This design comes from an exercise in tuning for small area, a short achievable clock period and few clock cycles on the open sky130 flow, not from production work.
RTL that was checked went through simulation tests only; none was proved equivalent to the original.
Some runs may be left out. An edit can pass the tests and still lose a function that they never use.
The RTL of runs 3 to 7 was laid out without a check of its function.

Fig. 1: run 1, cell classes on the final placement
Scale: 4 px per um.
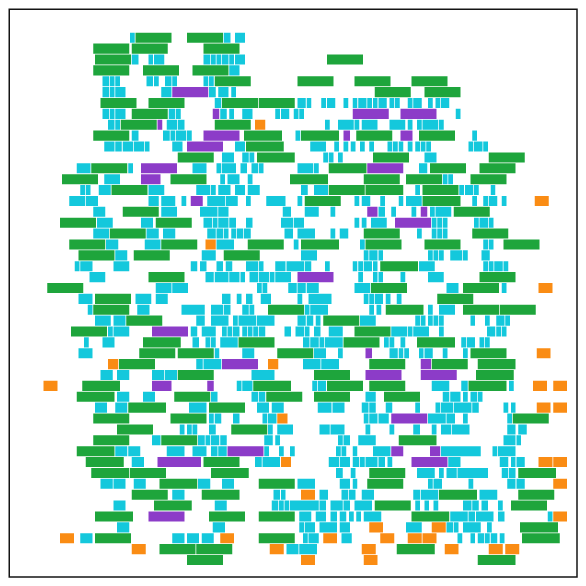
Fig. 2: run 1, clock distribution
Scale: 3 px per um.
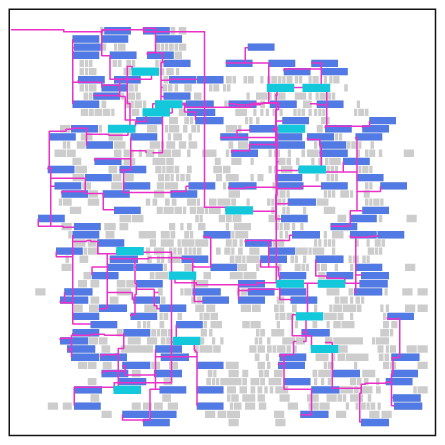
Fig. 3: run 1, supply network
Scale: 3 px per um. Pins as bars on the die edge.
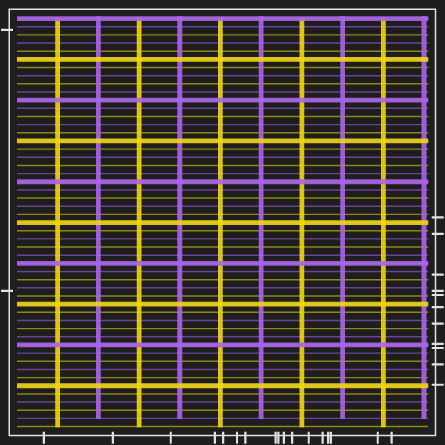
--- flow/run.sh ---
#!/bin/bash
# synth_recipe.tcl (not shown) runs the flow's synth.tcl, then flattens the netlist and writes it again
# the make line also repeats each setting of config.mk as NAME=value (left out here)
make -C /OpenROAD-flow-scripts/flow DESIGN_CONFIG=/design/flow/config.mk WORK_HOME=/design/flow/orfs CLKGATE_MAP_FILE= SYNTH_SCRIPT=/design/flow/synth_recipe.tcl finish
--- flow/config.mk ---
export PLATFORM = sky130hd
export DESIGN_NAME = JAM
export DESIGN_NICKNAME = JAM
export VERILOG_FILES = /design/flow/design.v
export SDC_FILE = /design/flow/constraint.sdc
export NUM_CORES = 4
export LEC_CHECK = 0
export CAP_MARGIN = 20
export CORE_MARGIN = 2
export CORE_UTILIZATION = 40
export SLEW_MARGIN = 20
--- flow/constraint.sdc ---
create_clock -name core_clock -period 7.0 [get_ports {CLK}]
set_input_delay 1.4000 -clock core_clock [delete_from_list [all_inputs] [get_ports {CLK}]]
set_output_delay 1.4000 -clock core_clock [all_outputs]
set_load 0.01 [all_outputs]
--- flow/design.v ---
module JAM (
    input CLK,
    input RST,
    output [3:0] MatchCount,
    output [9:0] MinCost,
    output       Valid,
    output [2:0] W,
    output [2:0] J,
    input  [6:0] Cost
);
parameter S_FIND_LEFT   = 0;
parameter S_FIND_RIGHT  = 1;
parameter S_TURN_TO_END = 2;
parameter S_REVERSE     = 3;
parameter S_WAIT_ADDER  = 4;
parameter AS_WAIT_PERM  = 0;
parameter AS_ADD_COST   = 1;
parameter AS_UPDATE_MIN = 2;
parameter MAX_COST = 1023;
integer i;
reg  finished, next_finished;
reg  last_perm;
wire no_perm_left;
wire find_left_swap, find_right_swap;
reg [2:0] perm_state, next_perm_state;
reg [2:0] shift_count, next_shift_count;
reg [2:0] turn_count, next_turn_count;
reg [2:0] perm [0:7], next_perm [0:7];
reg [2:0] perm_ext [0:5], next_perm_ext [0:5];
reg [2:0] perm_turn [0:5], next_perm_turn [0:5];
reg [1:0] adder_state, next_adder_state;
reg [3:0] adder_count, next_adder_count;
reg [9:0] psum, next_psum;
reg [9:0] min_cost, next_min_cost;
reg [3:0] min_count, next_min_count;
reg [2:0] workers [0:7], next_workers [0:7];
reg [2:0] jobs    [0:7], next_jobs    [0:7];
assign MatchCount = min_count;
assign MinCost = min_cost;
assign Valid = finished;
assign W = workers[0];
assign J = jobs[0];
always @(*) begin
    case (perm_state)
        S_FIND_LEFT:   next_perm_state = (find_left_swap)  ? S_FIND_RIGHT : S_FIND_LEFT;
        S_FIND_RIGHT:  next_perm_state = (find_right_swap) ? S_TURN_TO_END : S_FIND_RIGHT;
        S_TURN_TO_END: next_perm_state = (turn_count == 0) ? S_REVERSE : S_TURN_TO_END;
        S_REVERSE: begin
            if (shift_count == 0) begin
                if (adder_state == AS_WAIT_PERM) begin
                    next_perm_state = S_FIND_LEFT;
                end
                else begin
                    next_perm_state = S_WAIT_ADDER;
                end
            end
            else begin
                next_perm_state = S_REVERSE;
            end
        end
        S_WAIT_ADDER: begin
            if (adder_state == AS_WAIT_PERM && !finished) begin
                next_perm_state = S_FIND_LEFT;
            end
            else begin
                next_perm_state = S_WAIT_ADDER;
            end
        end
        default: next_perm_state = S_FIND_LEFT;
    endcase
    case (perm_state)
        S_FIND_LEFT: begin
            if (find_left_swap) begin
                next_shift_count = shift_count;
                next_turn_count = turn_count;
            end
            else begin
                next_shift_count = shift_count + 1;
                next_turn_count = turn_count + 1;
            end
        end
        S_FIND_RIGHT: begin
            next_shift_count = shift_count;
            if (find_right_swap) begin
                next_turn_count = turn_count;
            end
            else begin
                next_turn_count = turn_count - 1;
            end
        end
        S_TURN_TO_END: begin
            next_shift_count = shift_count;
            if (turn_count == 0) begin
                next_turn_count = 0;
            end
            else begin
                next_turn_count = turn_count - 1;
            end
        end
        S_REVERSE: begin
            if (shift_count == 0) begin
                next_shift_count = 0;
            end
            else begin
                next_shift_count = shift_count - 1;
            end
            next_turn_count = turn_count;
        end
        S_WAIT_ADDER: begin
            next_shift_count = 0;
            next_turn_count = 0;
        end
        default: begin
            next_shift_count = 0;
            next_turn_count = 0;
        end
    endcase
end
always @(posedge CLK or posedge RST) begin
    if (RST) begin
        perm_state <= S_WAIT_ADDER;
        shift_count <= 0;
        turn_count <= 0;
    end
    else begin
        perm_state <= next_perm_state;
        shift_count <= next_shift_count;
        turn_count <= next_turn_count;
    end
end
always @(*) begin
    case (adder_state)
        AS_WAIT_PERM: begin
            if (perm_state == S_WAIT_ADDER 
                    || (perm_state == S_REVERSE && shift_count == 0)) begin
                next_adder_state = AS_ADD_COST;
            end
            else begin
                next_adder_state = AS_WAIT_PERM;
            end
        end
        AS_ADD_COST: begin
            if (adder_count == 8) begin
                next_adder_state = AS_UPDATE_MIN;
            end
            else begin
                next_adder_state = AS_ADD_COST;
            end
        end
        AS_UPDATE_MIN: next_adder_state = AS_WAIT_PERM;
        default: next_adder_state = AS_WAIT_PERM;
    endcase
    case (adder_state)
        AS_WAIT_PERM: next_adder_count = 0;
        AS_ADD_COST: begin
            if (adder_count == 8) begin
                next_adder_count = 0;
            end
            else begin
                next_adder_count = adder_count + 1;
            end
        end
        AS_UPDATE_MIN: next_adder_count = 0;
        default: next_adder_count = 0;
    endcase
end
always @(posedge CLK or posedge RST) begin
    if (RST) begin
        adder_state <= AS_WAIT_PERM;
        adder_count <= 0;
    end
    else begin
        adder_state <= next_adder_state;
        adder_count <= next_adder_count;
    end
end
assign no_perm_left = (perm_state == S_FIND_LEFT && shift_count == 6 && !find_left_swap);
assign find_left_swap = (perm[6] < perm[7]);
assign find_right_swap = (perm[6] >= perm_ext[0]);
always @(*) begin
    next_finished = (finished || ((last_perm || no_perm_left) && adder_state == AS_UPDATE_MIN));
    case (perm_state)
        S_FIND_LEFT  : begin
            if (find_left_swap) begin
                for (i = 0; i <= 7; i = i + 1) begin
                    next_perm[i] = perm[i];
                end
                for (i = 0; i <= 5; i = i + 1) begin
                    next_perm_ext[i] = perm_ext[i];
                    next_perm_turn[i] = perm_turn[i];
                end
            end
            else begin
                next_perm[0] = 0;
                for (i = 1; i <= 7; i = i + 1) begin
                    next_perm[i] = perm[i-1];
                end
                next_perm_ext[0] = perm[7];
                for (i = 1; i <= 5; i = i + 1) begin
                    next_perm_ext[i] = perm_ext[i-1];
                end
                for (i = 0; i <= 5; i = i + 1) begin
                    next_perm_turn[i] = perm_turn[i];
                end
            end
        end
        S_FIND_RIGHT : begin
            if (find_right_swap) begin
                for (i = 0; i <= 5; i = i + 1) begin
                    next_perm[i] = perm[i];
                end
                next_perm[6] = perm[7];   
                next_perm[7] = perm[6];   
                for (i = 0; i <= 5; i = i + 1) begin
                    next_perm_ext[i] = perm_ext[i];
                    next_perm_turn[i] = perm_turn[i];
                end
            end
            else begin
                for (i = 0; i <= 6; i = i + 1) begin
                    next_perm[i] = perm[i];
                end
                next_perm[7] = perm_ext[0];
                for (i = 0; i <= 4; i = i + 1) begin
                    next_perm_ext[i] = perm_ext[i+1];
                end
                next_perm_ext[5] = 0;
                next_perm_turn[0] = perm[7];
                for (i = 1; i <= 5; i = i + 1) begin
                    next_perm_turn[i] = perm_turn[i-1];
                end
            end
        end
        S_TURN_TO_END: begin
            for (i = 0; i <= 6; i = i + 1) begin
                next_perm[i] = perm[i];
            end
            if (turn_count == 0) begin
                next_perm[7] = perm[7];
                for (i = 0; i <= 5; i = i + 1) begin
                    next_perm_ext[i] = perm_ext[i];
                    next_perm_turn[i] = perm_turn[i];
                end
            end
            else begin
                next_perm[7] = perm_ext[0];
                for (i = 0; i <= 4; i = i + 1) begin
                    next_perm_ext[i] = perm_ext[i+1];
                end
                next_perm_ext[5] = 0;
                next_perm_turn[0] = perm[7];
                for (i = 1; i <= 5; i = i + 1) begin
                    next_perm_turn[i] = perm_turn[i-1];
                end
            end
        end
        S_REVERSE    : begin
            for (i = 0; i <= 5; i = i + 1) begin
                next_perm_ext[i] = perm_ext[i];
            end
            if (shift_count == 0) begin
                for (i = 0; i <= 7; i = i + 1) begin
                    next_perm[i] = perm[i];
                end
                for (i = 0; i <= 5; i = i + 1) begin
                    next_perm_turn[i] = 0;
                end
            end
            else begin
                for (i = 0; i <= 6; i = i + 1) begin
                    next_perm[i] = perm[i+1];
                end
                next_perm[7] = perm_turn[0];
                for (i = 0; i <= 4; i = i + 1) begin
                    next_perm_turn[i] = perm_turn[i+1];
                end
                next_perm_turn[5] = 0;
            end
        end
        S_WAIT_ADDER : begin
            for (i = 0; i <= 7; i = i + 1) begin
                next_perm[i] = perm[i];
            end
            for (i = 0; i <= 5; i = i + 1) begin
                next_perm_ext[i] = 0;
                next_perm_turn[i] = 0;
            end
        end
        default: begin
            for (i = 0; i <= 7; i = i + 1) begin
                next_perm[i] = perm[i];
            end
            for (i = 0; i <= 5; i = i + 1) begin
                next_perm_ext[i] = 0;
                next_perm_turn[i] = 0;
            end
        end
    endcase
    case (adder_state)
        AS_WAIT_PERM: begin
            if ((perm_state == S_WAIT_ADDER) || 
                    (perm_state == S_REVERSE && shift_count == 0)) begin
                for (i = 0; i <= 7; i = i + 1) begin
                    next_workers[i] = perm[i];
                    next_jobs[i] = i;
                end
            end
            else begin
                for (i = 0; i <= 7; i = i + 1) begin
                    next_workers[i] = workers[i];
                    next_jobs[i] = jobs[i];
                end
            end
        end
        AS_ADD_COST: begin
            for (i = 0; i <= 6; i = i + 1) begin
                next_workers[i] = workers[i+1];
                next_jobs[i] = jobs[i+1];
            end
            next_workers[7] = workers[0];
            next_jobs[7] = jobs[0];
        end
        AS_UPDATE_MIN: begin
            for (i = 0; i <= 7; i = i + 1) begin
                next_workers[i] = workers[i];
                next_jobs[i] = jobs[i];
            end
        end
        default: begin
            for (i = 0; i <= 7; i = i + 1) begin
                next_workers[i] = workers[i];
                next_jobs[i] = jobs[i];
            end
        end
    endcase
    case (adder_state)
        AS_WAIT_PERM:  next_psum = 0;
        AS_ADD_COST: begin
            if (adder_count == 0) begin
                next_psum = psum;
            end
            else begin
                next_psum = psum + Cost;
            end
        end
        AS_UPDATE_MIN: next_psum = psum;
        default: next_psum = 0;
    endcase
    if (adder_state == AS_UPDATE_MIN && !finished) begin
        if (psum < min_cost) begin
            next_min_cost = psum;
            next_min_count = 1;
        end
        else if (psum == min_cost) begin
            next_min_cost = min_cost;
            next_min_count = min_count + 1;
        end
        else begin
            next_min_cost = min_cost;
            next_min_count = min_count;
        end
    end
    else begin
        next_min_cost = min_cost;
        next_min_count = min_count;
    end
end
always @(posedge CLK or posedge RST) begin
    if (RST) begin
        finished <= 0;
        last_perm <= 0;
        for (i = 0; i <= 7; i = i + 1) begin
            perm[i] <= i;
        end
        for (i = 0; i <= 5; i = i + 1) begin
            perm_ext[i]  <= 0;
            perm_turn[i] <= 0;
        end
        for (i = 0; i <= 7; i = i + 1) begin
            workers[i] <= 0;
            jobs[i]    <= i;
        end
        psum <= 0;
        min_cost <= MAX_COST;
        min_count <= 1;
    end 
    else begin
        finished <= next_finished;
        last_perm <= last_perm || no_perm_left;
        for (i = 0; i <= 7; i = i + 1) begin
            perm[i] <= next_perm[i];
        end
        for (i = 0; i <= 5; i = i + 1) begin
            perm_ext[i]  <= next_perm_ext[i];
            perm_turn[i] <= next_perm_turn[i];
        end
        for (i = 0; i <= 7; i = i + 1) begin
            workers[i] <= next_workers[i];
            jobs[i]    <= next_jobs[i];
        end
        psum <= next_psum;
        min_cost <= next_min_cost;
        min_count <= next_min_count;
    end
end
endmodule
==> results.py, run 1 <==
metrics = {
    "critical_path": {
        "path_class": "primary input to register",
        "cp_top_family": "compound AO/OA/AOI/OAI gates",
        "slowest_stage": "clkdlybuf4s50_1",
        "cp_data_required_time_ns": 7.36,
        "worstPathCellList": "clkdlybuf4s50_1, ha_1, inv_1, fa_1, nor2b_1, o31a_1, o31ai_1, a2111oi_0, a311o_1",
        "crit_path_end_kind": "register",
    },
    "status": {
        "status": "complete, no violations",
    },
    "final_layout": {
        "clkbuf_count": 20,
        "fin_nets": 819,
        "multi_input_area_share_pct": 40.45,
        "n_sequential_cell": 149,
        "fillers": 1778,
        "signal_buffers": 35,
        "seq-cell-share_pct": 43.95,
    },
    "clock_tree": {
        "cts_tree": "yes",
        "cts_resized": 0,
        "ctsLongestPathBuffers": 2,
        "clock-sinks": 149,
    },
    "global_route": {
        "grt_pass1_vias": 5580,
        "grt.busiest_layer": "met2",
        "met3_usage_pct": 3.577,
        "grt.met2_usage_pct": 26.98,
    },
    "drt": {
        "vias": 5629,
        "wl_per_cell_um": 15.04,
        "met2_length_um": 7415,
    },
    "timing": {
        "fin_crit_ns": 3.189,
        "post-route-period-util_pct": 45.56,
        "worst_pin_slew_ns": 0.9987,
        "report.final.hold_viol_count": 0,
    },
    "die": {
        "io_pins": 30,
    },
    "synth": {
        "ys_ff_latch": 149,
        "synth_top_area_share_pct": 37.35,
        "synthCells": 761,
    },
    "placement": {
        "port-buffer-count": 29,
    },
}
Testbench counts for the RTL of run 1, summed over its fixed seeds: cycles 8,065,242.
## Picture notes: Fig. 1
| class | color | cells | share of their area |
|---|---|---|---|
| other buffers and delay cells | orange | 35 | 4.0% |
| all other logic | cyan | 573 | 44% |
| flip-flops | green | 149 | 45% |
| clock drivers and dummy loads | purple | 32 | 6.8% |

## Picture notes: Fig. 2
[flip-flops] blue | count: 149
[cells driving clock nets] cyan | count: 17
[clock wires] magenta | length: 1910 um
routed clock nets: 18

## Picture notes: Fig. 3
| net | color |
|---|---|
| VDD | purple |
| VSS | yellow |
met4 straps: 10
met5 straps: 10
signal pins: 30
met1 rails: 51
rows: 50
area of the core: 18640 um^2
die width: 141.6 um
Die Y: 141.6 um

-- run 1: sequential cells by signal (all words and copies together) (netlist names) --
signal,cells
adder_state,2
min_count,4
last_perm,1
adder_count,4
shift_count,3
perm_turn,18
turn_count,3
perm,24
perm_ext,18
jobs,24
min_cost,10
perm_state,3
psum,10
finished,1
workers,24
-- run 1: worst paths after layout --
kind	endpoint	slack [ns]	cells past startpoint	start
max	psum[8]	3.81	9	Cost[0]
min	last_perm	0.47	1	last_perm
max reg2reg	perm[2][2]	3.96	4	perm_state[2]
min reg2reg	last_perm	0.47	1	last_perm
max in group asynchronous	workers[2][2]	4.25	3	RST
min in group asynchronous	jobs[0][0]	1.47	2	RST
## Run 2: files that changed since run 1, shown whole
==> flow/design.v <==
module JAM (
    input CLK,
    input RST,
    output [3:0] MatchCount,
    output [9:0] MinCost,
    output       Valid,
    output [2:0] W,
    output [2:0] J,
    input  [6:0] Cost
);
localparam ST_SCAN = 3'd0;
localparam ST_AUG  = 3'd1;
localparam ST_Z    = 3'd2;
localparam ST_RY   = 3'd3;
localparam ST_DONE = 3'd4;
integer k;
reg [2:0] st;
reg [7:0] cnt;
reg [2:0] wr;           
reg [2:0] r;            
reg       first;        
reg       pend;         
reg       pe;           
reg [6:0] dsum;         
reg [6:0] delta;        
reg [8:0] kofs;    
reg [9:0] xh;    
reg [6:0] cost_r;
reg [7:0] dmin;
reg [2:0] j1, j0, p1;
reg       m1;
reg [2:0] cpos;
reg       afirst;
reg [9:0] mincost;
reg [3:0] acc;
reg       valid;
reg [55:0] cNV;    
reg [63:0] cM;     
reg [23:0] cW;     
reg [7:0]  cU;     
reg [23:0] cP;     
reg [7:0]  cMt;    
reg [55:0] rU;     
reg [7:0]  rV;     
assign MatchCount = acc;
assign MinCost    = mincost;
assign Valid      = valid;
assign W          = wr;
assign J          = cnt[2:0];
wire scan = (st == ST_SCAN);
wire zp   = (st == ST_Z);
wire c_rot  = scan ? (cnt >= 8'd1 && cnt <= 8'd8) : zp ? (cnt >= 8'd1 && cnt <= 8'd64) : 1'b0;
wire c_proc = scan ? (cnt >= 8'd2 && cnt <= 8'd9) : zp ? (cnt >= 8'd2 && cnt <= 8'd65) : 1'b0;
wire r_rot  = scan ? (cnt >= 8'd1 && cnt <= 8'd8) : zp ? (cnt[2:0] == 3'd1 && cnt <= 8'd57) : 1'b0;
wire r_proc = scan && (cnt >= 8'd2 && cnt <= 8'd9);
wire [2:0] idx = cnt[2:0] - 3'd2;
wire force0 = scan && (r == 3'd0);
wire [6:0] nv_e = force0 ? 7'd0 : (cNV[13:7] + (cU[1] ? delta : 7'd0));
wire [6:0] u_e  = force0 ? 7'd0 : (rU[13:7]  + (rV[1] ? delta : 7'd0));
wire [9:0] xh_e = {3'b000, nv_e} + {kofs[8], kofs};
wire [9:0] cand = {3'b000, cost_r} + xh;
wire [7:0] sat   = (cand[9] | cand[8]) ? 8'hFF : cand[7:0];
wire usedh = first ? 1'b0 : cU[0];
wire isj0  = !first && (idx == j0);
wire elig  = !usedh && !isj0;
wire [7:0] mold = first ? 8'hFF : cM[7:0];
wire better = elig && (sat < mold);
wire [7:0] mnew = better ? sat : mold;
wire [7:0] din  = (cnt == 8'd2) ? 8'hFF : dmin;
wire take = elig && (mnew < din);
wire [7:0] dmin_n = take ? mnew : din;
wire [2:0] j1_n = take ? idx : j1;
wire [2:0] p1_n = take ? cP[2:0] : p1;
wire       m1_n = take ? cMt[0] : m1;
wire zbit = (cand == {3'b000, rU[6:0]});
wire [7:0]  cM_f  = zp ? {cM[6:0], zbit} : mnew;
wire [2:0]  cW_f  = better ? wr : cW[2:0];
wire        cU_f  = zp ? 1'b0 : (usedh | isj0);
wire        rV_f  = (first ? 1'b0 : rV[0]) | (idx == wr);
wire [2:0] j1pos = j1 + 3'd1;
wire [2:0] apos = afirst ? j1pos : cpos;
reg  [2:0] arw;
reg  [7:0] ahit;
reg  [2:0] aenc;
always @(*) begin
    arw = 3'd0;
    for (k = 0; k < 8; k = k + 1)
        if (apos == k) arw = cW[3*k +: 3];
    for (k = 0; k < 8; k = k + 1)
        ahit[k] = cMt[k] && (cP[3*k +: 3] == arw);
    aenc = 3'd0;
    for (k = 0; k < 8; k = k + 1)
        if (ahit[k]) aenc = k;
end
wire adone = (arw == r);
wire [2:0] wpos = wr + 3'd1;
reg [6:0] u_w;
always @(*) begin
    u_w = 7'd0;
    for (k = 0; k < 8; k = k + 1)
        if (wpos == k) u_w = rU[7*k +: 7];
end
function [3:0] mul4;
    input [3:0] a, b;
    mul4 = a * b;
endfunction
function [2:0] pc7;
    input [6:0] x;
    pc7 = x[0] + x[1] + x[2] + x[3] + x[4] + x[5] + x[6];
endfunction
reg [3:0] ra [0:7];
reg [3:0] rb [0:7];
always @(*) begin
    for (k = 0; k < 8; k = k + 1) begin
        ra[k] = {1'b0, pc7(cM[8*k +: 7] & cnt[6:0])};
        rb[k] = ra[k] + cM[8*k+7];
    end
end
reg [15:0] s1a, s1b;
reg        s1v, s1par;
wire [3:0] pa = mul4(mul4(s1a[3:0], s1a[7:4]), mul4(s1a[11:8], s1a[15:12]));
wire [3:0] pb = mul4(mul4(s1b[3:0], s1b[7:4]), mul4(s1b[11:8], s1b[15:12]));
wire [3:0] term = pa - pb;
always @(posedge CLK) begin
    s1a <= {mul4(ra[6], ra[7]), mul4(ra[4], ra[5]), mul4(ra[2], ra[3]), mul4(ra[0], ra[1])};
    s1b <= {mul4(rb[6], rb[7]), mul4(rb[4], rb[5]), mul4(rb[2], rb[3]), mul4(rb[0], rb[1])};
    s1par <= ^cnt[6:0];
end
always @(posedge CLK) begin
    cost_r <= Cost;
    if (c_rot) begin
        cNV <= {cNV[6:0], cNV[55:14], nv_e};
        cM  <= {(c_proc ? cM_f : cM[7:0]), cM[63:8]};
        cW  <= {(c_proc ? cW_f : cW[2:0]), cW[23:3]};
        cU  <= {(c_proc ? cU_f : cU[0]), cU[7:1]};
        cP  <= {cP[2:0], cP[23:3]};
        xh  <= xh_e;
    end else if (c_proc) begin
        cM[7:0] <= cM_f;
        cW[2:0] <= cW_f;
        cU[0]   <= cU_f;
    end
    if (st == ST_AUG) begin
        for (k = 0; k < 8; k = k + 1)
            if (apos == k) cP[3*k +: 3] <= arw;
    end
    if (r_rot) begin
        rU <= {rU[6:0], rU[55:14], u_e};
        rV <= {(r_proc ? rV_f : rV[0]), rV[7:1]};
    end else if (r_proc) begin
        rV[0] <= rV_f;
    end
    if (c_proc && scan) begin
        dmin <= dmin_n;
        j1 <= j1_n;
        p1 <= p1_n;
        m1 <= m1_n;
    end
    if (pend) begin
        delta <= dmin[6:0] - dsum;
        j0 <= j1;
    end
    if (st == ST_AUG) begin
        afirst <= 1'b0;
        cpos <= aenc;
    end else begin
        afirst <= 1'b1;
    end
end
always @(posedge CLK or posedge RST) begin
    if (RST) begin
        st <= ST_SCAN;
        cnt <= 8'd0;
        wr <= 3'd0;
        r <= 3'd0;
        first <= 1'b1;
        pend <= 1'b0;
        pe <= 1'b0;
        dsum <= 7'd0;
        kofs <= 9'd0;
        mincost <= 10'd0;
        acc <= 4'd0;
        valid <= 1'b0;
        s1v <= 1'b0;
        cMt <= 8'd0;
    end else begin
        pend <= 1'b0;
        s1v <= (st == ST_RY) && !cnt[7];
        if (pend) begin
            if (pe) begin
                dsum <= 7'd0;
                kofs <= 9'd0;
                first <= 1'b1;
                mincost <= mincost + dmin[6:0];
            end else begin
                dsum <= dmin[6:0];
                kofs <= {2'b00, dmin[6:0]} - {2'b00, u_w};
                first <= 1'b0;
            end
        end
        if (c_rot)
            cMt <= {cMt[0], cMt[7:1]};
        case (st)
            ST_SCAN: begin
                if (cnt == 8'd9) begin
                    pend <= 1'b1;
                    pe <= !m1_n;
                    cnt <= 8'd0;
                    if (m1_n) begin
                        wr <= p1_n;
                    end else if (r == 3'd7) begin
                        st <= ST_Z;
                        wr <= 3'd0;
                    end else begin
                        st <= ST_AUG;
                        wr <= r + 3'd1;
                    end
                end else begin
                    cnt <= cnt + 8'd1;
                end
            end
            ST_AUG: begin
                for (k = 0; k < 8; k = k + 1)
                    if (apos == k) cMt[k] <= 1'b1;
                if (adone) begin
                    st <= ST_SCAN;
                    cnt <= 8'd1;
                    r <= r + 3'd1;
                end
            end
            ST_Z: begin
                wr <= cnt[5:3] + {2'b00, (cnt[2:0] == 3'd7)};
                if (cnt == 8'd65) begin
                    st <= ST_RY;
                    cnt <= 8'd0;
                    acc <= 4'd0;
                end else begin
                    cnt <= cnt + 8'd1;
                end
            end
            ST_RY: begin
                if (s1v)
                    acc <= s1par ? (acc - term) : (acc + term);
                if (cnt == 8'd128) begin
                    st <= ST_DONE;
                    valid <= 1'b1;
                end
                cnt <= cnt + 8'd1;
            end
            default: ;
        endcase
    end
end
endmodule
==> run 2 against run 1 <==
  * Register-to-register slack got worse by 3.4 ns
  * Hold slack got worse by 0.053 ns
  * Sequential cell count increased by 229
  * Clock skew increased by 0.0037 ns
  * Non-clock buffer count increased by 11
  * Sequential share of layout area increased by 1.0 points
  * Design area increased to 2.7 times the previous value
  * Synthesized area increased to 2.7 times the previous value
  * Synthesized cell count increased by 130%
  * Global-route usage increased by 0.51 points
==> results.py, run 2 <==
metrics = {
    "status": {
        "status": "complete, no violations",
    },
    "critical_path": {
        "crit_start": "xh[0]",
        "path_class": "register to register",
        "r2r_start": "xh[0]",
        "rr_worst_depth": 26,
        "crit_path_end_kind": "register",
        "cp_data_required_time_ns": 7.44,
        "r2r_setup_slack_ns": 0.61,
    },
    "synth": {
        "ys_ff_latch": 378,
        "synth_top_area_share_pct": 35.53,
        "synthCells": 1742,
    },
    "min_path": {
        "hold_path_end": "cNV[44]",
        "min_from": "cNV[51]",
    },
    "final_layout": {
        "largest_register": "cM",
    },
    "clock_tree": {
        "cts_tree": "yes",
        "ctsLongestPathBuffers": 3,
    },
    "drt": {
        "vias": 12780,
        "wl_per_cell_um": 17.49,
    },
    "timing": {
        "worst_pin_slew_ns": 0.9094,
        "fin_crit_ns": 6.393,
    },
}
Testbench counts for the RTL of run 2, summed over its fixed seeds: cycles 6,730.
## run 2: worst max-delay path, cell delays in order, from the launching register on
cell and delay, ns:
edfxtp_1 0.33, ha_1 0.20, inv_1 0.07, fa_1 0.40
nor2b_1 0.23, o31ai_2 0.13, a21oi_1 0.25, a2bb2oi_4 0.31
nand2b_1 0.20, ha_1 0.26, a21oi_1 0.14, o21ai_0 0.13
a211oi_1 0.43, a21boi_1 0.30, or2_4 0.24, mux2i_1 0.39
ha_1 0.32, a21oi_1 0.15, nor2_1 0.06, a2111oi_0 0.40
buf_4 0.20, nand3_1 0.08, o22ai_2 0.23, mux2_2 0.37
o21ai_0 0.07, a21oi_1 0.08, a311o_1 0.27
## run 2: cell type report
type | count | area share [%]
inverters | 117 | 1.944
repair buffers | 46 | 1.829
flip-flops and latches | 378 | 44.97
multi-input cells | 1199 | 41.54
clock inverters | 13 | 0.4928
clock buffers | 67 | 5.552
well taps | 672 | 3.679
## run 2: per-layer routing
metal / part of all wire (%) / GRT usage, %
met1: 49 / 24.16
met2: 45 / 26.00
met3: 4.5 / 3.113
met4: 2.1 / 4.809
met5: 0 / 0
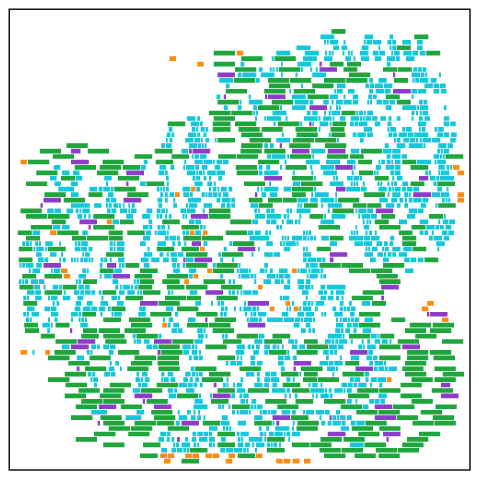
Fig. 4. Cell classes on the final placement (run 2).
Scale: 2 px per um.
| class | color | cells | share of their area |
|---|---|---|---|
| flip-flops | green | 378 | 47% |
| other buffers and delay cells | orange | 46 | 1.9% |
| all other logic | cyan | 1316 | 45% |
| clock drivers and dummy loads | purple | 80 | 6.3% |

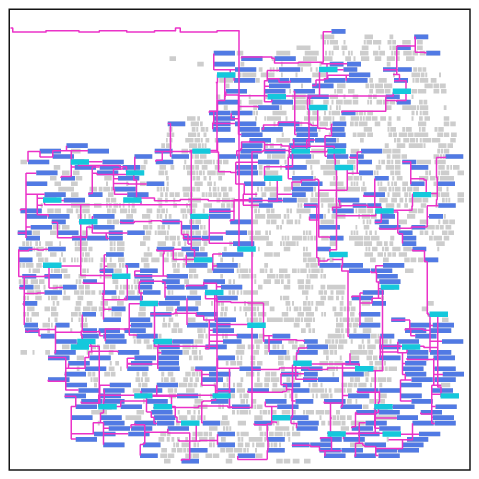
Fig. 5. Clock distribution (run 2).
Scale: 2 px per um.
[cells driving clock nets] cyan | count: 44
[flip-flops] blue | count: 378
[clock wires] magenta | length: 5260 um
routed clock nets: 45
skew final: 0.01224 ns
clock latency (worst-skew pair): 0.56 ns

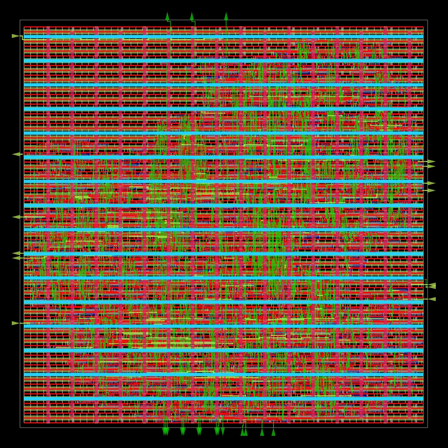
Fig. 6. Final layout (run 2).
die width: 229.7 um
FP Rows: 82
Finished Core Util: 45.55%
num ports: 30

==> run 3: a larger rewrite; changed files in full <==
==> flow/design.v <==
module JAM (
    input CLK,
    input RST,
    output [3:0] MatchCount,
    output [9:0] MinCost,
    output       Valid,
    output [2:0] W,
    output [2:0] J,
    input  [6:0] Cost
);
localparam ST_SCAN = 2'd0;
localparam ST_Z    = 2'd1;
localparam ST_FIN  = 2'd2;
localparam ST_DONE = 2'd3;
integer k;
reg [1:0] st;
reg [6:0] cnt;
reg [2:0] rc;           
reg [2:0] jr;           
reg [2:0] wr;           
reg [2:0] r;            
reg       first;        
reg       pend;         
reg       pe;           
reg [6:0] dsum;         
reg [6:0] delta;        
reg [8:0] kofs;         
reg [9:0] xh;           
reg [6:0] cost_r;
reg [7:0] dmin;
reg [2:0] j1, j0, p1;
reg       m1;
reg       aact, afirst;
reg [2:0] ac;
reg [9:0] mincost;
reg       valid;
reg [6:0] uz;
reg [3:0] nrdy;
reg [2:0] lvl;
reg [3:0] ds;
reg [7:0] dused;
reg [20:0] dch;
reg [3:0] dcnt;
reg [55:0] cNV;    
reg [63:0] cM;     
reg [23:0] cW;     
reg [7:0]  cU;     
reg [23:0] cP;     
reg [7:0]  cMt;    
reg [55:0] rU;     
reg [7:0]  rV;     
assign MatchCount = dcnt;
assign MinCost    = mincost;
assign Valid      = valid;
assign W          = wr;
assign J          = jr;
wire scan = (st == ST_SCAN);
wire zp   = (st == ST_Z);
wire hold1 = scan && (cnt == 7'd1) && aact && !adone;
wire s_ent  = scan && ((cnt >= 7'd2 && cnt <= 7'd8) || (cnt == 7'd1 && !hold1));
wire s_proc = scan && (cnt >= 7'd2 && cnt <= 7'd9);
wire z_ent  = zp && (cnt >= 7'd1 && cnt <= 7'd64);
wire z_proc = zp && (cnt >= 7'd2 && cnt <= 7'd65);
wire force0 = s_ent && first && (wr == 3'd0);
wire [6:0] nv_e = force0 ? 7'd0 : (cNV[13:7] + (((s_ent || z_ent) && cU[1]) ? delta : 7'd0));
wire [6:0] u_e  = force0 ? 7'd0 : (rU[13:7]  + ((s_ent && rV[1]) ? delta : 7'd0));
wire [9:0] xh_e = {3'b000, nv_e} + {kofs[8], kofs};
wire [9:0] cand = {3'b000, cost_r} + xh;
wire [7:0] sat   = (cand[9] | cand[8]) ? 8'hFF : cand[7:0];
wire usedh = first ? 1'b0 : cU[0];
wire isj0  = !first && (rc == j0);
wire elig  = !usedh && !isj0;
wire [7:0] mold = first ? 8'hFF : cM[7:0];
wire better = elig && (sat < mold);
wire [7:0] mnew = better ? sat : mold;
wire [7:0] din  = (cnt == 7'd2) ? 8'hFF : dmin;
wire take = elig && (mnew < din);
wire [7:0] dmin_n = take ? mnew : din;
wire [2:0] j1_n = take ? rc : j1;
wire [2:0] p1_n = take ? cP[2:0] : p1;
wire       m1_n = take ? cMt[0] : m1;
wire [6:0] zc = cnt - 7'd2;
wire zbit = (cand == {3'b000, uz});
reg  [7:0] mz;
always @(*) begin
    mz = cM[7:0];
    for (k = 0; k < 8; k = k + 1)
        if (zc[5:3] == k) mz[k] = zbit;
end
wire [7:0] cM_h = z_proc ? mz : s_proc ? mnew : cM[7:0];
wire [2:0] cW_h = (s_proc && better) ? wr : cW[2:0];
wire       cU_h = z_proc ? 1'b0 : s_proc ? (usedh | isj0) : cU[0];
wire       rV_h = s_proc ? ((first ? 1'b0 : rV[0]) | (rc == wr)) : rV[0];
wire [2:0] acol = afirst ? j1 : ac;
wire [2:0] apos = acol - rc;
wire [2:0] rm1  = r - 3'd1;
reg  [2:0] arw;
reg  [2:0] aenc;
always @(*) begin
    arw = 3'd0;
    for (k = 0; k < 8; k = k + 1)
        if (apos == k) arw = cW[3*k +: 3];
    aenc = 3'd0;
    for (k = 0; k < 8; k = k + 1)
        if (cMt[k] && (cP[3*k +: 3] == arw)) aenc = k;
end
wire adone = (arw == rm1);
wire [2:0] awp = apos - 3'd1;    
wire [6:0] zr = cnt - 7'd1;
wire [2:0] usel = (zp ? zr[5:3] : wr) - rc;
reg [6:0] u_w;
reg       v_w;
always @(*) begin
    u_w = 7'd0;
    v_w = 1'b0;
    for (k = 0; k < 8; k = k + 1)
        if (usel == k) begin
            u_w = rU[7*k +: 7];
            v_w = rV[k];
        end
end
reg [7:0] zpos;
always @(*) begin
    for (k = 0; k < 8; k = k + 1)
        zpos[k] = cM[8*k + lvl];
end
wire [7:0] zrot1 = rc[0] ? {zpos[6:0], zpos[7]}   : zpos;
wire [7:0] zrot2 = rc[1] ? {zrot1[5:0], zrot1[7:6]} : zrot1;
wire [7:0] zcol  = rc[2] ? {zrot2[3:0], zrot2[7:4]} : zrot2;
reg  [7:0] gtm;
always @(*) begin
    for (k = 0; k < 8; k = k + 1)
        gtm[k] = ds[3] || (k > ds[2:0]);
end
wire [7:0] dc = zcol & ~dused & gtm;
reg  [2:0] dj;
always @(*) begin
    dj = 3'd0;
    for (k = 7; k >= 0; k = k - 1)
        if (dc[k]) dj = k;
end
wire [2:0] lm1 = lvl - 3'd1;
reg  [2:0] dback;
always @(*) begin
    dback = 3'd0;
    for (k = 0; k < 7; k = k + 1)
        if (lm1 == k) dback = dch[3*k +: 3];
end
wire dgo = (st == ST_Z || st == ST_FIN) && (nrdy > {1'b0, lvl});
wire dhave = (dc != 8'd0);
wire ddesc = dhave && (lvl != 3'd7);
wire dfin  = !ddesc && (lvl == 3'd0);
always @(posedge CLK) begin
    cost_r <= Cost;
    xh <= xh_e;
    cNV <= {cNV[6:0], cNV[55:14], nv_e};
    cM  <= {cM_h, cM[63:8]};
    cW  <= {cW_h, cW[23:3]};
    cU  <= {cU_h, cU[7:1]};
    cP  <= {cP[2:0], cP[23:3]};
    if (aact) begin
        for (k = 0; k < 8; k = k + 1)
            if (awp == k) cP[3*k +: 3] <= arw;
    end
    rU <= {rU[6:0], rU[55:14], u_e};
    rV <= {rV_h, rV[7:1]};
    if (s_proc) begin
        dmin <= dmin_n;
        j1 <= j1_n;
        p1 <= p1_n;
        m1 <= m1_n;
    end
    if (pend) begin
        delta <= dmin[6:0] - dsum;
        j0 <= j1;
    end
    if (aact) begin
        afirst <= 1'b0;
        ac <= aenc + rc;
    end else begin
        afirst <= 1'b1;
    end
    if (zp && zc[2:0] == 3'd7)
        uz <= u_w + (v_w ? delta : 7'd0);
    if (dgo) begin
        if (ddesc) begin
            for (k = 0; k < 7; k = k + 1)
                if (lvl == k) dch[3*k +: 3] <= dj;
        end
    end
end
always @(posedge CLK or posedge RST) begin
    if (RST) begin
        st <= ST_SCAN;
        cnt <= 7'd0;
        rc <= 3'd0;
        jr <= 3'd2;
        wr <= 3'd0;
        r <= 3'd0;
        first <= 1'b1;
        pend <= 1'b0;
        pe <= 1'b0;
        dsum <= 7'd0;
        kofs <= 9'd0;
        mincost <= 10'd0;
        valid <= 1'b0;
        aact <= 1'b0;
        cMt <= 8'd0;
        nrdy <= 4'd0;
        lvl <= 3'd0;
        ds <= 4'hF;
        dused <= 8'd0;
        dcnt <= 4'd0;
    end else begin
        rc <= rc + 3'd1;
        jr <= jr + 3'd1;
        pend <= 1'b0;
        cMt <= {cMt[0], cMt[7:1]};
        if (aact) begin
            for (k = 0; k < 8; k = k + 1)
                if (awp == k) cMt[k] <= 1'b1;
            if (adone)
                aact <= 1'b0;
        end
        if (pend) begin
            if (pe) begin
                dsum <= 7'd0;
                kofs <= 9'd0;
                first <= 1'b1;
                mincost <= mincost + dmin[6:0];
            end else begin
                dsum <= dmin[6:0];
                kofs <= {2'b00, dmin[6:0]} - {2'b00, u_w};
                first <= 1'b0;
            end
        end
        case (st)
            ST_SCAN: begin
                if (cnt == 7'd9) begin
                    pend <= 1'b1;
                    pe <= !m1_n;
                    cnt <= 7'd0;
                    if (m1_n) begin
                        wr <= p1_n;
                    end else if (r == 3'd7) begin
                        st <= ST_Z;
                        wr <= 3'd0;
                    end else begin
                        aact <= 1'b1;
                        r <= r + 3'd1;
                        wr <= r + 3'd1;
                    end
                end else if (!hold1) begin
                    cnt <= cnt + 7'd1;
                end
            end
            ST_Z: begin
                wr <= cnt[5:3] + {2'b00, (cnt[2:0] == 3'd7)};
                if (cnt >= 7'd9 && cnt[2:0] == 3'd1)
                    nrdy <= nrdy + 4'd1;
                if (cnt == 7'd65)
                    st <= ST_FIN;
                cnt <= cnt + 7'd1;
            end
            default: ;
        endcase
        if (dgo) begin
            if (ddesc) begin
                dused <= dused | (8'd1 << dj);
                lvl <= lvl + 3'd1;
                ds <= 4'hF;
            end else if (lvl == 3'd0) begin
                valid <= 1'b1;
                st <= ST_DONE;
            end else begin
                if (lvl == 3'd7 && dhave)
                    dcnt <= dcnt + 4'd1;
                dused <= dused & ~(8'd1 << dback);
                lvl <= lm1;
                ds <= {1'b0, dback};
            end
        end
    end
end
endmodule
==> run 3 against run 2 <==
  * Sequential cell count increased by 18
  * Synthesized cell count decreased by 9.5%
  * Count of clock-buffer cells in the layout decreased by 5
  * Die area decreased by 13%
==> results.py, run 3 <==
metrics = {
    "placement": {
        "port-buffer-count": 29,
        "dp.cells": 2158,
    },
    "critical_path": {
        "setup.worst_path.end": "r[2]",
        "r2r_start": "xh[0]",
        "path_depth": 26,
        "path_class": "register to register",
        "crit_path_end_kind": "register",
        "r2r_setup_slack_ns": 0.65,
        "critPathMaxStageDelay_ns": 0.42,
        "cp_top_family": "compound AO/OA/AOI/OAI gates",
        "r2r-end": "r[2]",
        "slowest_stage": "fa_1",
        "rr_worst_depth": 26,
    },
    "global_route": {
        "grt.busiest_layer": "met2",
        "met3_usage_pct": 2.965,
        "use_met1_pct": 23.53,
        "grt_pass1_vias": 11640,
        "grt_pass1_wl_um": 62760,
    },
    "min_path": {
        "hold_path_end": "cNV[12]",
        "min_from": "cNV[19]",
    },
    "clock_tree": {
        "clock-sinks": 396,
        "cts_resized": 0,
        "cts_tree": "yes",
    },
    "synth": {
        "synth_top_area_share_pct": 29.24,
        "ys_ff_latch": 396,
        "synthCells": 1577,
    },
    "final_layout": {
        "largest_register": "cM",
        "largest_reg_flops": 64,
        "reg_top3": "cM (64), cNV (56), rU (56)",
        "fillers": 4015,
    },
    "drt": {
        "drtPass1Iterations": 5,
        "vias": 11590,
    },
    "timing": {
        "post-route-period-util_pct": 90.69,
        "fmax_mhz": 157.5,
        "report.final.hold_viol_count": 0,
        "fin_crit_ns": 6.348,
    },
    "status": {
        "status": "complete, no violations",
    },
    "die": {
        "io_pins": 30,
    },
}
-- run 3: final cells by class --
class | instances | area (um^2) | share of cell area (%)
well taps | 585 | 732.0 | 3.659
repair buffers | 47 | 425.4 | 2.127
multi-input cells | 1029 | 8110 | 40.54
clock buffers | 62 | 1271 | 6.355
clock inverters | 17 | 177.7 | 0.8882
flip-flops and latches | 396 | 8907 | 44.53
inverters | 101 | 380.4 | 1.901
-- run 3: metal layers --
metal | vias up | share of wire (%)
met3 | 60 | 4.3
met4 | 0 | 2.5
li1 | 5711 | -
met1 | 5612 | 48
met2 | 209 | 45
met5 | - | 0
-- run 3: worst register-to-register path: stages (launching register included) --
cell	delay, ns
dfxtp_1	0.31
ha_1	0.19
inv_1	0.07
fa_1	0.42
nor2b_1	0.17
o31a_1	0.19
o211a_1	0.16
o21ai_0	0.10
a2bb2oi_2	0.37
nor2_1	0.11
inv_1	0.07
ha_1	0.25
a21o_1	0.19
a21oi_1	0.16
o211ai_1	0.18
nor4b_1	0.31
o21bai_1	0.39
mux2i_1	0.37
inv_1	0.08
ha_1	0.32
a21o_1	0.18
a21oi_1	0.15
o21ai_0	0.09
or3_1	0.40
or2_1	0.27
mux2i_1	0.35
mux2_2	0.39
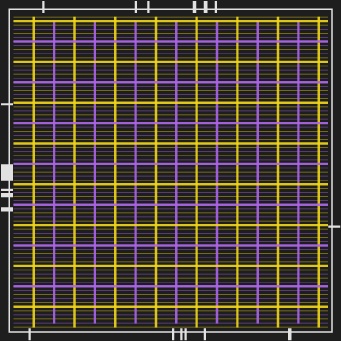
Fig. 7. Supply network (run 3).
Scale: 1.5 px per um. Pins as bars on the die edge.
| net | color |
|---|---|
| VDD | purple |
| VSS | yellow |
rows: 76
met5 straps: 15
met1 rails: 77
met4 straps: 15
signal pins: 30
area of the core: 43360 um^2
die width: 214.1 um
Die Y: 214.1 um

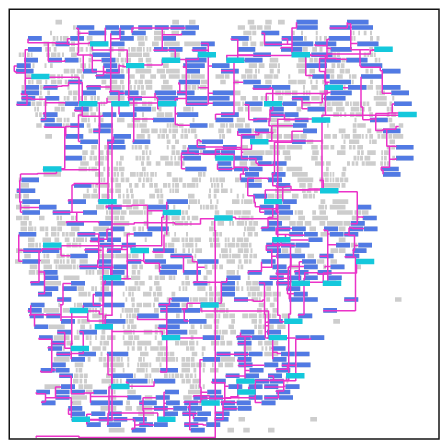
Fig. 8. Clock distribution (run 3).
Scale: 2 px per um.
[clock wires] magenta | length: 5130 um
[flip-flops] blue | count: 396
[cells driving clock nets] cyan | count: 44
routed clock nets: 45
flops lie: widely spread
clock latency (worst-skew pair): 0.57 ns

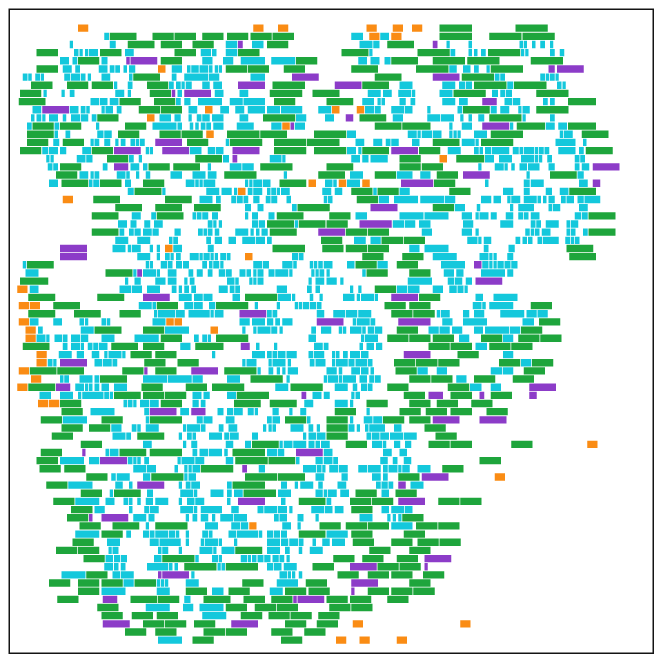
Fig. 9. Cell classes on the final placement (run 3).
Scale: 3 px per um.
| class | color | cells | share of their area |
|---|---|---|---|
| all other logic | cyan | 1130 | 44% |
| other buffers and delay cells | orange | 47 | 2.2% |
| flip-flops | green | 396 | 46% |
| clock drivers and dummy loads | purple | 79 | 7.5% |
Layout Cell Area excl Fill: 20000 um^2
FP Rows: 76
Finished Core Util: 46.13%
sequential share of cell area: 44.53%

==> run 4: a larger rewrite; changed files in full <==
==> flow/design.v <==
module JAM (
    input CLK,
    input RST,
    output [3:0] MatchCount,
    output [9:0] MinCost,
    output       Valid,
    output [2:0] W,
    output [2:0] J,
    input  [6:0] Cost
);
localparam ST_SCAN = 2'd0;
localparam ST_Z    = 2'd1;
localparam ST_FIN  = 2'd2;
localparam ST_DONE = 2'd3;
integer k;
reg [1:0] st;
reg [6:0] cnt;
reg [2:0] rc;           
reg [2:0] jr;           
reg [2:0] wr;           
reg [2:0] r;            
reg       first;        
reg       pend;         
reg       pe;           
reg [6:0] dsum;         
reg [6:0] delta;        
reg [8:0] kofs;         
reg [9:0] xh;           
reg [6:0] cost_r;
reg [7:0] dmin;
reg [2:0] j1p, j0p, p1;    
reg [2:0] wp;           
reg       m1;
reg       aact, afirst;
reg [2:0] ac;
reg [9:0] mincost;
reg       valid;
reg [6:0] uz;
reg [3:0] nrdy;
reg [2:0] lvl;
reg [3:0] ds;
reg [7:0] dused;
reg [20:0] dch;
reg [3:0] dcnt;
reg [55:0] cNV;    
reg [63:0] cM;     
reg [23:0] cW;     
reg [7:0]  cU;     
reg [7:0]  cPd;    
reg [23:0] cP;     
reg [7:0]  cMt;    
reg [55:0] rU;     
reg [7:0]  rV;     
reg [7:0]  rPd;    
assign MatchCount = dcnt;
assign MinCost    = mincost;
assign Valid      = valid;
assign W          = wr;
assign J          = jr;
wire scan = (st == ST_SCAN);
wire zp   = (st == ST_Z);
wire hold1 = scan && (cnt == 7'd1) && aact;
wire s_proc = scan && (cnt >= 7'd2 && cnt <= 7'd9);
wire z_proc = zp && (cnt >= 7'd2 && cnt <= 7'd65);
wire force0 = scan && (r == 3'd0);
wire [6:0] dsel = cPd[1] ? delta : 7'd0;
wire [6:0] nv_e = force0 ? 7'd0 : (cNV[13:7] + dsel);
wire [6:0] u_e  = force0 ? 7'd0 : (rU[13:7]  + (rPd[1] ? delta : 7'd0));
wire [9:0] xa = force0 ? 10'd0 : {3'b000, cNV[13:7]};
wire [9:0] xb = force0 ? 10'd0 : {3'b000, dsel};
wire [9:0] xc = {kofs[8], kofs};
wire [9:0] xh_e = (xa ^ xb ^ xc) + {((xa[8:0] & xb[8:0]) | (xa[8:0] & xc[8:0]) | (xb[8:0] & xc[8:0])), 1'b0};
wire [9:0] cand = {3'b000, cost_r} + xh;
wire usedh = first ? 1'b0 : cU[0];
wire isj0  = !first && (j0p == 3'd0);
wire elig  = !usedh && !isj0;
wire [7:0] mold = first ? 8'hFF : cM[7:0];
wire [7:0] din  = dmin;
function sgn3;
    input [6:0] a;
    input [9:0] b;
    input [7:0] x;
    reg [10:0] p, q, y, sm, cy;
    begin
        p = {4'b0000, a};
        q = {b[9], b};
        y = ~{3'b000, x};
        sm = p ^ q ^ y;
        cy = {((p[9:0] & q[9:0]) | (p[9:0] & y[9:0]) | (q[9:0] & y[9:0])), 1'b1};
        sgn3 = (sm + cy) >> 10;
    end
endfunction
wire c1 = sgn3(cost_r, xh, mold);
wire c2 = sgn3(cost_r, xh, din);
wire c3 = (mold < din);
wire better = elig && c1;
wire [7:0] mnew = better ? cand[7:0] : mold;
wire take = elig && (c1 ? c2 : c3);
wire [7:0] dmin_n = take ? mnew : din;
wire [2:0] p1_n = take ? cP[2:0] : p1;
wire       m1_n = take ? cMt[0] : m1;
wire [2:0] r1 = r + 3'd1;
wire [2:0] wnx_t = cMt[0] ? cP[2:0] : r1;
wire [2:0] wnx_f = m1 ? p1 : r1;
wire [2:0] wnx = take ? wnx_t : wnx_f;
wire [2:0] wpx_t = wnx_t - rc - 3'd1;
wire [2:0] wpx_f = wnx_f - rc - 3'd1;
wire [2:0] wpx = take ? wpx_t : wpx_f;
wire [6:0] zc = cnt - 7'd2;
wire zbit = (cand == {3'b000, uz});
reg  [7:0] mz;
always @(*) begin
    mz = cM[7:0];
    for (k = 0; k < 8; k = k + 1)
        if (zc[5:3] == k) mz[k] = zbit;
end
wire [7:0] cM_h = z_proc ? mz : s_proc ? mnew : cM[7:0];
wire [2:0] cW_h = (s_proc && better) ? wr : cW[2:0];
wire       cU_h = z_proc ? 1'b0 : s_proc ? (usedh | isj0) : cU[0];
wire       rV_h = s_proc ? ((first ? 1'b0 : rV[0]) | (wp == 3'd0)) : rV[0];
wire [2:0] apos = afirst ? j1p : ac;
wire [2:0] rm1  = r - 3'd1;
reg  [2:0] arw;
reg  [2:0] aenc;
always @(*) begin
    arw = 3'd0;
    for (k = 0; k < 8; k = k + 1)
        if (apos == k) arw = cW[3*k +: 3];
    aenc = 3'd0;
    for (k = 0; k < 8; k = k + 1)
        if (cMt[k] && (cP[3*k +: 3] == arw)) aenc = k;
end
wire adone = (arw == rm1);
wire [2:0] awp = apos - 3'd1;    
wire [2:0] usel = wp;
reg [6:0] u_w;
reg       v_w;
always @(*) begin
    u_w = 7'd0;
    v_w = 1'b0;
    for (k = 0; k < 8; k = k + 1)
        if (usel == k) begin
            u_w = rU[7*k +: 7];
            v_w = rPd[k];
        end
end
reg [7:0] zpos;
always @(*) begin
    for (k = 0; k < 8; k = k + 1)
        zpos[k] = cM[8*k + lvl];
end
wire [7:0] zrot1 = rc[0] ? {zpos[6:0], zpos[7]}   : zpos;
wire [7:0] zrot2 = rc[1] ? {zrot1[5:0], zrot1[7:6]} : zrot1;
wire [7:0] zcol  = rc[2] ? {zrot2[3:0], zrot2[7:4]} : zrot2;
reg  [7:0] gtm;
always @(*) begin
    for (k = 0; k < 8; k = k + 1)
        gtm[k] = ds[3] || (k > ds[2:0]);
end
wire [7:0] dc = zcol & ~dused & gtm;
reg  [2:0] dj;
always @(*) begin
    dj = 3'd0;
    for (k = 7; k >= 0; k = k - 1)
        if (dc[k]) dj = k;
end
wire [2:0] lm1 = lvl - 3'd1;
reg  [2:0] dback;
always @(*) begin
    dback = 3'd0;
    for (k = 0; k < 7; k = k + 1)
        if (lm1 == k) dback = dch[3*k +: 3];
end
wire dgo = (st == ST_Z || st == ST_FIN) && (nrdy > {1'b0, lvl});
wire dhave = (dc != 8'd0);
wire ddesc = dhave && (lvl != 3'd7);
wire dfin  = !ddesc && (lvl == 3'd0);
always @(posedge CLK) begin
    cost_r <= Cost;
    xh <= xh_e;
    cNV <= {cNV[6:0], cNV[55:14], nv_e};
    cM  <= {cM_h, cM[63:8]};
    cW  <= {cW_h, cW[23:3]};
    cU  <= {cU_h, cU[7:1]};
    cP  <= {cP[2:0], cP[23:3]};
    if (aact) begin
        for (k = 0; k < 8; k = k + 1)
            if (awp == k) cP[3*k +: 3] <= arw;
    end
    rU <= {rU[6:0], rU[55:14], u_e};
    rV <= {rV_h, rV[7:1]};
    if (pend) begin
        cPd <= {cU[0], cU[7:1]};
        rPd <= {rV[0], rV[7:1]};
    end else begin
        cPd <= {cPd[0], cPd[7:2], 1'b0};
        rPd <= {rPd[0], rPd[7:2], 1'b0};
    end
    if (scan && cnt == 7'd1)
        dmin <= 8'hFF;
    if (s_proc) begin
        dmin <= dmin_n;
        p1 <= p1_n;
        m1 <= m1_n;
    end
    if (s_proc && take)
        j1p <= 3'd7;
    else
        j1p <= j1p - 3'd1;
    if (pend)
        j0p <= j1p - 3'd1;
    else
        j0p <= j0p - 3'd1;
    if (pend)
        delta <= dmin[6:0] - dsum;
    if (aact) begin
        afirst <= 1'b0;
        ac <= aenc - 3'd1;
    end else begin
        afirst <= 1'b1;
    end
    if (zp && zc[2:0] == 3'd7)
        uz <= u_w + (v_w ? delta : 7'd0);
    if (dgo) begin
        if (ddesc) begin
            for (k = 0; k < 7; k = k + 1)
                if (lvl == k) dch[3*k +: 3] <= dj;
        end
    end
end
always @(posedge CLK or posedge RST) begin
    if (RST) begin
        st <= ST_SCAN;
        cnt <= 7'd0;
        rc <= 3'd0;
        jr <= 3'd2;
        wr <= 3'd0;
        wp <= 3'd0;
        r <= 3'd0;
        first <= 1'b1;
        pend <= 1'b0;
        pe <= 1'b0;
        dsum <= 7'd0;
        kofs <= 9'd0;
        mincost <= 10'd0;
        valid <= 1'b0;
        aact <= 1'b0;
        cMt <= 8'd0;
        nrdy <= 4'd0;
        lvl <= 3'd0;
        ds <= 4'hF;
        dused <= 8'd0;
        dcnt <= 4'd0;
    end else begin
        rc <= rc + 3'd1;
        wp <= wp - 3'd1;
        jr <= jr + 3'd1;
        pend <= 1'b0;
        cMt <= {cMt[0], cMt[7:1]};
        if (aact) begin
            for (k = 0; k < 8; k = k + 1)
                if (awp == k) cMt[k] <= 1'b1;
            if (adone)
                aact <= 1'b0;
        end
        if (pend) begin
            if (pe) begin
                dsum <= 7'd0;
                kofs <= 9'd0;
                first <= 1'b1;
                mincost <= mincost + dmin[6:0];
            end else begin
                dsum <= dmin[6:0];
                kofs <= {2'b00, dmin[6:0]} - {2'b00, u_w};
                first <= 1'b0;
            end
        end
        case (st)
            ST_SCAN: begin
                if (cnt == 7'd9) begin
                    pend <= 1'b1;
                    pe <= !m1_n;
                    cnt <= 7'd0;
                    wr <= wnx;
                    wp <= wpx;
                    if (!m1_n) begin
                        if (r == 3'd7) begin
                            st <= ST_Z;
                        end else begin
                            aact <= 1'b1;
                            r <= r1;
                        end
                    end
                end else if (!hold1) begin
                    cnt <= cnt + 7'd1;
                end
            end
            ST_Z: begin
                wr <= cnt[5:3] + {2'b00, (cnt[2:0] == 3'd7)};
                if (cnt[2:0] == 3'd7) wp <= wp;
                if (cnt >= 7'd9 && cnt[2:0] == 3'd1)
                    nrdy <= nrdy + 4'd1;
                if (cnt == 7'd65)
                    st <= ST_FIN;
                cnt <= cnt + 7'd1;
            end
            default: ;
        endcase
        if (dgo) begin
            if (ddesc) begin
                dused <= dused | (8'd1 << dj);
                lvl <= lvl + 3'd1;
                ds <= 4'hF;
            end else if (lvl == 3'd0) begin
                valid <= 1'b1;
                st <= ST_DONE;
            end else begin
                if (lvl == 3'd7 && dhave)
                    dcnt <= dcnt + 4'd1;
                dused <= dused & ~(8'd1 << dback);
                lvl <= lm1;
                ds <= {1'b0, dback};
            end
        end
    end
end
endmodule
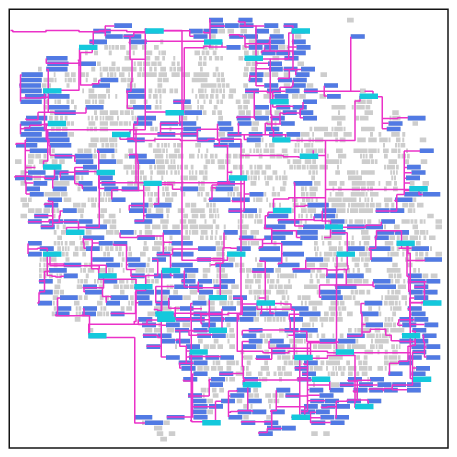
Fig. 10. Clock distribution (run 4).
Scale: 2 px per um.
[cells driving clock nets] cyan | count: 45
[flip-flops] blue | count: 415
[clock wires] magenta | length: 5360 um
flops lie: widely spread
clock latency (worst-skew pair): 0.58 ns
skew final: 0.02563 ns

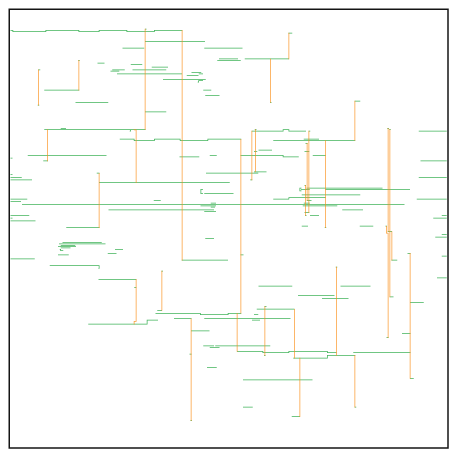
Fig. 11. Signal wires by layer (run 4).
Scale: 2 px per um. Only two layers are drawn.
| layer | color | wire length |
|---|---|---|
| met4 | orange | 1110 um |
| met3 | green | 1980 um |
drt total wl: 41700 um
vias: 12350
GRT Total Usage: 17.79%
WL/cell: 17.51 um

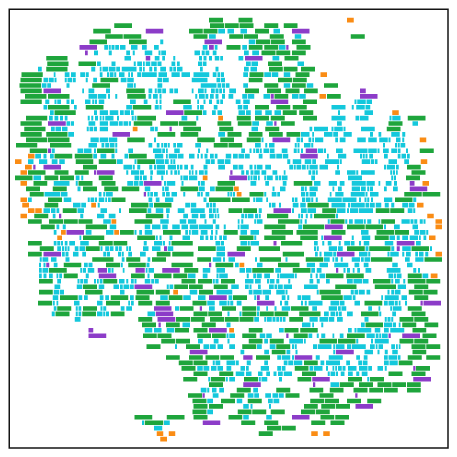
Fig. 12. Cell classes on the final placement (run 4).
Scale: 2 px per um.
| class | color | cells | share of their area |
|---|---|---|---|
| all other logic | cyan | 1241 | 45% |
| flip-flops | green | 415 | 46% |
| other buffers and delay cells | orange | 42 | 1.9% |
| clock drivers and dummy loads | purple | 83 | 6.9% |
Finished Core Util: 45.64%
area of the core: 45380 um^2
Layout Cell Area excl Fill: 20710 um^2
sequential share of cell area: 44.63%
FP Rows: 78

==> run 4 against run 3 <==
  * Still clean
  * Routed wire length is 8.6% higher
  * Sequential share of layout area up 0.10 points
  * Hold slack improved by 0.00094 ns
  * Core utilization fell by 0.50 points
  * Via count is 6.6% higher
  * First-iteration DRC count grew 62%
  * Setup slack improved by 2.1 ns
==> results.py, run 4 <==
metrics = {
    "timing": {
        "fmax_mhz": 236.9,
        "fin_crit_ns": 4.221,
        "post-route-period-util_pct": 60.30,
        "worst_pin_slew_ns": 0.8162,
    },
    "placement": {
        "dp.cells": 2298,
        "port-buffer-count": 29,
    },
    "status": {
        "status": "complete, no violations",
    },
    "critical_path": {
        "cp_top_family": "compound AO/OA/AOI/OAI gates",
        "worstPathCellList": "or2_2, fa_1, inv_1, ha_1, o21a_1, o21a_1, o21ai_0, a311o_1, and3b_1, o21ai_0, nand2_1, nand2_1, o21ai_1",
        "path_buf_inv": 1,
        "path_class": "register to register",
        "crit_path_end_kind": "register",
        "critPathMaxStageDelay_ns": 0.57,
    },
    "drt": {
        "met2_length_um": 18560,
        "wl_met3_um": 1984,
        "top_layer": "met4",
    },
    "die": {
        "tapCellCount": 600,
        "dieHeight_um": 218.6,
    },
    "global_route": {
        "use_met1_pct": 24.22,
        "grt_pass1_vias": 12450,
        "grt.busiest_layer": "met2",
        "grt_pass1_wl_um": 66790,
    },
    "final_layout": {
        "buf_share_pct": 1.873,
        "clkbuf_count": 65,
        "clock_area_share_pct": 6.682,
        "largest_class": "registers",
        "fillers": 4207,
        "n_sequential_cell": 415,
        "seqCellArea_um2": 9243,
        "multiInputCombCellCount": 1101,
    },
    "clock_tree": {
        "ctsLongestPathBuffers": 3,
    },
}
==> run 4: cell types whose count changed after synthesis, moves of 22 or more <==
cell / previous run / this run
and2_1: 7 / 40
a22oi_1: 6 / 32
nand3_1: 15 / 48
inv_1: 99 / 138
dfxtp_1: 258 / 280
nand2_1: 91 / 115
mux4_2: 35 / 6
nor2_1: 107 / 78
==> run 4: worst paths after layout <==
check	start	endpoint	slack (ns)	depth (start not counted)
max in group asynchronous	RST	mincost[6]	4.63	3
min	cNV[33]	cNV[26]	0.32	0
max	first	dmin[6]	2.78	13
max reg2reg	first	dmin[6]	2.78	13
min in group asynchronous	RST	dcnt[3]	1.17	2
min reg2reg	cNV[33]	cNV[26]	0.32	0
==> run 4: kinds of logic after synthesis <==
kind of cell | after synthesis
AND/OR/NAND/NOR | 415
adder cells (fa/ha/maj) | 151
AO/OA/AOI/OAI | 349
XOR/XNOR | 101
flip-flops | 415
multiplexers | 85
buffers and inverters | 193
--- run 5 (diff from run 4) ---
--- a/flow/design.v
+++ b/flow/design.v
@@ -32,5 +32,6 @@
 reg [2:0] wp;           
 reg       m1;
-reg       aact, afirst;
+reg       aact;
+reg [2:0] ar;            
 reg [2:0] ac;
 reg [9:0] mincost;
@@ -62,6 +63,7 @@
 wire hold1 = scan && (cnt == 7'd1) && aact;
 wire s_proc = scan && (cnt >= 7'd2 && cnt <= 7'd9);
+wire fclr = first && scan && (cnt >= 7'd1 && cnt <= 7'd8);   
 wire z_proc = zp && (cnt >= 7'd2 && cnt <= 7'd65);
-wire force0 = scan && (r == 3'd0);
+wire force0 = scan && (r == 3'd0) && !pend;
 wire [6:0] dsel = cPd[1] ? delta : 7'd0;
 wire [6:0] nv_e = force0 ? 7'd0 : (cNV[13:7] + dsel);
@@ -72,8 +74,8 @@
 wire [9:0] xh_e = (xa ^ xb ^ xc) + {((xa[8:0] & xb[8:0]) | (xa[8:0] & xc[8:0]) | (xb[8:0] & xc[8:0])), 1'b0};
 wire [9:0] cand = {3'b000, cost_r} + xh;
-wire usedh = first ? 1'b0 : cU[0];
+wire usedh = cU[0];
 wire isj0  = !first && (j0p == 3'd0);
 wire elig  = !usedh && !isj0;
-wire [7:0] mold = first ? 8'hFF : cM[7:0];
+wire [7:0] mold = cM[7:0];
 wire [7:0] din  = dmin;
 function sgn3;
@@ -118,6 +120,6 @@
 wire [2:0] cW_h = (s_proc && better) ? wr : cW[2:0];
 wire       cU_h = z_proc ? 1'b0 : s_proc ? (usedh | isj0) : cU[0];
-wire       rV_h = s_proc ? ((first ? 1'b0 : rV[0]) | (wp == 3'd0)) : rV[0];
-wire [2:0] apos = afirst ? j1p : ac;
+wire       rV_h = s_proc ? (rV[0] | (wp == 3'd0)) : rV[0];
+wire [2:0] apos = ac;
 wire [2:0] rm1  = r - 3'd1;
 reg  [2:0] arw;
@@ -131,5 +133,5 @@
         if (cMt[k] && (cP[3*k +: 3] == arw)) aenc = k;
 end
-wire adone = (arw == rm1);
+wire adone = (arw == ar);
 wire [2:0] awp = apos - 3'd1;    
 wire [2:0] usel = wp;
@@ -180,7 +182,7 @@
     xh <= xh_e;
     cNV <= {cNV[6:0], cNV[55:14], nv_e};
-    cM  <= {cM_h, cM[63:8]};
+    cM  <= {cM_h, cM[63:16], (fclr ? 8'hFF : cM[15:8])};
     cW  <= {cW_h, cW[23:3]};
-    cU  <= {cU_h, cU[7:1]};
+    cU  <= {cU_h, cU[7:2], (cU[1] & !fclr)};
     cP  <= {cP[2:0], cP[23:3]};
     if (aact) begin
@@ -189,5 +191,5 @@
     end
     rU <= {rU[6:0], rU[55:14], u_e};
-    rV <= {rV_h, rV[7:1]};
+    rV <= {rV_h, rV[7:2], (rV[1] & !fclr)};
     if (pend) begin
         cPd <= {cU[0], cU[7:1]};
@@ -214,9 +216,9 @@
     if (pend)
         delta <= dmin[6:0] - dsum;
-    if (aact) begin
-        afirst <= 1'b0;
-        ac <= aenc - 3'd1;
+    if (s_proc && cnt == 7'd9) begin
+        ac <= take ? 3'd7 : (j1p - 3'd1);
+        ar <= r;
     end else begin
-        afirst <= 1'b1;
+        ac <= aenc - 3'd1;
     end
     if (zp && zc[2:0] == 3'd7)
@@ -266,4 +268,9 @@
         if (pend) begin
             if (pe) begin
+                if (r == 3'd7) begin
+                    st <= ST_Z;
+                    cnt <= 7'd1;
+                end
+                r <= r1;
                 dsum <= 7'd0;
                 kofs <= 9'd0;
@@ -284,12 +291,6 @@
                     wr <= wnx;
                     wp <= wpx;
-                    if (!m1_n) begin
-                        if (r == 3'd7) begin
-                            st <= ST_Z;
-                        end else begin
-                            aact <= 1'b1;
-                            r <= r1;
-                        end
-                    end
+                    if (!m1_n && r != 3'd7)
+                        aact <= 1'b1;
                 end else if (!hold1) begin
                     cnt <= cnt + 7'd1;
==> run 5 against run 4 <==
  * Synthesized cell count is 2.9% higher
  * Global-route usage is 0.47 points lower
  * Clock skew is 0.0069 ns higher
  * Sequential share of layout area is 0.37 points lower
  * Design area is 1.3% higher
  * Still clean
  * Non-clock buffer count is 2 lower
  * Hold slack better by 0.00057 ns
==> results.py, run 5 <==
metrics = {
    "clock_tree": {
        "cts_tree": "yes",
        "cts_resized": 0,
        "clock-sinks": 417,
    },
    "final_layout": {
        "largest_reg_flops": 64,
        "largest_register": "cM",
        "seq-cell-share_pct": 44.26,
        "reg_top3": "cM (64), cNV (56), rU (56)",
        "largest_class": "registers",
        "nNonClkInverters": 162,
        "n_sequential_cell": 417,
        "clock_area_share_pct": 7.523,
    },
    "die": {
        "dieHeight_um": 219.2,
        "die_w_um": 219.2,
        "io_pins": 30,
    },
    "min_path": {
        "min_from": "cNV[30]",
    },
    "drt": {
        "routed_wl_um": 40310,
        "wl_per_cell_um": 16.63,
    },
    "critical_path": {
        "crit_path_end_kind": "register",
        "cp_top_family": "compound AO/OA/AOI/OAI gates",
        "cp_data_required_time_ns": 7.19,
        "setup.worst_path.end": "dmin[2]",
        "path_buf_inv": 2,
    },
    "status": {
        "status": "complete, no violations",
    },
    "timing": {
        "report.final.hold_viol_count": 0,
    },
}
==> run 5: cell count changes in the layout (fill, tap and decap cells not counted), sizes merged, moves of 12 or more <==
cell and delta:
nand2 +20, inv +24, xor2 -14, a21oi +48, nor2 +12, nand3 -19
==> run 5: kinds of logic (layout without fill, tap and decap cells) <==
| logic type | count (synthesis) | count (layout) | share of synthesized area, % |
|---|---|---|---|
| xor+xnor | 99 | 99 | 4.754 |
| buf+inv | 221 | 285 | 4.693 |
| fa+ha+maj | 151 | 151 | 11.45 |
| mux | 84 | 84 | 5.550 |
| flops | 417 | 417 | 50.09 |
| compound gates | 370 | 370 | 12.43 |
| simple gates | 417 | 417 | 11.03 |
==> run 5: per-layer routing <==
metal  vias up  part of all wire, %  track usage [%]
met5         -                    0                0
met4         0                  2.2            5.383
met3        65                  4.6            2.703
met2       218                   45            27.56
met1      5867                   48            24.22
li1       6115                    -                -
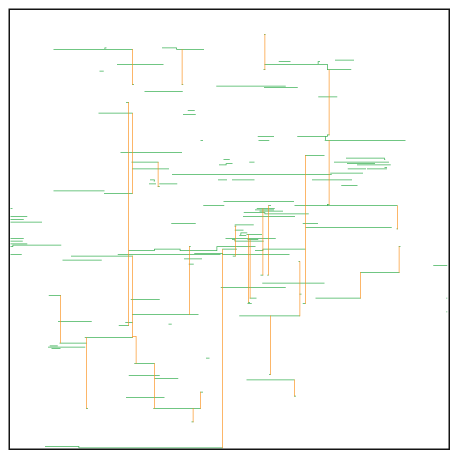
Fig. 13. Signal wires by layer (run 5).
Scale: 2 px per um. Only two layers are drawn.
| layer | color | wire length |
|---|---|---|
| met4 | orange | 890 um |
| met3 | green | 1860 um |

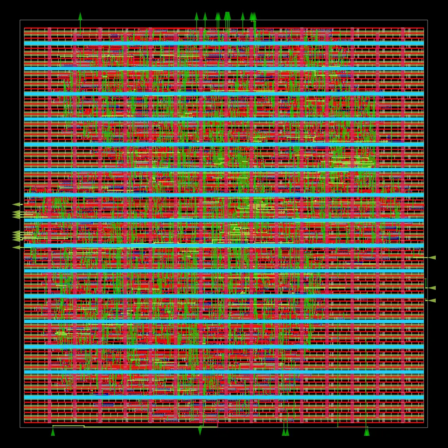
Fig. 14. Final layout (run 5).
Layout Cell Area excl Fill: 20970 um^2
Finished Core Util: 46.02%
Cell Count, Final, Fillers Out: 2423

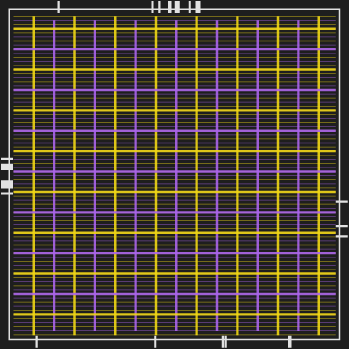
Fig. 15. Supply network (run 5).
Scale: 1.5 px per um. Pins as bars on the die edge.
| net | color |
|---|---|
| VSS | yellow |
| VDD | purple |
signal pins: 30
rows: 78

--- run 6 (diff from run 5) ---
--- a/flow/config.mk
+++ b/flow/config.mk
@@ -9,3 +9,4 @@
 export CORE_MARGIN = 2
 export CORE_UTILIZATION = 40
+export SETUP_SLACK_MARGIN = 4.0
 export SLEW_MARGIN = 20
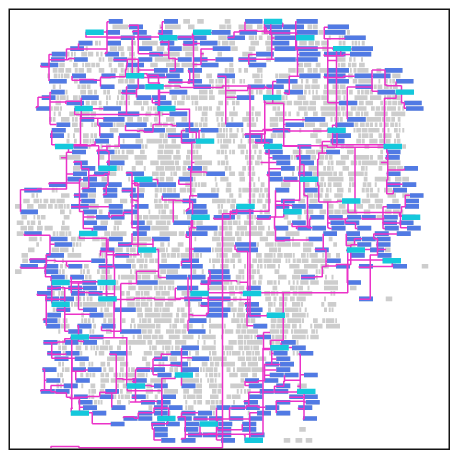
Fig. 16. Clock distribution (run 6).
Scale: 2 px per um.
[flip-flops] blue | count: 417
[cells driving clock nets] cyan | count: 45
[clock wires] magenta | length: 5260 um
flops lie: widely spread
routed clock nets: 46

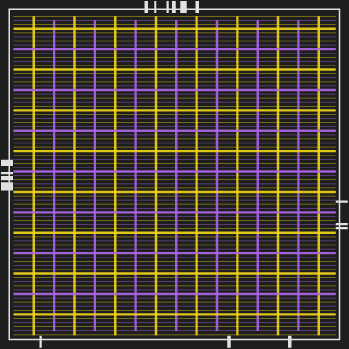
Fig. 17. Supply network (run 6).
Scale: 1.5 px per um. Pins as bars on the die edge.
| net | color |
|---|---|
| VSS | yellow |
| VDD | purple |
met4 straps: 15
signal pins: 30

==> run 6 against run 5 <==
  * Clock skew shrank 0.0071 ns
  * Hold slack lost 0.0011 ns
  * Setup slack gained 1.2 ns
==> results.py, run 6 <==
metrics = {
    "clock_tree": {
        "ctsLongestPathBuffers": 3,
        "clock-sinks": 417,
        "clk_latency_ns": 0.58,
    },
    "synth": {
        "synthCells": 1759,
        "synth_top_area_share_pct": 30.47,
        "synth_xor_xnor_area_share_pct": 4.754,
        "synth-compound-area-share_pct": 12.43,
        "synthAdderAreaFrac_pct": 11.45,
        "ys_ff_latch": 417,
        "synthSimpleGateAreaFrac_pct": 11.03,
        "syn_avg_cell_area_um2": 10.53,
        "synth_top_family_by_area": "compound AO/OA/AOI/OAI gates",
    },
    "global_route": {
        "grt.busiest_layer": "met2",
        "grt_pass1_vias": 13270,
        "met3_usage_pct": 2.952,
        "use_met1_pct": 24.79,
        "grt.met2_usage_pct": 30.93,
        "grt_pass1_wl_um": 70750,
    },
    "drt": {
        "met2_length_um": 20630,
        "drtPass1Iterations": 5,
        "wl_met1_um": 20210,
        "wl_met3_um": 1820,
    },
    "min_path": {
        "min_from": "cNV[2]",
    },
    "status": {
        "status": "complete, no violations",
    },
    "final_layout": {
        "utilization_pct": 50.20,
        "reg_top3": "cM (64), cNV (56), rU (56)",
        "fin_nets": 2044,
        "final_area_um2": 22880,
        "diodes": 0,
        "seqCellArea_um2": 9301,
        "largest_reg_flops": 64,
        "multi_input_area_um2": 9278,
        "fillers": 3952,
        "largest_register": "cM",
        "fin_cells": 2518,
    },
    "timing": {
        "fin_crit_ns": 3.335,
        "report.final.hold_viol_count": 0,
        "post-route-period-util_pct": 47.64,
        "worst_pin_slew_ns": 0.8097,
        "slew_violations": 0,
        "skew_ns": 0.02541,
    },
    "critical_path": {
        "crit_path_end_kind": "register",
        "r2r_start": "cM[5]",
        "path_class": "register to register",
    },
    "flow_run": {
        "max-cap-violations": 0,
    },
    "die": {
        "dieHeight_um": 219.2,
        "die_w_um": 219.2,
        "rows": 78,
        "core_area_um2": 45580,
    },
    "placement": {
        "dpl_worst_slack_ns": 3.013,
    },
}
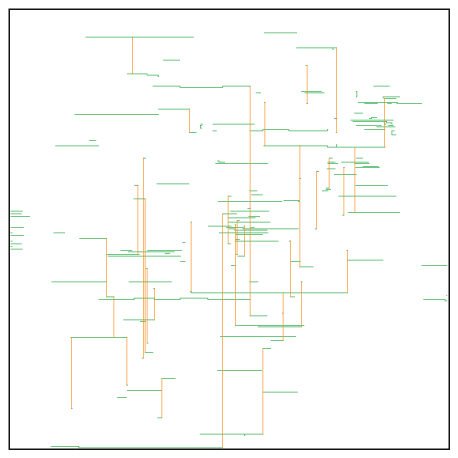
Fig. 18. Signal wires by layer (run 6).
Scale: 2 px per um. Only two layers are drawn.
| layer | color | wire length |
|---|---|---|
| met3 | green | 1820 um |
| met4 | orange | 1200 um |
vias: 12980
GRT Total Usage: 18.59%
WL/cell: 17.42 um

-- run 6: cell counts after synthesis --
No cell type changed its count.
-- run 6: cell type report --
class	count	share of cell area (%)
tap	600	3.281
sequential	417	40.65
clock inverter	17	0.8094
clock buffer	64	5.868
multi-input combinational	1121	40.55
inverter	162	2.729
timing repair buffer	137	6.109
-- run 6: what timing repair did --
item	CTS	global route
setup buffers	71	26
endpoints found under the setup margin	128	124
endpoints found under the hold margin	0	0
resized for setup	137	97
cloned	2	2
pin swaps	58	54
-- run 6: worst paths after layout --
kind / slack, ns / to / cells after the start
max: 3.67 / wp[2] / 15
min: 0.32 / cNV[51] / 0
max reg2reg: 3.67 / wp[2] / 15
min reg2reg: 0.32 / cNV[51] / 0
max in group asynchronous: 4.43 / r[0] / 3
min in group asynchronous: 1.31 / jr[2] / 2
-- run 6: critical path: stages, from the launching register on --
cell and delay (ns):
dfxtp_1 0.51, fa_1 0.47, inv_1 0.07, ha_1 0.21, o21a_1 0.18, o21a_1 0.15, o21ai_0 0.18, a311oi_2 0.08
a211oi_2 0.17, buf_4 0.20, a21oi_4 0.05, o2bb2a_4 0.26, buf_6 0.13, mux2i_2 0.23, xnor2_1 0.09, o31ai_1 0.24
--- run 7 (diff from run 6) ---
--- a/flow/config.mk
+++ b/flow/config.mk
@@ -8,5 +8,5 @@
 export CAP_MARGIN = 20
 export CORE_MARGIN = 2
-export CORE_UTILIZATION = 40
+export CORE_UTILIZATION = 65
 export SETUP_SLACK_MARGIN = 4.0
 export SLEW_MARGIN = 20
==> run 7 against run 6 <==
  * Still clean
  * Global-route usage grew 11 points
  * Critical path depth shrank 2
  * First-iteration DRC count grew 58%
  * Final cell count shrank 7.0%
  * Critical endpoint is now dch[7]
  * Largest cell class is now multi-input gates
==> results.py, run 7 <==
metrics = {
    "drt": {
        "drtPass1Iterations": 6,
        "wl_per_cell_um": 20.00,
        "wl_met3_um": 3225,
        "wl_met1_um": 19960,
        "routed_wl_um": 46810,
        "top_layer": "met4",
        "met2_length_um": 22020,
    },
    "flow_run": {
        "max-cap-violations": 0,
    },
    "timing": {
        "worst_pin_slew_ns": 0.8257,
        "fin_crit_ns": 3.473,
        "skew_ns": 0.01328,
        "slew_violations": 0,
        "fmax_mhz": 287.9,
    },
    "status": {
        "status": "complete, no violations",
    },
    "synth": {
        "synth_mux_area_share_pct": 5.550,
        "ys_ff_latch": 417,
        "synth_xor_xnor_area_share_pct": 4.754,
        "synthCells": 1759,
        "synthAdderAreaFrac_pct": 11.45,
        "synth_top_family_by_area": "compound AO/OA/AOI/OAI gates",
        "synth_top_area_share_pct": 30.47,
        "synthSimpleGateAreaFrac_pct": 11.03,
    },
    "clock_tree": {
        "cts_tree": "yes",
        "clk_latency_ns": 0.53,
    },
    "critical_path": {
        "slowest_stage": "dfrtp_4",
        "r2r_setup_slack_ns": 3.53,
        "critPathMaxStageDelay_ns": 0.58,
        "worstPathCellList": "buf_12, mux2i_1, a22oi_1, nand2_1, mux4_2, o22ai_2, o21bai_4, nor4_4, buf_4, buf_6, or2_4, inv_4, and3_4",
        "r2r-end": "dch[7]",
        "crit_path_end_kind": "register",
        "path_class": "register to register",
    },
    "placement": {
        "port-buffer-count": 29,
        "dp.cells": 2114,
    },
    "final_layout": {
        "largest_class": "multi-input gates",
        "nNonClkInverters": 162,
        "multi_input_area_um2": 9487,
        "multiInputCombCellCount": 1121,
        "largest_reg_flops": 64,
        "reg_top3": "cM (64), cNV (56), rU (56)",
        "diodes": 1,
        "buf_share_pct": 8.037,
        "seqCellArea_um2": 9306,
        "fin_cells": 2341,
        "n_sequential_cell": 417,
        "largest_register": "cM",
    },
    "global_route": {
        "grt.busiest_layer": "met2",
        "met3_usage_pct": 5.563,
        "use_met1_pct": 40.43,
        "grt_usage_pct": 29.09,
        "grt.met2_usage_pct": 46.17,
    },
    "min_path": {
        "min_from": "cNV[19]",
        "hold_path_end": "cNV[12]",
    },
    "die": {
        "io_pins": 30,
    },
}
==> run 7: stage by stage <==
step	util, %	setup slack [ns]	area (um^2)
global route	82.80	3.449	23130
finish	82.81	3.527	23130
global placement	68.86	3.149	19230
CTS	78.71	3.615	21990
detailed placement	68.86	3.040	19230
floorplan	-	3.797	18750
==> run 7: what timing repair did <==
action / in CTS / in global routing
gates resized for setup: 133 / 157
buffers inserted: 92 / 50
gates cloned: 3 / 4
pin swaps: 57 / 77
setup endpoints to repair: 124 / 130
==> run 7: how the worst max path moves through the flow <==
stage | startpoint | end | slack [ns]
3_3_place_gp | lvl[0] | dch[3] | 3.15
5_1_grt | lvl[0] | dused[2] | 3.45
3_5_place_dp | lvl[0] | dch[16] | 3.04
2_1_floorplan | xh[1] | dmin[0] | 3.80
6_report | lvl[0] | dch[7] | 3.53
4_1_cts | cost_r[1] | wr[2] | 3.61
==> run 7: worst max-delay path, delay by kind of cell (launching register included) <==
family                 cells  cell delay, ns
buffers and inverters      4            0.51
AOI/OAI and AO/OA          3            0.73
and+or+nand+nor            4            0.70
muxes                      2            0.67
DFF                        1            0.58
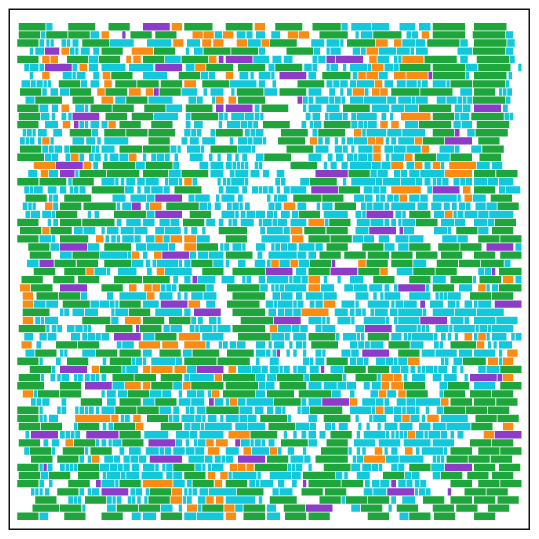
Fig. 19. Cell classes on the final placement (run 7).
Scale: 3 px per um.
| class | color | cells | share of their area |
|---|---|---|---|
| flip-flops | green | 417 | 41% |
| other buffers and delay cells | orange | 185 | 8.2% |
| all other logic | cyan | 1283 | 45% |
| clock drivers and dummy loads | purple | 77 | 6.1% |
Finished Core Util: 82.81%
area of the core: 27930 um^2
FP Rows: 61
Layout Cell Area excl Fill: 23130 um^2

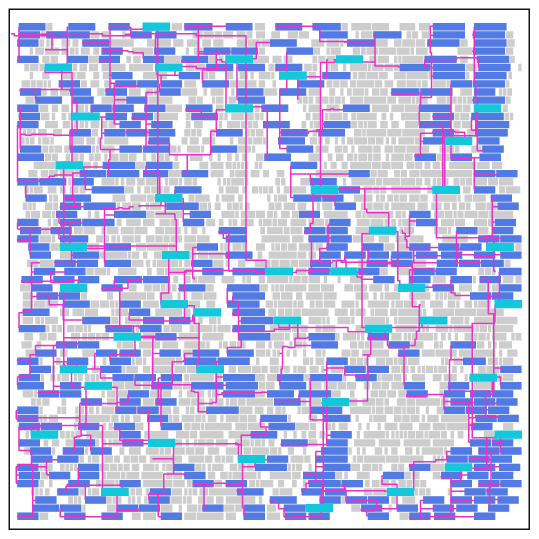
Fig. 20. Clock distribution (run 7).
Scale: 3 px per um.
[flip-flops] blue | count: 417
[clock wires] magenta | length: 4510 um
[cells driving clock nets] cyan | count: 42
flops lie: widely spread

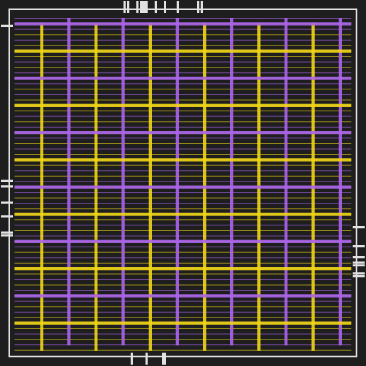
Fig. 21. Supply network (run 7).
Scale: 2 px per um. Pins as bars on the die edge.
| net | color |
|---|---|
| VDD | purple |
| VSS | yellow |
met5 straps: 12
signal pins: 30
met4 straps: 12
rows: 61
met1 rails: 62
Die Y: 172.8 um
die width: 172.8 um

Fig. 22: run 7, final layout
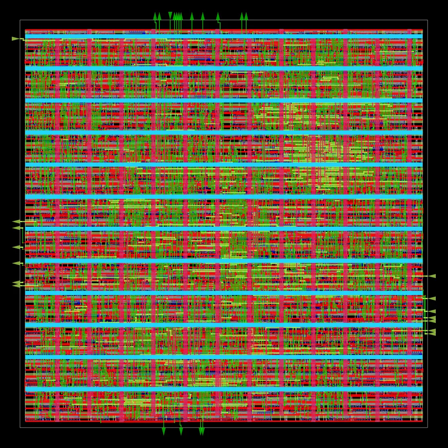

--- run 8 (diff from run 7) ---
--- a/flow/design.v
+++ b/flow/design.v
@@ -38,5 +38,5 @@
 reg       valid;
 reg [6:0] uz;
-reg [3:0] nrdy;
+reg [6:0] dmore;        
 reg [2:0] lvl;
 reg [3:0] ds;
@@ -117,5 +117,5 @@
         if (zc[5:3] == k) mz[k] = zbit;
 end
-wire [7:0] cM_h = z_proc ? mz : s_proc ? mnew : cM[7:0];
+wire [7:0] cM_h = z_proc ? mz : s_proc ? mnew : pM[7:0];
 wire [2:0] cW_h = (s_proc && better) ? wr : cW[2:0];
 wire       cU_h = z_proc ? 1'b0 : s_proc ? (usedh | isj0) : cU[0];
@@ -167,20 +167,57 @@
         if (dc[k]) dj = k;
 end
-wire [2:0] lm1 = lvl - 3'd1;
+wire dgo = (st == ST_FIN);
+wire dhave = (dc != 8'd0);
+wire ddesc = dhave && (lvl != 3'd7);
+wire dtwo  = dhave && !one8(dc);
+reg  [6:0] dlt;
+reg  [2:0] dtl;
+reg        dany;
 reg  [2:0] dback;
+reg  [7:0] dkeep;
 always @(*) begin
-    dback = 3'd0;
     for (k = 0; k < 7; k = k + 1)
-        if (lm1 == k) dback = dch[3*k +: 3];
+        dlt[k] = dmore[k] && (k < lvl);
+    dany = (dlt != 7'd0);
+    dtl = 3'd0;
+    for (k = 0; k < 7; k = k + 1)
+        if (dlt[k]) dtl = k;
+    dback = 3'd0;
+    dkeep = 8'd0;
+    for (k = 0; k < 7; k = k + 1) begin
+        if (dtl == k) dback = dch[3*k +: 3];
+        if (k < dtl) dkeep = dkeep | (8'd1 << dch[3*k +: 3]);
+    end
 end
-wire dgo = (st == ST_Z || st == ST_FIN) && (nrdy > {1'b0, lvl});
-wire dhave = (dc != 8'd0);
-wire ddesc = dhave && (lvl != 3'd7);
-wire dfin  = !ddesc && (lvl == 3'd0);
+reg [7:0] rf;
+reg [7:0] ctk;
+reg [63:0] pM;
+function one8;    
+    input [7:0] x;
+    reg [3:0] o1, t1;
+    reg [1:0] o2, t2;
+    begin
+        o1 = x[7:4] | x[3:0];
+        t1 = x[7:4] & x[3:0];
+        o2 = o1[3:2] | o1[1:0];
+        t2 = (o1[3:2] & o1[1:0]) | t1[3:2] | t1[1:0];
+        one8 = (o2[1] ^ o2[0]) && !(o2[1] & o2[0]) && (t2 == 2'b00)
+            || ((o2[1] ^ o2[0]) && (t2 == 2'b00));
+    end
+endfunction
+always @(*) begin
+    for (k = 0; k < 8; k = k + 1)
+        rf[k] = one8({cM[56+k], cM[48+k], cM[40+k], cM[32+k], cM[24+k], cM[16+k], cM[8+k], cM[k]});
+    for (k = 0; k < 8; k = k + 1)
+        ctk[k] = dgo && ((cM[8*k +: 8] & rf) != 8'd0);
+    for (k = 0; k < 64; k = k + 1)
+        pM[k] = cM[k] && (rf[k % 8] || !ctk[k / 8]);
+end
+wire allf = (rf == 8'hFF);
 always @(posedge CLK) begin
     cost_r <= Cost;
     xh <= xh_e;
     cNV <= {cNV[6:0], cNV[55:14], nv_e};
-    cM  <= {cM_h, cM[63:16], (fclr ? 8'hFF : cM[15:8])};
+    cM  <= {cM_h, pM[63:16], (fclr ? 8'hFF : pM[15:8])};
     cW  <= {cW_h, cW[23:3]};
     cU  <= {cU_h, cU[7:2], (cU[1] & !fclr)};
@@ -249,5 +286,5 @@
         aact <= 1'b0;
         cMt <= 8'd0;
-        nrdy <= 4'd0;
+        dmore <= 7'd0;
         lvl <= 3'd0;
         ds <= 4'hF;
@@ -300,6 +337,4 @@
                 wr <= cnt[5:3] + {2'b00, (cnt[2:0] == 3'd7)};
                 if (cnt[2:0] == 3'd7) wp <= wp;
-                if (cnt >= 7'd9 && cnt[2:0] == 3'd1)
-                    nrdy <= nrdy + 4'd1;
                 if (cnt == 7'd65)
                     st <= ST_FIN;
@@ -309,16 +344,23 @@
         endcase
         if (dgo) begin
-            if (ddesc) begin
+            if (allf) begin
+                dcnt <= 4'd1;
+                valid <= 1'b1;
+                st <= ST_DONE;
+            end else if (ddesc) begin
                 dused <= dused | (8'd1 << dj);
                 lvl <= lvl + 3'd1;
                 ds <= 4'hF;
-            end else if (lvl == 3'd0) begin
-                valid <= 1'b1;
-                st <= ST_DONE;
+                for (k = 0; k < 7; k = k + 1)
+                    if (lvl == k) dmore[k] <= dtwo;
             end else begin
                 if (lvl == 3'd7 && dhave)
                     dcnt <= dcnt + 4'd1;
-                dused <= dused & ~(8'd1 << dback);
-                lvl <= lm1;
+                if (!dany) begin
+                    valid <= 1'b1;
+                    st <= ST_DONE;
+                end
+                dused <= dkeep;
+                lvl <= dtl;
                 ds <= {1'b0, dback};
             end
--- a/flow/config.mk
+++ b/flow/config.mk
@@ -8,5 +8,5 @@
 export CAP_MARGIN = 20
 export CORE_MARGIN = 2
-export CORE_UTILIZATION = 65
-export SETUP_SLACK_MARGIN = 4.0
+export CORE_UTILIZATION = 40
+export SETUP_SLACK_MARGIN = 4.5
 export SLEW_MARGIN = 20
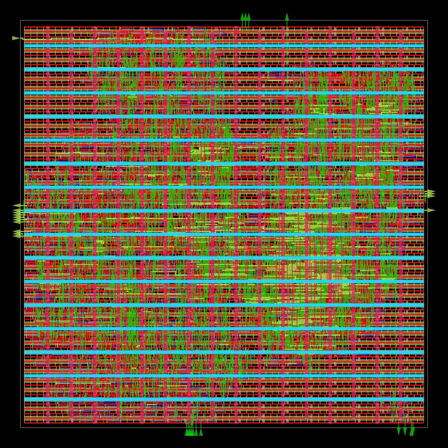
Fig. 23. Final layout (run 8).
Die Y: 235 um
die width: 235 um

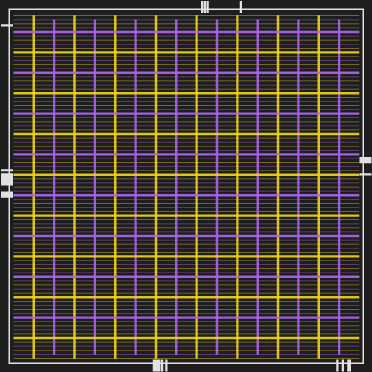
Fig. 24. Supply network (run 8).
Scale: 1.5 px per um. Pins as bars on the die edge.
| net | color |
|---|---|
| VDD | purple |
| VSS | yellow |
rows: 84
met1 rails: 85
met4 straps: 16
met5 straps: 16

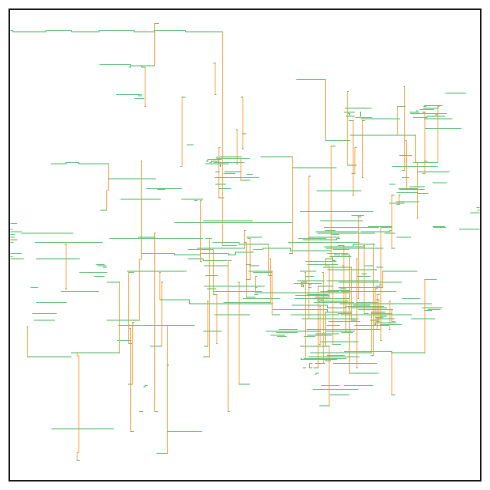
Fig. 25. Signal wires by layer (run 8).
Scale: 2 px per um. Only two layers are drawn.
| layer | color | wire length |
|---|---|---|
| met4 | orange | 2570 um |
| met3 | green | 3610 um |
GRT Total Usage: 21.50%
WL/cell: 19.76 um

==> run 8 against run 7 <==
  * Register-to-register slack better by 0.02 ns
  * Fmax grew 0.66%
  * Highest routed layer unchanged
  * Still clean on timing, DRC and antenna
==> results.py, run 8 <==
metrics = {
    "placement": {
        "port-buffer-count": 29,
        "dpl_worst_slack_ns": 2.649,
    },
    "global_route": {
        "grt_pass1_vias": 17080,
        "grt_pass1_wl_um": 95680,
    },
    "status": {
        "status": "complete, no violations",
    },
    "clock_tree": {
        "ctsLongestPathBuffers": 3,
        "postCtsSetupBuffers": 153,
    },
    "drt": {
        "drtPass1Iterations": 6,
    },
    "critical_path": {
        "crit_path_end_kind": "register",
        "r2r_start": "lvl[1]",
        "critPathMaxStageDelay_ns": 0.49,
        "slowest_stage": "dfrtp_2",
        "path_depth": 14,
        "r2r-end": "dused[4]",
        "r2r_setup_slack_ns": 3.55,
    },
    "final_layout": {
        "diodes": 0,
        "largest_reg_flops": 64,
        "reg_top3": "cM (64), cNV (56), rU (56)",
        "fin_cells": 3116,
    },
    "flow_run": {
        "max-cap-violations": 0,
    },
    "timing": {
        "worst_pin_slew_ns": 0.8892,
        "fin_crit_ns": 3.451,
        "slew_violations": 0,
        "post-route-period-util_pct": 49.29,
    },
    "synth": {
        "synth_top_area_share_pct": 26.45,
    },
}
Testbench counts for the RTL of run 8, summed over its fixed seeds: cycles 4,694.
[run 8: cell families after synthesis]
group / synth area share [%]
adders and majority gates: 9.778
AOI/OAI and AO/OA: 16.49
xor gates and xnor gates: 4.209
DFF: 43.84
muxes: 6.923
and+or+nand+nor: 13.88
buffers and inverters: 4.883
[run 8: layout make-up]
| class | instances | area (um^2) |
|---|---|---|
| Fill cell | 4585 | 24920 |
| Timing Repair Buffer | 267 | 2565 |
| Multi-Input combinational cell | 1486 | 12680 |
| Tap cell | 688 | 860.8 |
| Sequential cell | 420 | 9404 |
| Clock buffer | 58 | 1226 |
| Clock inverter | 28 | 325.3 |
| Inverter | 169 | 666.9 |
[run 8: routing by layer]
metal  track usage (%)  vias up  wire [um]
li1                  -     8148          -
met1             27.40     8501      25890
met2             36.24      592      29500
met3             3.113      174       3608
met4             9.455        0       2568
met5                 0        -          0
--- run 9 (diff from run 8) ---
--- a/flow/config.mk
+++ b/flow/config.mk
@@ -9,4 +9,4 @@
 export CORE_MARGIN = 2
 export CORE_UTILIZATION = 40
-export SETUP_SLACK_MARGIN = 4.5
+export SETUP_SLACK_MARGIN = 4.0
 export SLEW_MARGIN = 20
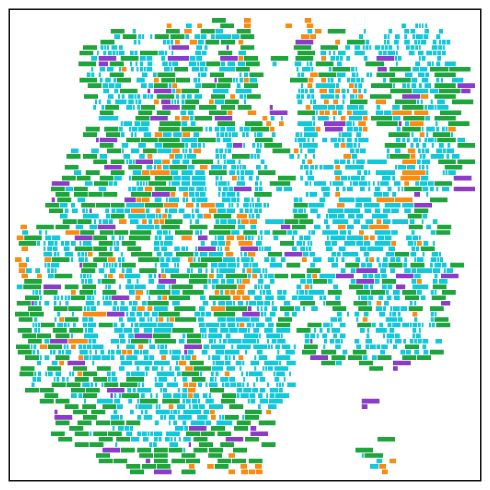
Fig. 26. Cell classes on the final placement (run 9).
Scale: 2 px per um.
| class | color | cells | share of their area |
|---|---|---|---|
| flip-flops | green | 420 | 36% |
| other buffers and delay cells | orange | 207 | 8.2% |
| all other logic | cyan | 1654 | 49% |
| clock drivers and dummy loads | purple | 85 | 6.2% |

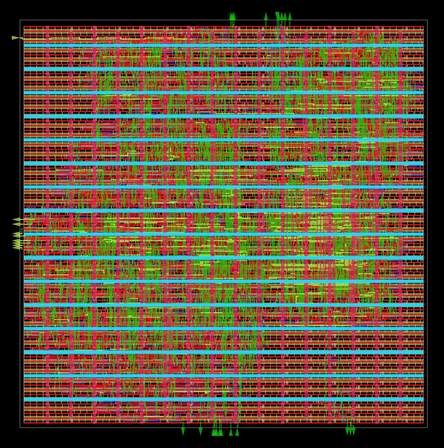
Fig. 27. Final layout (run 9).
Layout Cell Area excl Fill: 26820 um^2
Cell Count, Final, Fillers Out: 3054
Finished Core Util: 50.94%
drt total wl: 60670 um

==> run 9 against run 8 <==
  * Still clean on timing, DRC and antenna
  * Sequential share of layout area rose by 1.1 points
  * Hold slack worse by 0.0026 ns
  * Routed wire length is 1.5% lower
  * Global-route usage down 0.28 points
==> results.py, run 9 <==
metrics = {
    "placement": {
        "dpl_worst_slack_ns": 2.694,
    },
    "clock_tree": {
        "clk_latency_ns": 0.62,
        "cts_tree": "yes",
        "clock-sinks": 420,
    },
    "status": {
        "status": "complete, no violations",
    },
    "flow_run": {
        "max-cap-violations": 0,
    },
    "critical_path": {
        "path_class": "register to register",
        "setup.worst_path.end": "dmore[1]",
        "r2r_setup_slack_ns": 3.48,
        "r2r-end": "dmore[1]",
        "critPathMaxStageDelay_ns": 0.57,
    },
    "timing": {
        "setup_ws_ns": 3.481,
        "fmax_mhz": 284.2,
        "skew_ns": 0.04959,
        "report.final.hold_viol_count": 0,
    },
    "drt": {
        "drtPass1Iterations": 7,
    },
    "die": {
        "die_w_um": 235,
        "rows": 84,
        "io_pins": 30,
    },
    "min_path": {
        "hold_depth": 0,
        "hold_path_end": "cNV[23]",
    },
    "final_layout": {
        "clock_area_share_pct": 5.981,
        "buf_share_pct": 7.889,
        "multi_input_area_share_pct": 45.42,
        "largest_register": "cM",
        "nNonClkInverters": 169,
        "fin_nets": 2480,
        "clkbuf_count": 65,
    },
    "global_route": {
        "grt_usage_pct": 21.22,
    },
    "synth": {
        "synth_top_area_share_pct": 26.45,
        "ys_ff_latch": 420,
    },
}
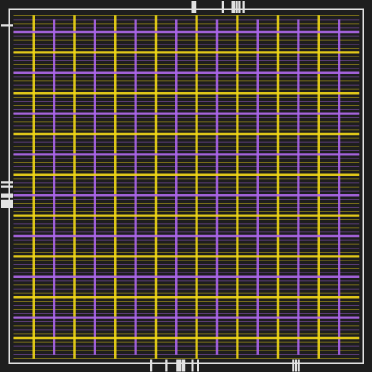
Fig. 28. Supply network (run 9).
Scale: 1.5 px per um. Pins as bars on the die edge.
| net | color |
|---|---|
| VDD | purple |
| VSS | yellow |
rows: 84
met4 straps: 16
met5 straps: 16
area of the core: 52660 um^2

-- run 9: cell types whose count changed in the layout (fill, tap and decap cells not counted), moves of 8 or more --
cell             change
a21boi_0             +8
a21oi_2             -13
dfxtp_1              +9
clkdlybuf4s50_1     +15
a21oi_1             +12
buf_6               -24
inv_1                +9
inv_2                -8
buf_4               -38
buf_2               -16
-- run 9: what timing repair did --
action | 4_1_cts | 5_1_grt
gates resized for setup | 196 | 112
gates cloned | 8 | 2
pin swaps | 79 | 61
setup endpoints to repair | 186 | 173
buffers inserted | 101 | 53
-- run 9: per-layer routing --
metal | up-vias | wire, um | share of wire (%) | track usage, %
li1 | 8027 | - | - | -
met1 | 8283 | 25710 | 42 | 27.56
met2 | 548 | 28530 | 47 | 34.92
met3 | 169 | 3716 | 6.1 | 3.207
met4 | 0 | 2709 | 4.5 | 9.609
met5 | - | 0 | 0 | 0
-- run 9: cell families after synthesis --
group,Yosys count,share of synthesized area [%]
DFF,420,43.84
buffers and inverters,257,4.883
xor gates and xnor gates,101,4.209
adders and majority gates,150,9.778
muxes,112,6.923
and+or+nand+nor,594,13.88
AOI/OAI and AO/OA,526,16.49
Fig. 29: run 9, clock distribution
Scale: 2 px per um.
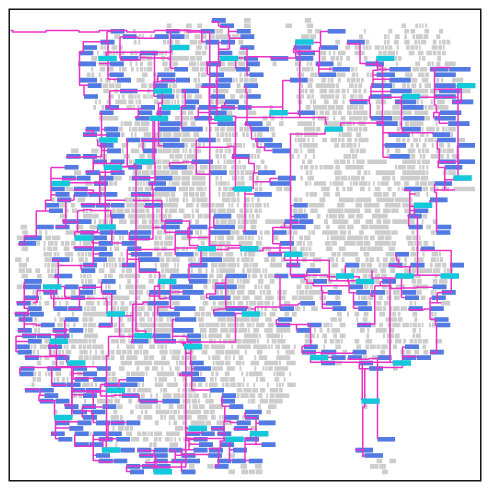

--- run 10 (diff from run 9) ---
--- a/flow/design.v
+++ b/flow/design.v
@@ -31,4 +31,5 @@
 reg [2:0] j1p, j0p, p1;    
 reg [2:0] wp;           
+reg [2:0] wro, wpo;     
 reg       m1;
 reg       aact;
@@ -38,4 +39,6 @@
 reg       valid;
 reg [6:0] uz;
+reg [6:0] ut;
+reg       vt;
 reg [6:0] dmore;        
 reg [2:0] lvl;
@@ -61,12 +64,12 @@
 wire scan = (st == ST_SCAN);
 wire zp   = (st == ST_Z);
-wire hold1 = scan && (cnt == 7'd1) && aact;
+wire hold1 = scan && (cnt == 7'd1) && aact && !adone;
 wire s_proc = scan && (cnt >= 7'd2 && cnt <= 7'd9);
 wire fclr = first && scan && (cnt >= 7'd1 && cnt <= 7'd8);   
 wire z_proc = zp && (cnt >= 7'd2 && cnt <= 7'd65);
 wire force0 = scan && (r == 3'd0) && !pend;
-wire [6:0] dsel = cPd[1] ? delta : 7'd0;
+wire [6:0] dsel = (cPd[1] && !pend) ? delta : 7'd0;
 wire [6:0] nv_e = force0 ? 7'd0 : (cNV[13:7] + dsel);
-wire [6:0] u_e  = force0 ? 7'd0 : (rU[13:7]  + (rPd[1] ? delta : 7'd0));
+wire [6:0] u_e  = force0 ? 7'd0 : (rU[13:7]  + ((rPd[1] && !pend) ? delta : 7'd0));
 wire [9:0] xa = force0 ? 10'd0 : {3'b000, cNV[13:7]};
 wire [9:0] xb = force0 ? 10'd0 : {3'b000, dsel};
@@ -98,9 +101,10 @@
 wire better = elig && c1;
 wire [7:0] mnew = better ? cand[7:0] : mold;
-wire take = elig && (c1 ? c2 : c3);
+wire take = elig && (c2 || c3);
 wire [7:0] dmin_n = take ? mnew : din;
 wire [2:0] p1_n = take ? cP[2:0] : p1;
 wire       m1_n = take ? cMt[0] : m1;
 wire [2:0] r1 = r + 3'd1;
+wire pcommit = !(s_proc && (cnt == 7'd9) && take);
 wire [2:0] wnx_t = cMt[0] ? cP[2:0] : r1;
 wire [2:0] wnx_f = m1 ? p1 : r1;
@@ -118,7 +122,7 @@
 end
 wire [7:0] cM_h = z_proc ? mz : s_proc ? mnew : pM[7:0];
-wire [2:0] cW_h = (s_proc && better) ? wr : cW[2:0];
+wire [2:0] cW_h = (s_proc && better) ? wro : cW[2:0];
 wire       cU_h = z_proc ? 1'b0 : s_proc ? (usedh | isj0) : cU[0];
-wire       rV_h = s_proc ? (rV[0] | (wp == 3'd0)) : rV[0];
+wire       rV_h = s_proc ? (rV[0] | (wpo == 3'd0)) : rV[0];
 wire [2:0] apos = ac;
 wire [2:0] rm1  = r - 3'd1;
@@ -138,11 +142,14 @@
 reg [6:0] u_w;
 reg       v_w;
+reg       rV_w;
 always @(*) begin
     u_w = 7'd0;
     v_w = 1'b0;
+    rV_w = 1'b0;
     for (k = 0; k < 8; k = k + 1)
         if (usel == k) begin
             u_w = rU[7*k +: 7];
             v_w = rPd[k];
+            rV_w = rV[k];
         end
 end
@@ -230,6 +237,6 @@
     rV <= {rV_h, rV[7:2], (rV[1] & !fclr)};
     if (pend) begin
-        cPd <= {cU[0], cU[7:1]};
-        rPd <= {rV[0], rV[7:1]};
+        cPd <= {cU_h, cU[7:1]};
+        rPd <= {rV_h, rV[7:1]};
     end else begin
         cPd <= {cPd[0], cPd[7:2], 1'b0};
@@ -253,12 +260,16 @@
     if (pend)
         delta <= dmin[6:0] - dsum;
-    if (s_proc && cnt == 7'd9) begin
-        ac <= take ? 3'd7 : (j1p - 3'd1);
-        ar <= r;
-    end else begin
+    if (aact) begin
         ac <= aenc - 3'd1;
+    end else begin
+        ac <= (s_proc && take) ? 3'd7 : (j1p - 3'd1);
+        ar <= r;
     end
+    ut <= u_w;
+    wro <= wr;
+    wpo <= wp - 3'd1;
+    vt <= pend ? ((wp == 3'd0) ? rV_h : rV_w) : v_w;
     if (zp && zc[2:0] == 3'd7)
-        uz <= u_w + (v_w ? delta : 7'd0);
+        uz <= ut + (vt ? delta : 7'd0);
     if (dgo) begin
         if (ddesc) begin
@@ -305,15 +316,21 @@
         if (pend) begin
             if (pe) begin
-                if (r == 3'd7) begin
-                    st <= ST_Z;
-                    cnt <= 7'd1;
+                if (pcommit) begin
+                    if (r == 3'd7) begin
+                        st <= ST_Z;
+                        cnt <= 7'd1;
+                    end else begin
+                        aact <= 1'b1;
+                    end
+                    r <= r1;
+                    mincost <= mincost + dmin[6:0];
                 end
-                r <= r1;
-                dsum <= 7'd0;
+                if (pcommit)
+                    dsum <= 7'd0;
                 kofs <= 9'd0;
                 first <= 1'b1;
-                mincost <= mincost + dmin[6:0];
             end else begin
-                dsum <= dmin[6:0];
+                if (pcommit)
+                    dsum <= dmin[6:0];
                 kofs <= {2'b00, dmin[6:0]} - {2'b00, u_w};
                 first <= 1'b0;
@@ -322,12 +339,12 @@
         case (st)
             ST_SCAN: begin
-                if (cnt == 7'd9) begin
+                if (cnt == 7'd8 || (cnt == 7'd9 && take)) begin
                     pend <= 1'b1;
                     pe <= !m1_n;
-                    cnt <= 7'd0;
+                    cnt <= (cnt == 7'd8) ? 7'd9 : 7'd0;
                     wr <= wnx;
                     wp <= wpx;
-                    if (!m1_n && r != 3'd7)
-                        aact <= 1'b1;
+                end else if (cnt == 7'd9) begin
+                    cnt <= 7'd1;
                 end else if (!hold1) begin
                     cnt <= cnt + 7'd1;
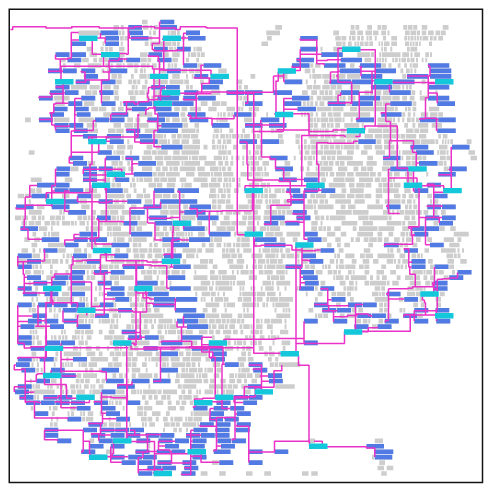
Fig. 30. Clock distribution (run 10).
Scale: 2 px per um.
[cells driving clock nets] cyan | count: 48
[clock wires] magenta | length: 5790 um
[flip-flops] blue | count: 434
flops lie: widely spread
routed clock nets: 49

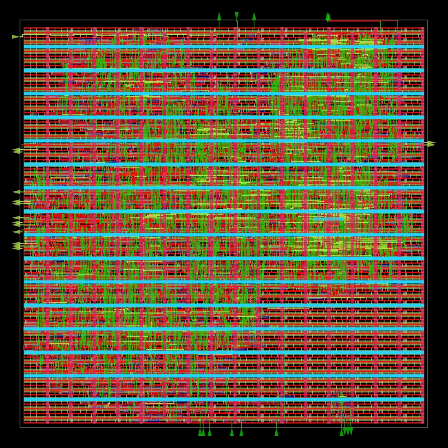
Fig. 31. Final layout (run 10).
die footprint: 55610 um^2
Cell Count, Final, Fillers Out: 3039
drt total wl: 60450 um
FP Rows: 84
Die Y: 235.8 um

==> run 10 against run 9 <==
  * Design area rose by 1.7%
  * Via count rose by 0.84%
  * Fmax rose by 2.0%
  * Critical path depth did not move
  * Register-to-register slack improved by 0.07 ns
  * Synthesized cell count fell by 0.46%
  * Critical path type unchanged
==> results.py, run 10 <==
metrics = {
    "timing": {
        "setup_ws_ns": 3.550,
        "slew_violations": 0,
        "fin_crit_ns": 3.450,
    },
    "drt": {
        "wl_met3_um": 3775,
        "top_layer": "met5",
        "met2_length_um": 28380,
    },
    "critical_path": {
        "r2r_start": "lvl[0]",
        "rr_worst_depth": 12,
        "cp_data_required_time_ns": 7.48,
        "crit_start": "lvl[0]",
        "cp_top_family": "multiplexers",
        "setup.worst_path.end": "dmore[2]",
        "r2r_setup_slack_ns": 3.55,
    },
    "status": {
        "status": "complete, no violations",
    },
    "global_route": {
        "use_met1_pct": 27.69,
        "grt_pass1_vias": 16920,
        "grt.met2_usage_pct": 34.37,
    },
    "die": {
        "die_w_um": 235.8,
        "core_area_um2": 52870,
        "io_pins": 30,
    },
    "synth": {
        "synthCells": 2150,
    },
    "placement": {
        "dpl_worst_slack_ns": 2.410,
        "port-buffer-count": 29,
        "placed_cell_area_um2": 22520,
    },
    "final_layout": {
        "diodes": 0,
        "fillers": 4652,
        "largest_register": "cM",
        "utilization_pct": 51.57,
    },
    "min_path": {
        "min_from": "cNV[41]",
        "hold_depth": 0,
    },
    "clock_tree": {
        "clk_latency_ns": 0.62,
    },
}
Testbench counts for the RTL of run 10, summed over its fixed seeds: cycles 4,374.
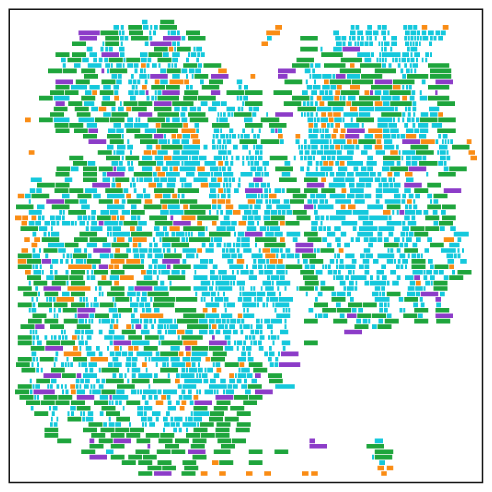
Fig. 32. Cell classes on the final placement (run 10).
Scale: 2 px per um.
| class | color | cells | share of their area |
|---|---|---|---|
| flip-flops | green | 434 | 37% |
| all other logic | cyan | 1633 | 49% |
| clock drivers and dummy loads | purple | 90 | 6.5% |
| other buffers and delay cells | orange | 194 | 7.4% |

## run 10: cell count changes after synthesis, sizes merged, moves of 9 or more
cell,before,now
nor2,136,145
dfxtp,282,296
nand4b,13,1
o21bai,19,10
a21oi,138,117
inv,168,143
nand2b,32,49
nand3,52,37
o221ai,1,12
a221oi,2,11
## run 10: repair_timing
| item | 4_1_cts | 5_1_grt |
|---|---|---|
| buffers inserted | 93 | 47 |
| pin swaps | 73 | 77 |
| gates cloned | 8 | 4 |
| setup endpoints to repair | 203 | 187 |
| gates resized for setup | 239 | 173 |
## run 10: cells by family (layout without fill, tap and decap cells)
logic type,count (synthesis),in the layout,synth area share [%]
XOR/XNOR,98,98,3.993
AND/OR/NAND/NOR,615,619,14.61
multiplexers,112,112,6.734
adder cells (fa/ha/maj),149,149,9.662
flip-flops,434,434,44.83
AO/OA/AOI/OAI,508,510,15.85
buffers and inverters,234,429,4.319
## run 10: cell type report
class                   instances  area, um^2  area share (%)
clock buffers                  65        1428           5.236
clock inverters                25       300.3           1.101
inverters                     145       574.3           2.106
multi-input cells            1488       12480           45.78
flip-flops and latches        434        9672           35.47
well taps                     688       860.8           3.157
repair buffers                194        1947           7.141
--- run 11 (diff from run 10) ---
--- a/flow/config.mk
+++ b/flow/config.mk
@@ -9,4 +9,4 @@
 export CORE_MARGIN = 2
 export CORE_UTILIZATION = 40
-export SETUP_SLACK_MARGIN = 4.0
+export SETUP_SLACK_MARGIN = 3.0
 export SLEW_MARGIN = 20
==> run 11 against run 10 <==
  * Highest routed layer is now met4
  * Sequential cell count stayed put
  * Routed wire length is 8.5% lower
  * Die area stayed put
  * Synthesized area stayed put
  * Final cell count is 4.9% lower
  * Global-route usage is 1.2 points lower
  * Still clean
  * Count of clock-buffer cells in the layout is 2 lower
  * Non-clock buffer count is 140 lower
  * Largest cell class unchanged
==> results.py, run 11 <==
metrics = {
    "status": {
        "status": "complete, no violations",
    },
    "timing": {
        "worst_pin_slew_ns": 1.125,
        "fin_crit_ns": 3.837,
        "slew_violations": 0,
        "setup_ws_ns": 3.163,
        "report.final.hold_viol_count": 0,
        "skew_ns": 0.03471,
    },
    "clock_tree": {
        "cts_tree": "yes",
        "clk_latency_ns": 0.61,
        "ctsLongestPathBuffers": 3,
    },
    "critical_path": {
        "setup.worst_path.end": "dmore[3]",
        "slowest_stage": "nor4_1",
        "worstPathCellList": "buf_4, nor4_1, nand2b_1, nor4b_1, o22a_2, and2_1, and4_1, nor2_2, buf_4, nand2_4, nor3b_2, mux2_1",
        "crit_start": "cM[4]",
        "r2r_start": "cM[4]",
        "cp_top_family": "simple AND/OR/NAND/NOR gates",
        "path_buf_inv": 2,
        "worst_path_most_repeated_cell": "buf_4",
        "path_depth": 12,
        "critPathMaxStageDelay_ns": 0.63,
    },
    "final_layout": {
        "fin_nets": 2315,
        "reg_top3": "cM (64), cNV (56), rU (56)",
        "diodes": 0,
        "largest_reg_flops": 64,
        "largest_register": "cM",
        "fin_cells": 2890,
        "fillers": 4902,
    },
    "drt": {
        "top_layer": "met4",
        "wl_met3_um": 2719,
        "vias": 16000,
        "wl_met1_um": 25120,
        "routed_wl_um": 55340,
    },
    "flow_run": {
        "max-cap-violations": 0,
    },
    "placement": {
        "placed_cell_area_um2": 22400,
        "dp.cells": 2796,
        "dpl_worst_slack_ns": 2.161,
    },
    "min_path": {
        "hold_path_end": "cNV[11]",
    },
    "die": {
        "die_area_um2": 55610,
        "die_w_um": 235.8,
    },
    "synth": {
        "syn_avg_cell_area_um2": 9.999,
    },
    "global_route": {
        "grt_usage_pct": 19.82,
    },
}
-- run 11: cell count changes in the layout (fill, tap and decap cells not counted), sizes merged, moves of 2 or more --
| cell | before | now |
|---|---|---|
| buf | 158 | 25 |
| bufbuf | 3 | 0 |
| dlygate4sd2 | 11 | 0 |
| nand3 | 39 | 37 |
| dlymetal6s2s | 2 | 0 |
| clkbuf | 69 | 63 |
| bufinv | 4 | 2 |
| clkinv | 16 | 19 |
| clkdlybuf4s50 | 16 | 29 |
| inv | 145 | 143 |
-- run 11: kinds of logic (layout without fill, tap and decap cells) --
group,Yosys count,count (layout),synth area share (%)
xor+xnor,98,98,3.993
mux,112,112,6.734
buf+inv,234,285,4.319
simple gates,615,615,14.61
flops,434,434,44.83
fa+ha+maj,149,149,9.662
compound gates,508,509,15.85
-- run 11: cell type report --
type                    count  area, um^2  area share [%]
clock buffers              63        1359           5.615
flip-flops and latches    434        9642           39.84
repair buffers             54       481.7           1.991
clock inverters            23       255.2           1.055
multi-input cells        1483       11050           45.66
well taps                 688       860.8           3.557
inverters                 145       550.5           2.275
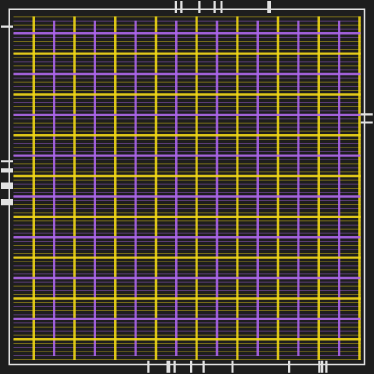
Fig. 33. Supply network (run 11).
Scale: 1.5 px per um. Pins as bars on the die edge.
| net | color |
|---|---|
| VDD | purple |
| VSS | yellow |
signal pins: 30
met5 straps: 16
met1 rails: 85
met4 straps: 17

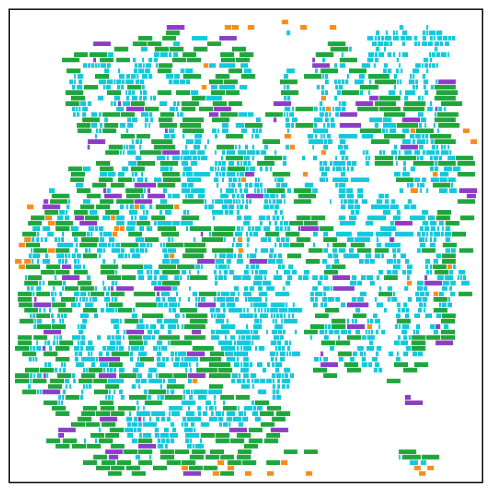
Fig. 34. Cell classes on the final placement (run 11).
Scale: 2 px per um.
| class | color | cells | share of their area |
|---|---|---|---|
| other buffers and delay cells | orange | 54 | 2.1% |
| clock drivers and dummy loads | purple | 86 | 6.9% |
| all other logic | cyan | 1628 | 50% |
| flip-flops | green | 434 | 41% |
Finished Core Util: 45.78%
area of the core: 52870 um^2
Layout Cell Area excl Fill: 24200 um^2
sequential share of cell area: 39.84%

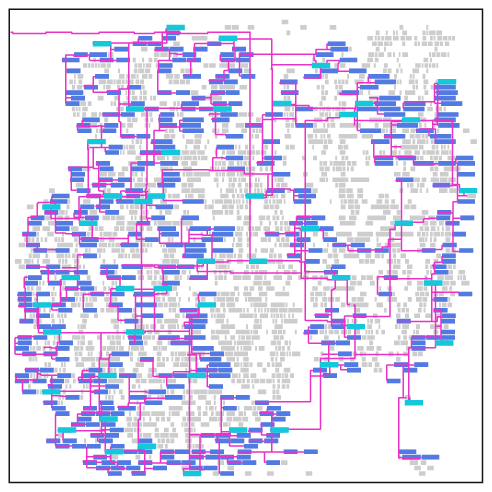
Fig. 35. Clock distribution (run 11).
Scale: 2 px per um.
[flip-flops] blue | count: 434
[clock wires] magenta | length: 5640 um
[cells driving clock nets] cyan | count: 47
routed clock nets: 48


==> notes/layouts.md <==
Pictures saved along the way, in no particular order.

Supply network.
Scale: 1.5 px per um. Pins as bars on the die edge.
Plate I
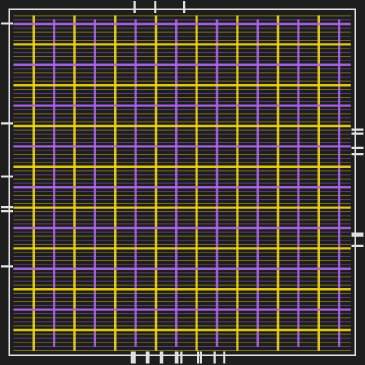
Plate II
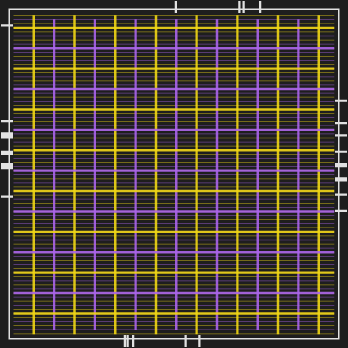
Plate III
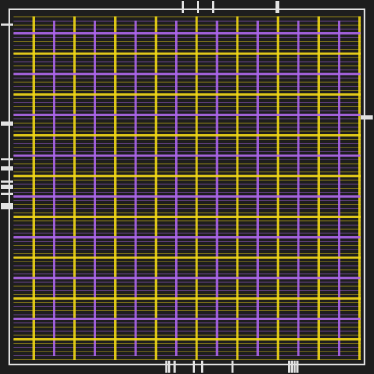
run 2 -> Plate I
run 10 -> Plate III
run 4 -> Plate II

Key to Plate II:
| net | color |
|---|---|
| VSS | yellow |
| VDD | purple |
met1 rails: 79
signal pins: 30


==> layout pictures side by side <==
Cell classes on the final placement.
Scale: 2 px per um.
picture 1
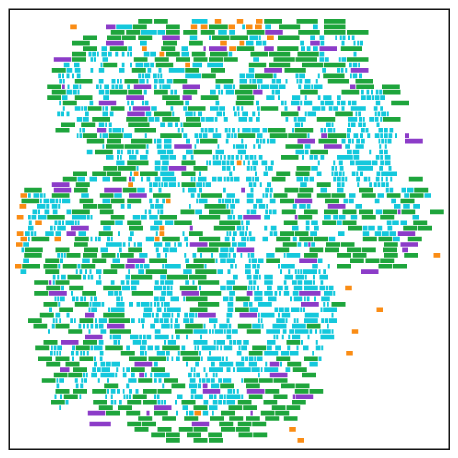
picture 2
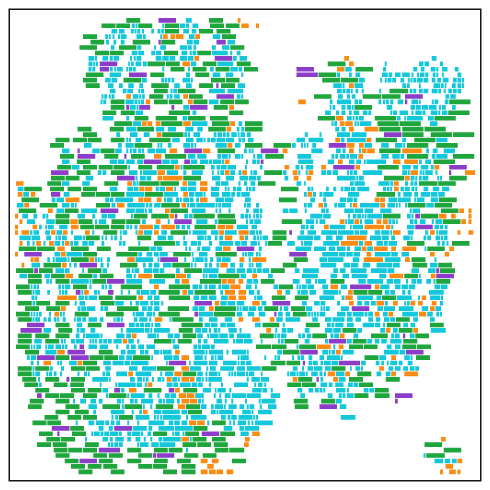
- most cells: picture 2
- run 8 = picture 2
- run 5 = picture 1

Key to picture 2:
| class | color | cells | share of their area |
|---|---|---|---|
| flip-flops | green | 420 | 35% |
| all other logic | cyan | 1655 | 50% |
| clock drivers and dummy loads | purple | 86 | 5.8% |
| other buffers and delay cells | orange | 267 | 9.5% |

[static timing again, ports no longer ideal]
How much do the figures lean on ideal ports? The routed layouts below were timed once more, with nothing changed but the port constraints.
Step 1, drivers: a clkbuf_16 drives CLK and a buf_2 each remaining input, both assumed.
Step 2 times the ports against the registers' clock, not the clock port: input delays grow and output delays shrink by t, the midpoint of the rising clock arrivals with the driver on.
Three values: no drivers, after step 1, after step 2; two values: the first two.
run	shift t [ns]	setup WS [ns]	worst hold slack (ns)	worst setup path after step 2	slew at the worst register clock pin (ns)
run 1	0.462	3.811 / 3.829 / 3.367	0.467 / 0.467 / 0.467	input to register	0.06 / 0.06
run 2	0.611	0.607 / 0.607 / 0.607	0.414 / 0.414 / 0.414	register to register	0.06 / 0.06
run 3	0.606	0.652 / 0.652 / 0.652	0.323 / 0.323 / 0.323	register to register	0.06 / 0.06
run 4	0.623	2.779 / 2.779 / 2.779	0.324 / 0.324 / 0.324	register to register	0.06 / 0.06
run 5	0.621	2.513 / 2.513 / 2.513	0.324 / 0.324 / 0.324	register to register	0.07 / 0.07
run 6	0.614	3.665 / 3.665 / 3.665	0.323 / 0.323 / 0.323	register to register	0.06 / 0.06
run 7	0.579	3.527 / 3.527 / 3.527	0.321 / 0.321 / 0.321	register to register	0.07 / 0.07
run 8	0.657	3.549 / 3.549 / 3.549	0.324 / 0.324 / 0.324	register to register	0.07 / 0.07
run 9	0.655	3.481 / 3.481 / 3.481	0.322 / 0.322 / 0.322	register to register	0.07 / 0.07
run 10	0.659	3.550 / 3.550 / 3.550	0.320 / 0.320 / 0.320	register to register	0.07 / 0.07
run 11	0.657	3.163 / 3.163 / 3.163	0.318 / 0.318 / 0.318	register to register	0.07 / 0.07
After both steps setup and hold are still met in every run listed. For run 1, which loses most, drivers alone change the setup slack by +0.018 ns; drivers and shift together by -0.444 ns.
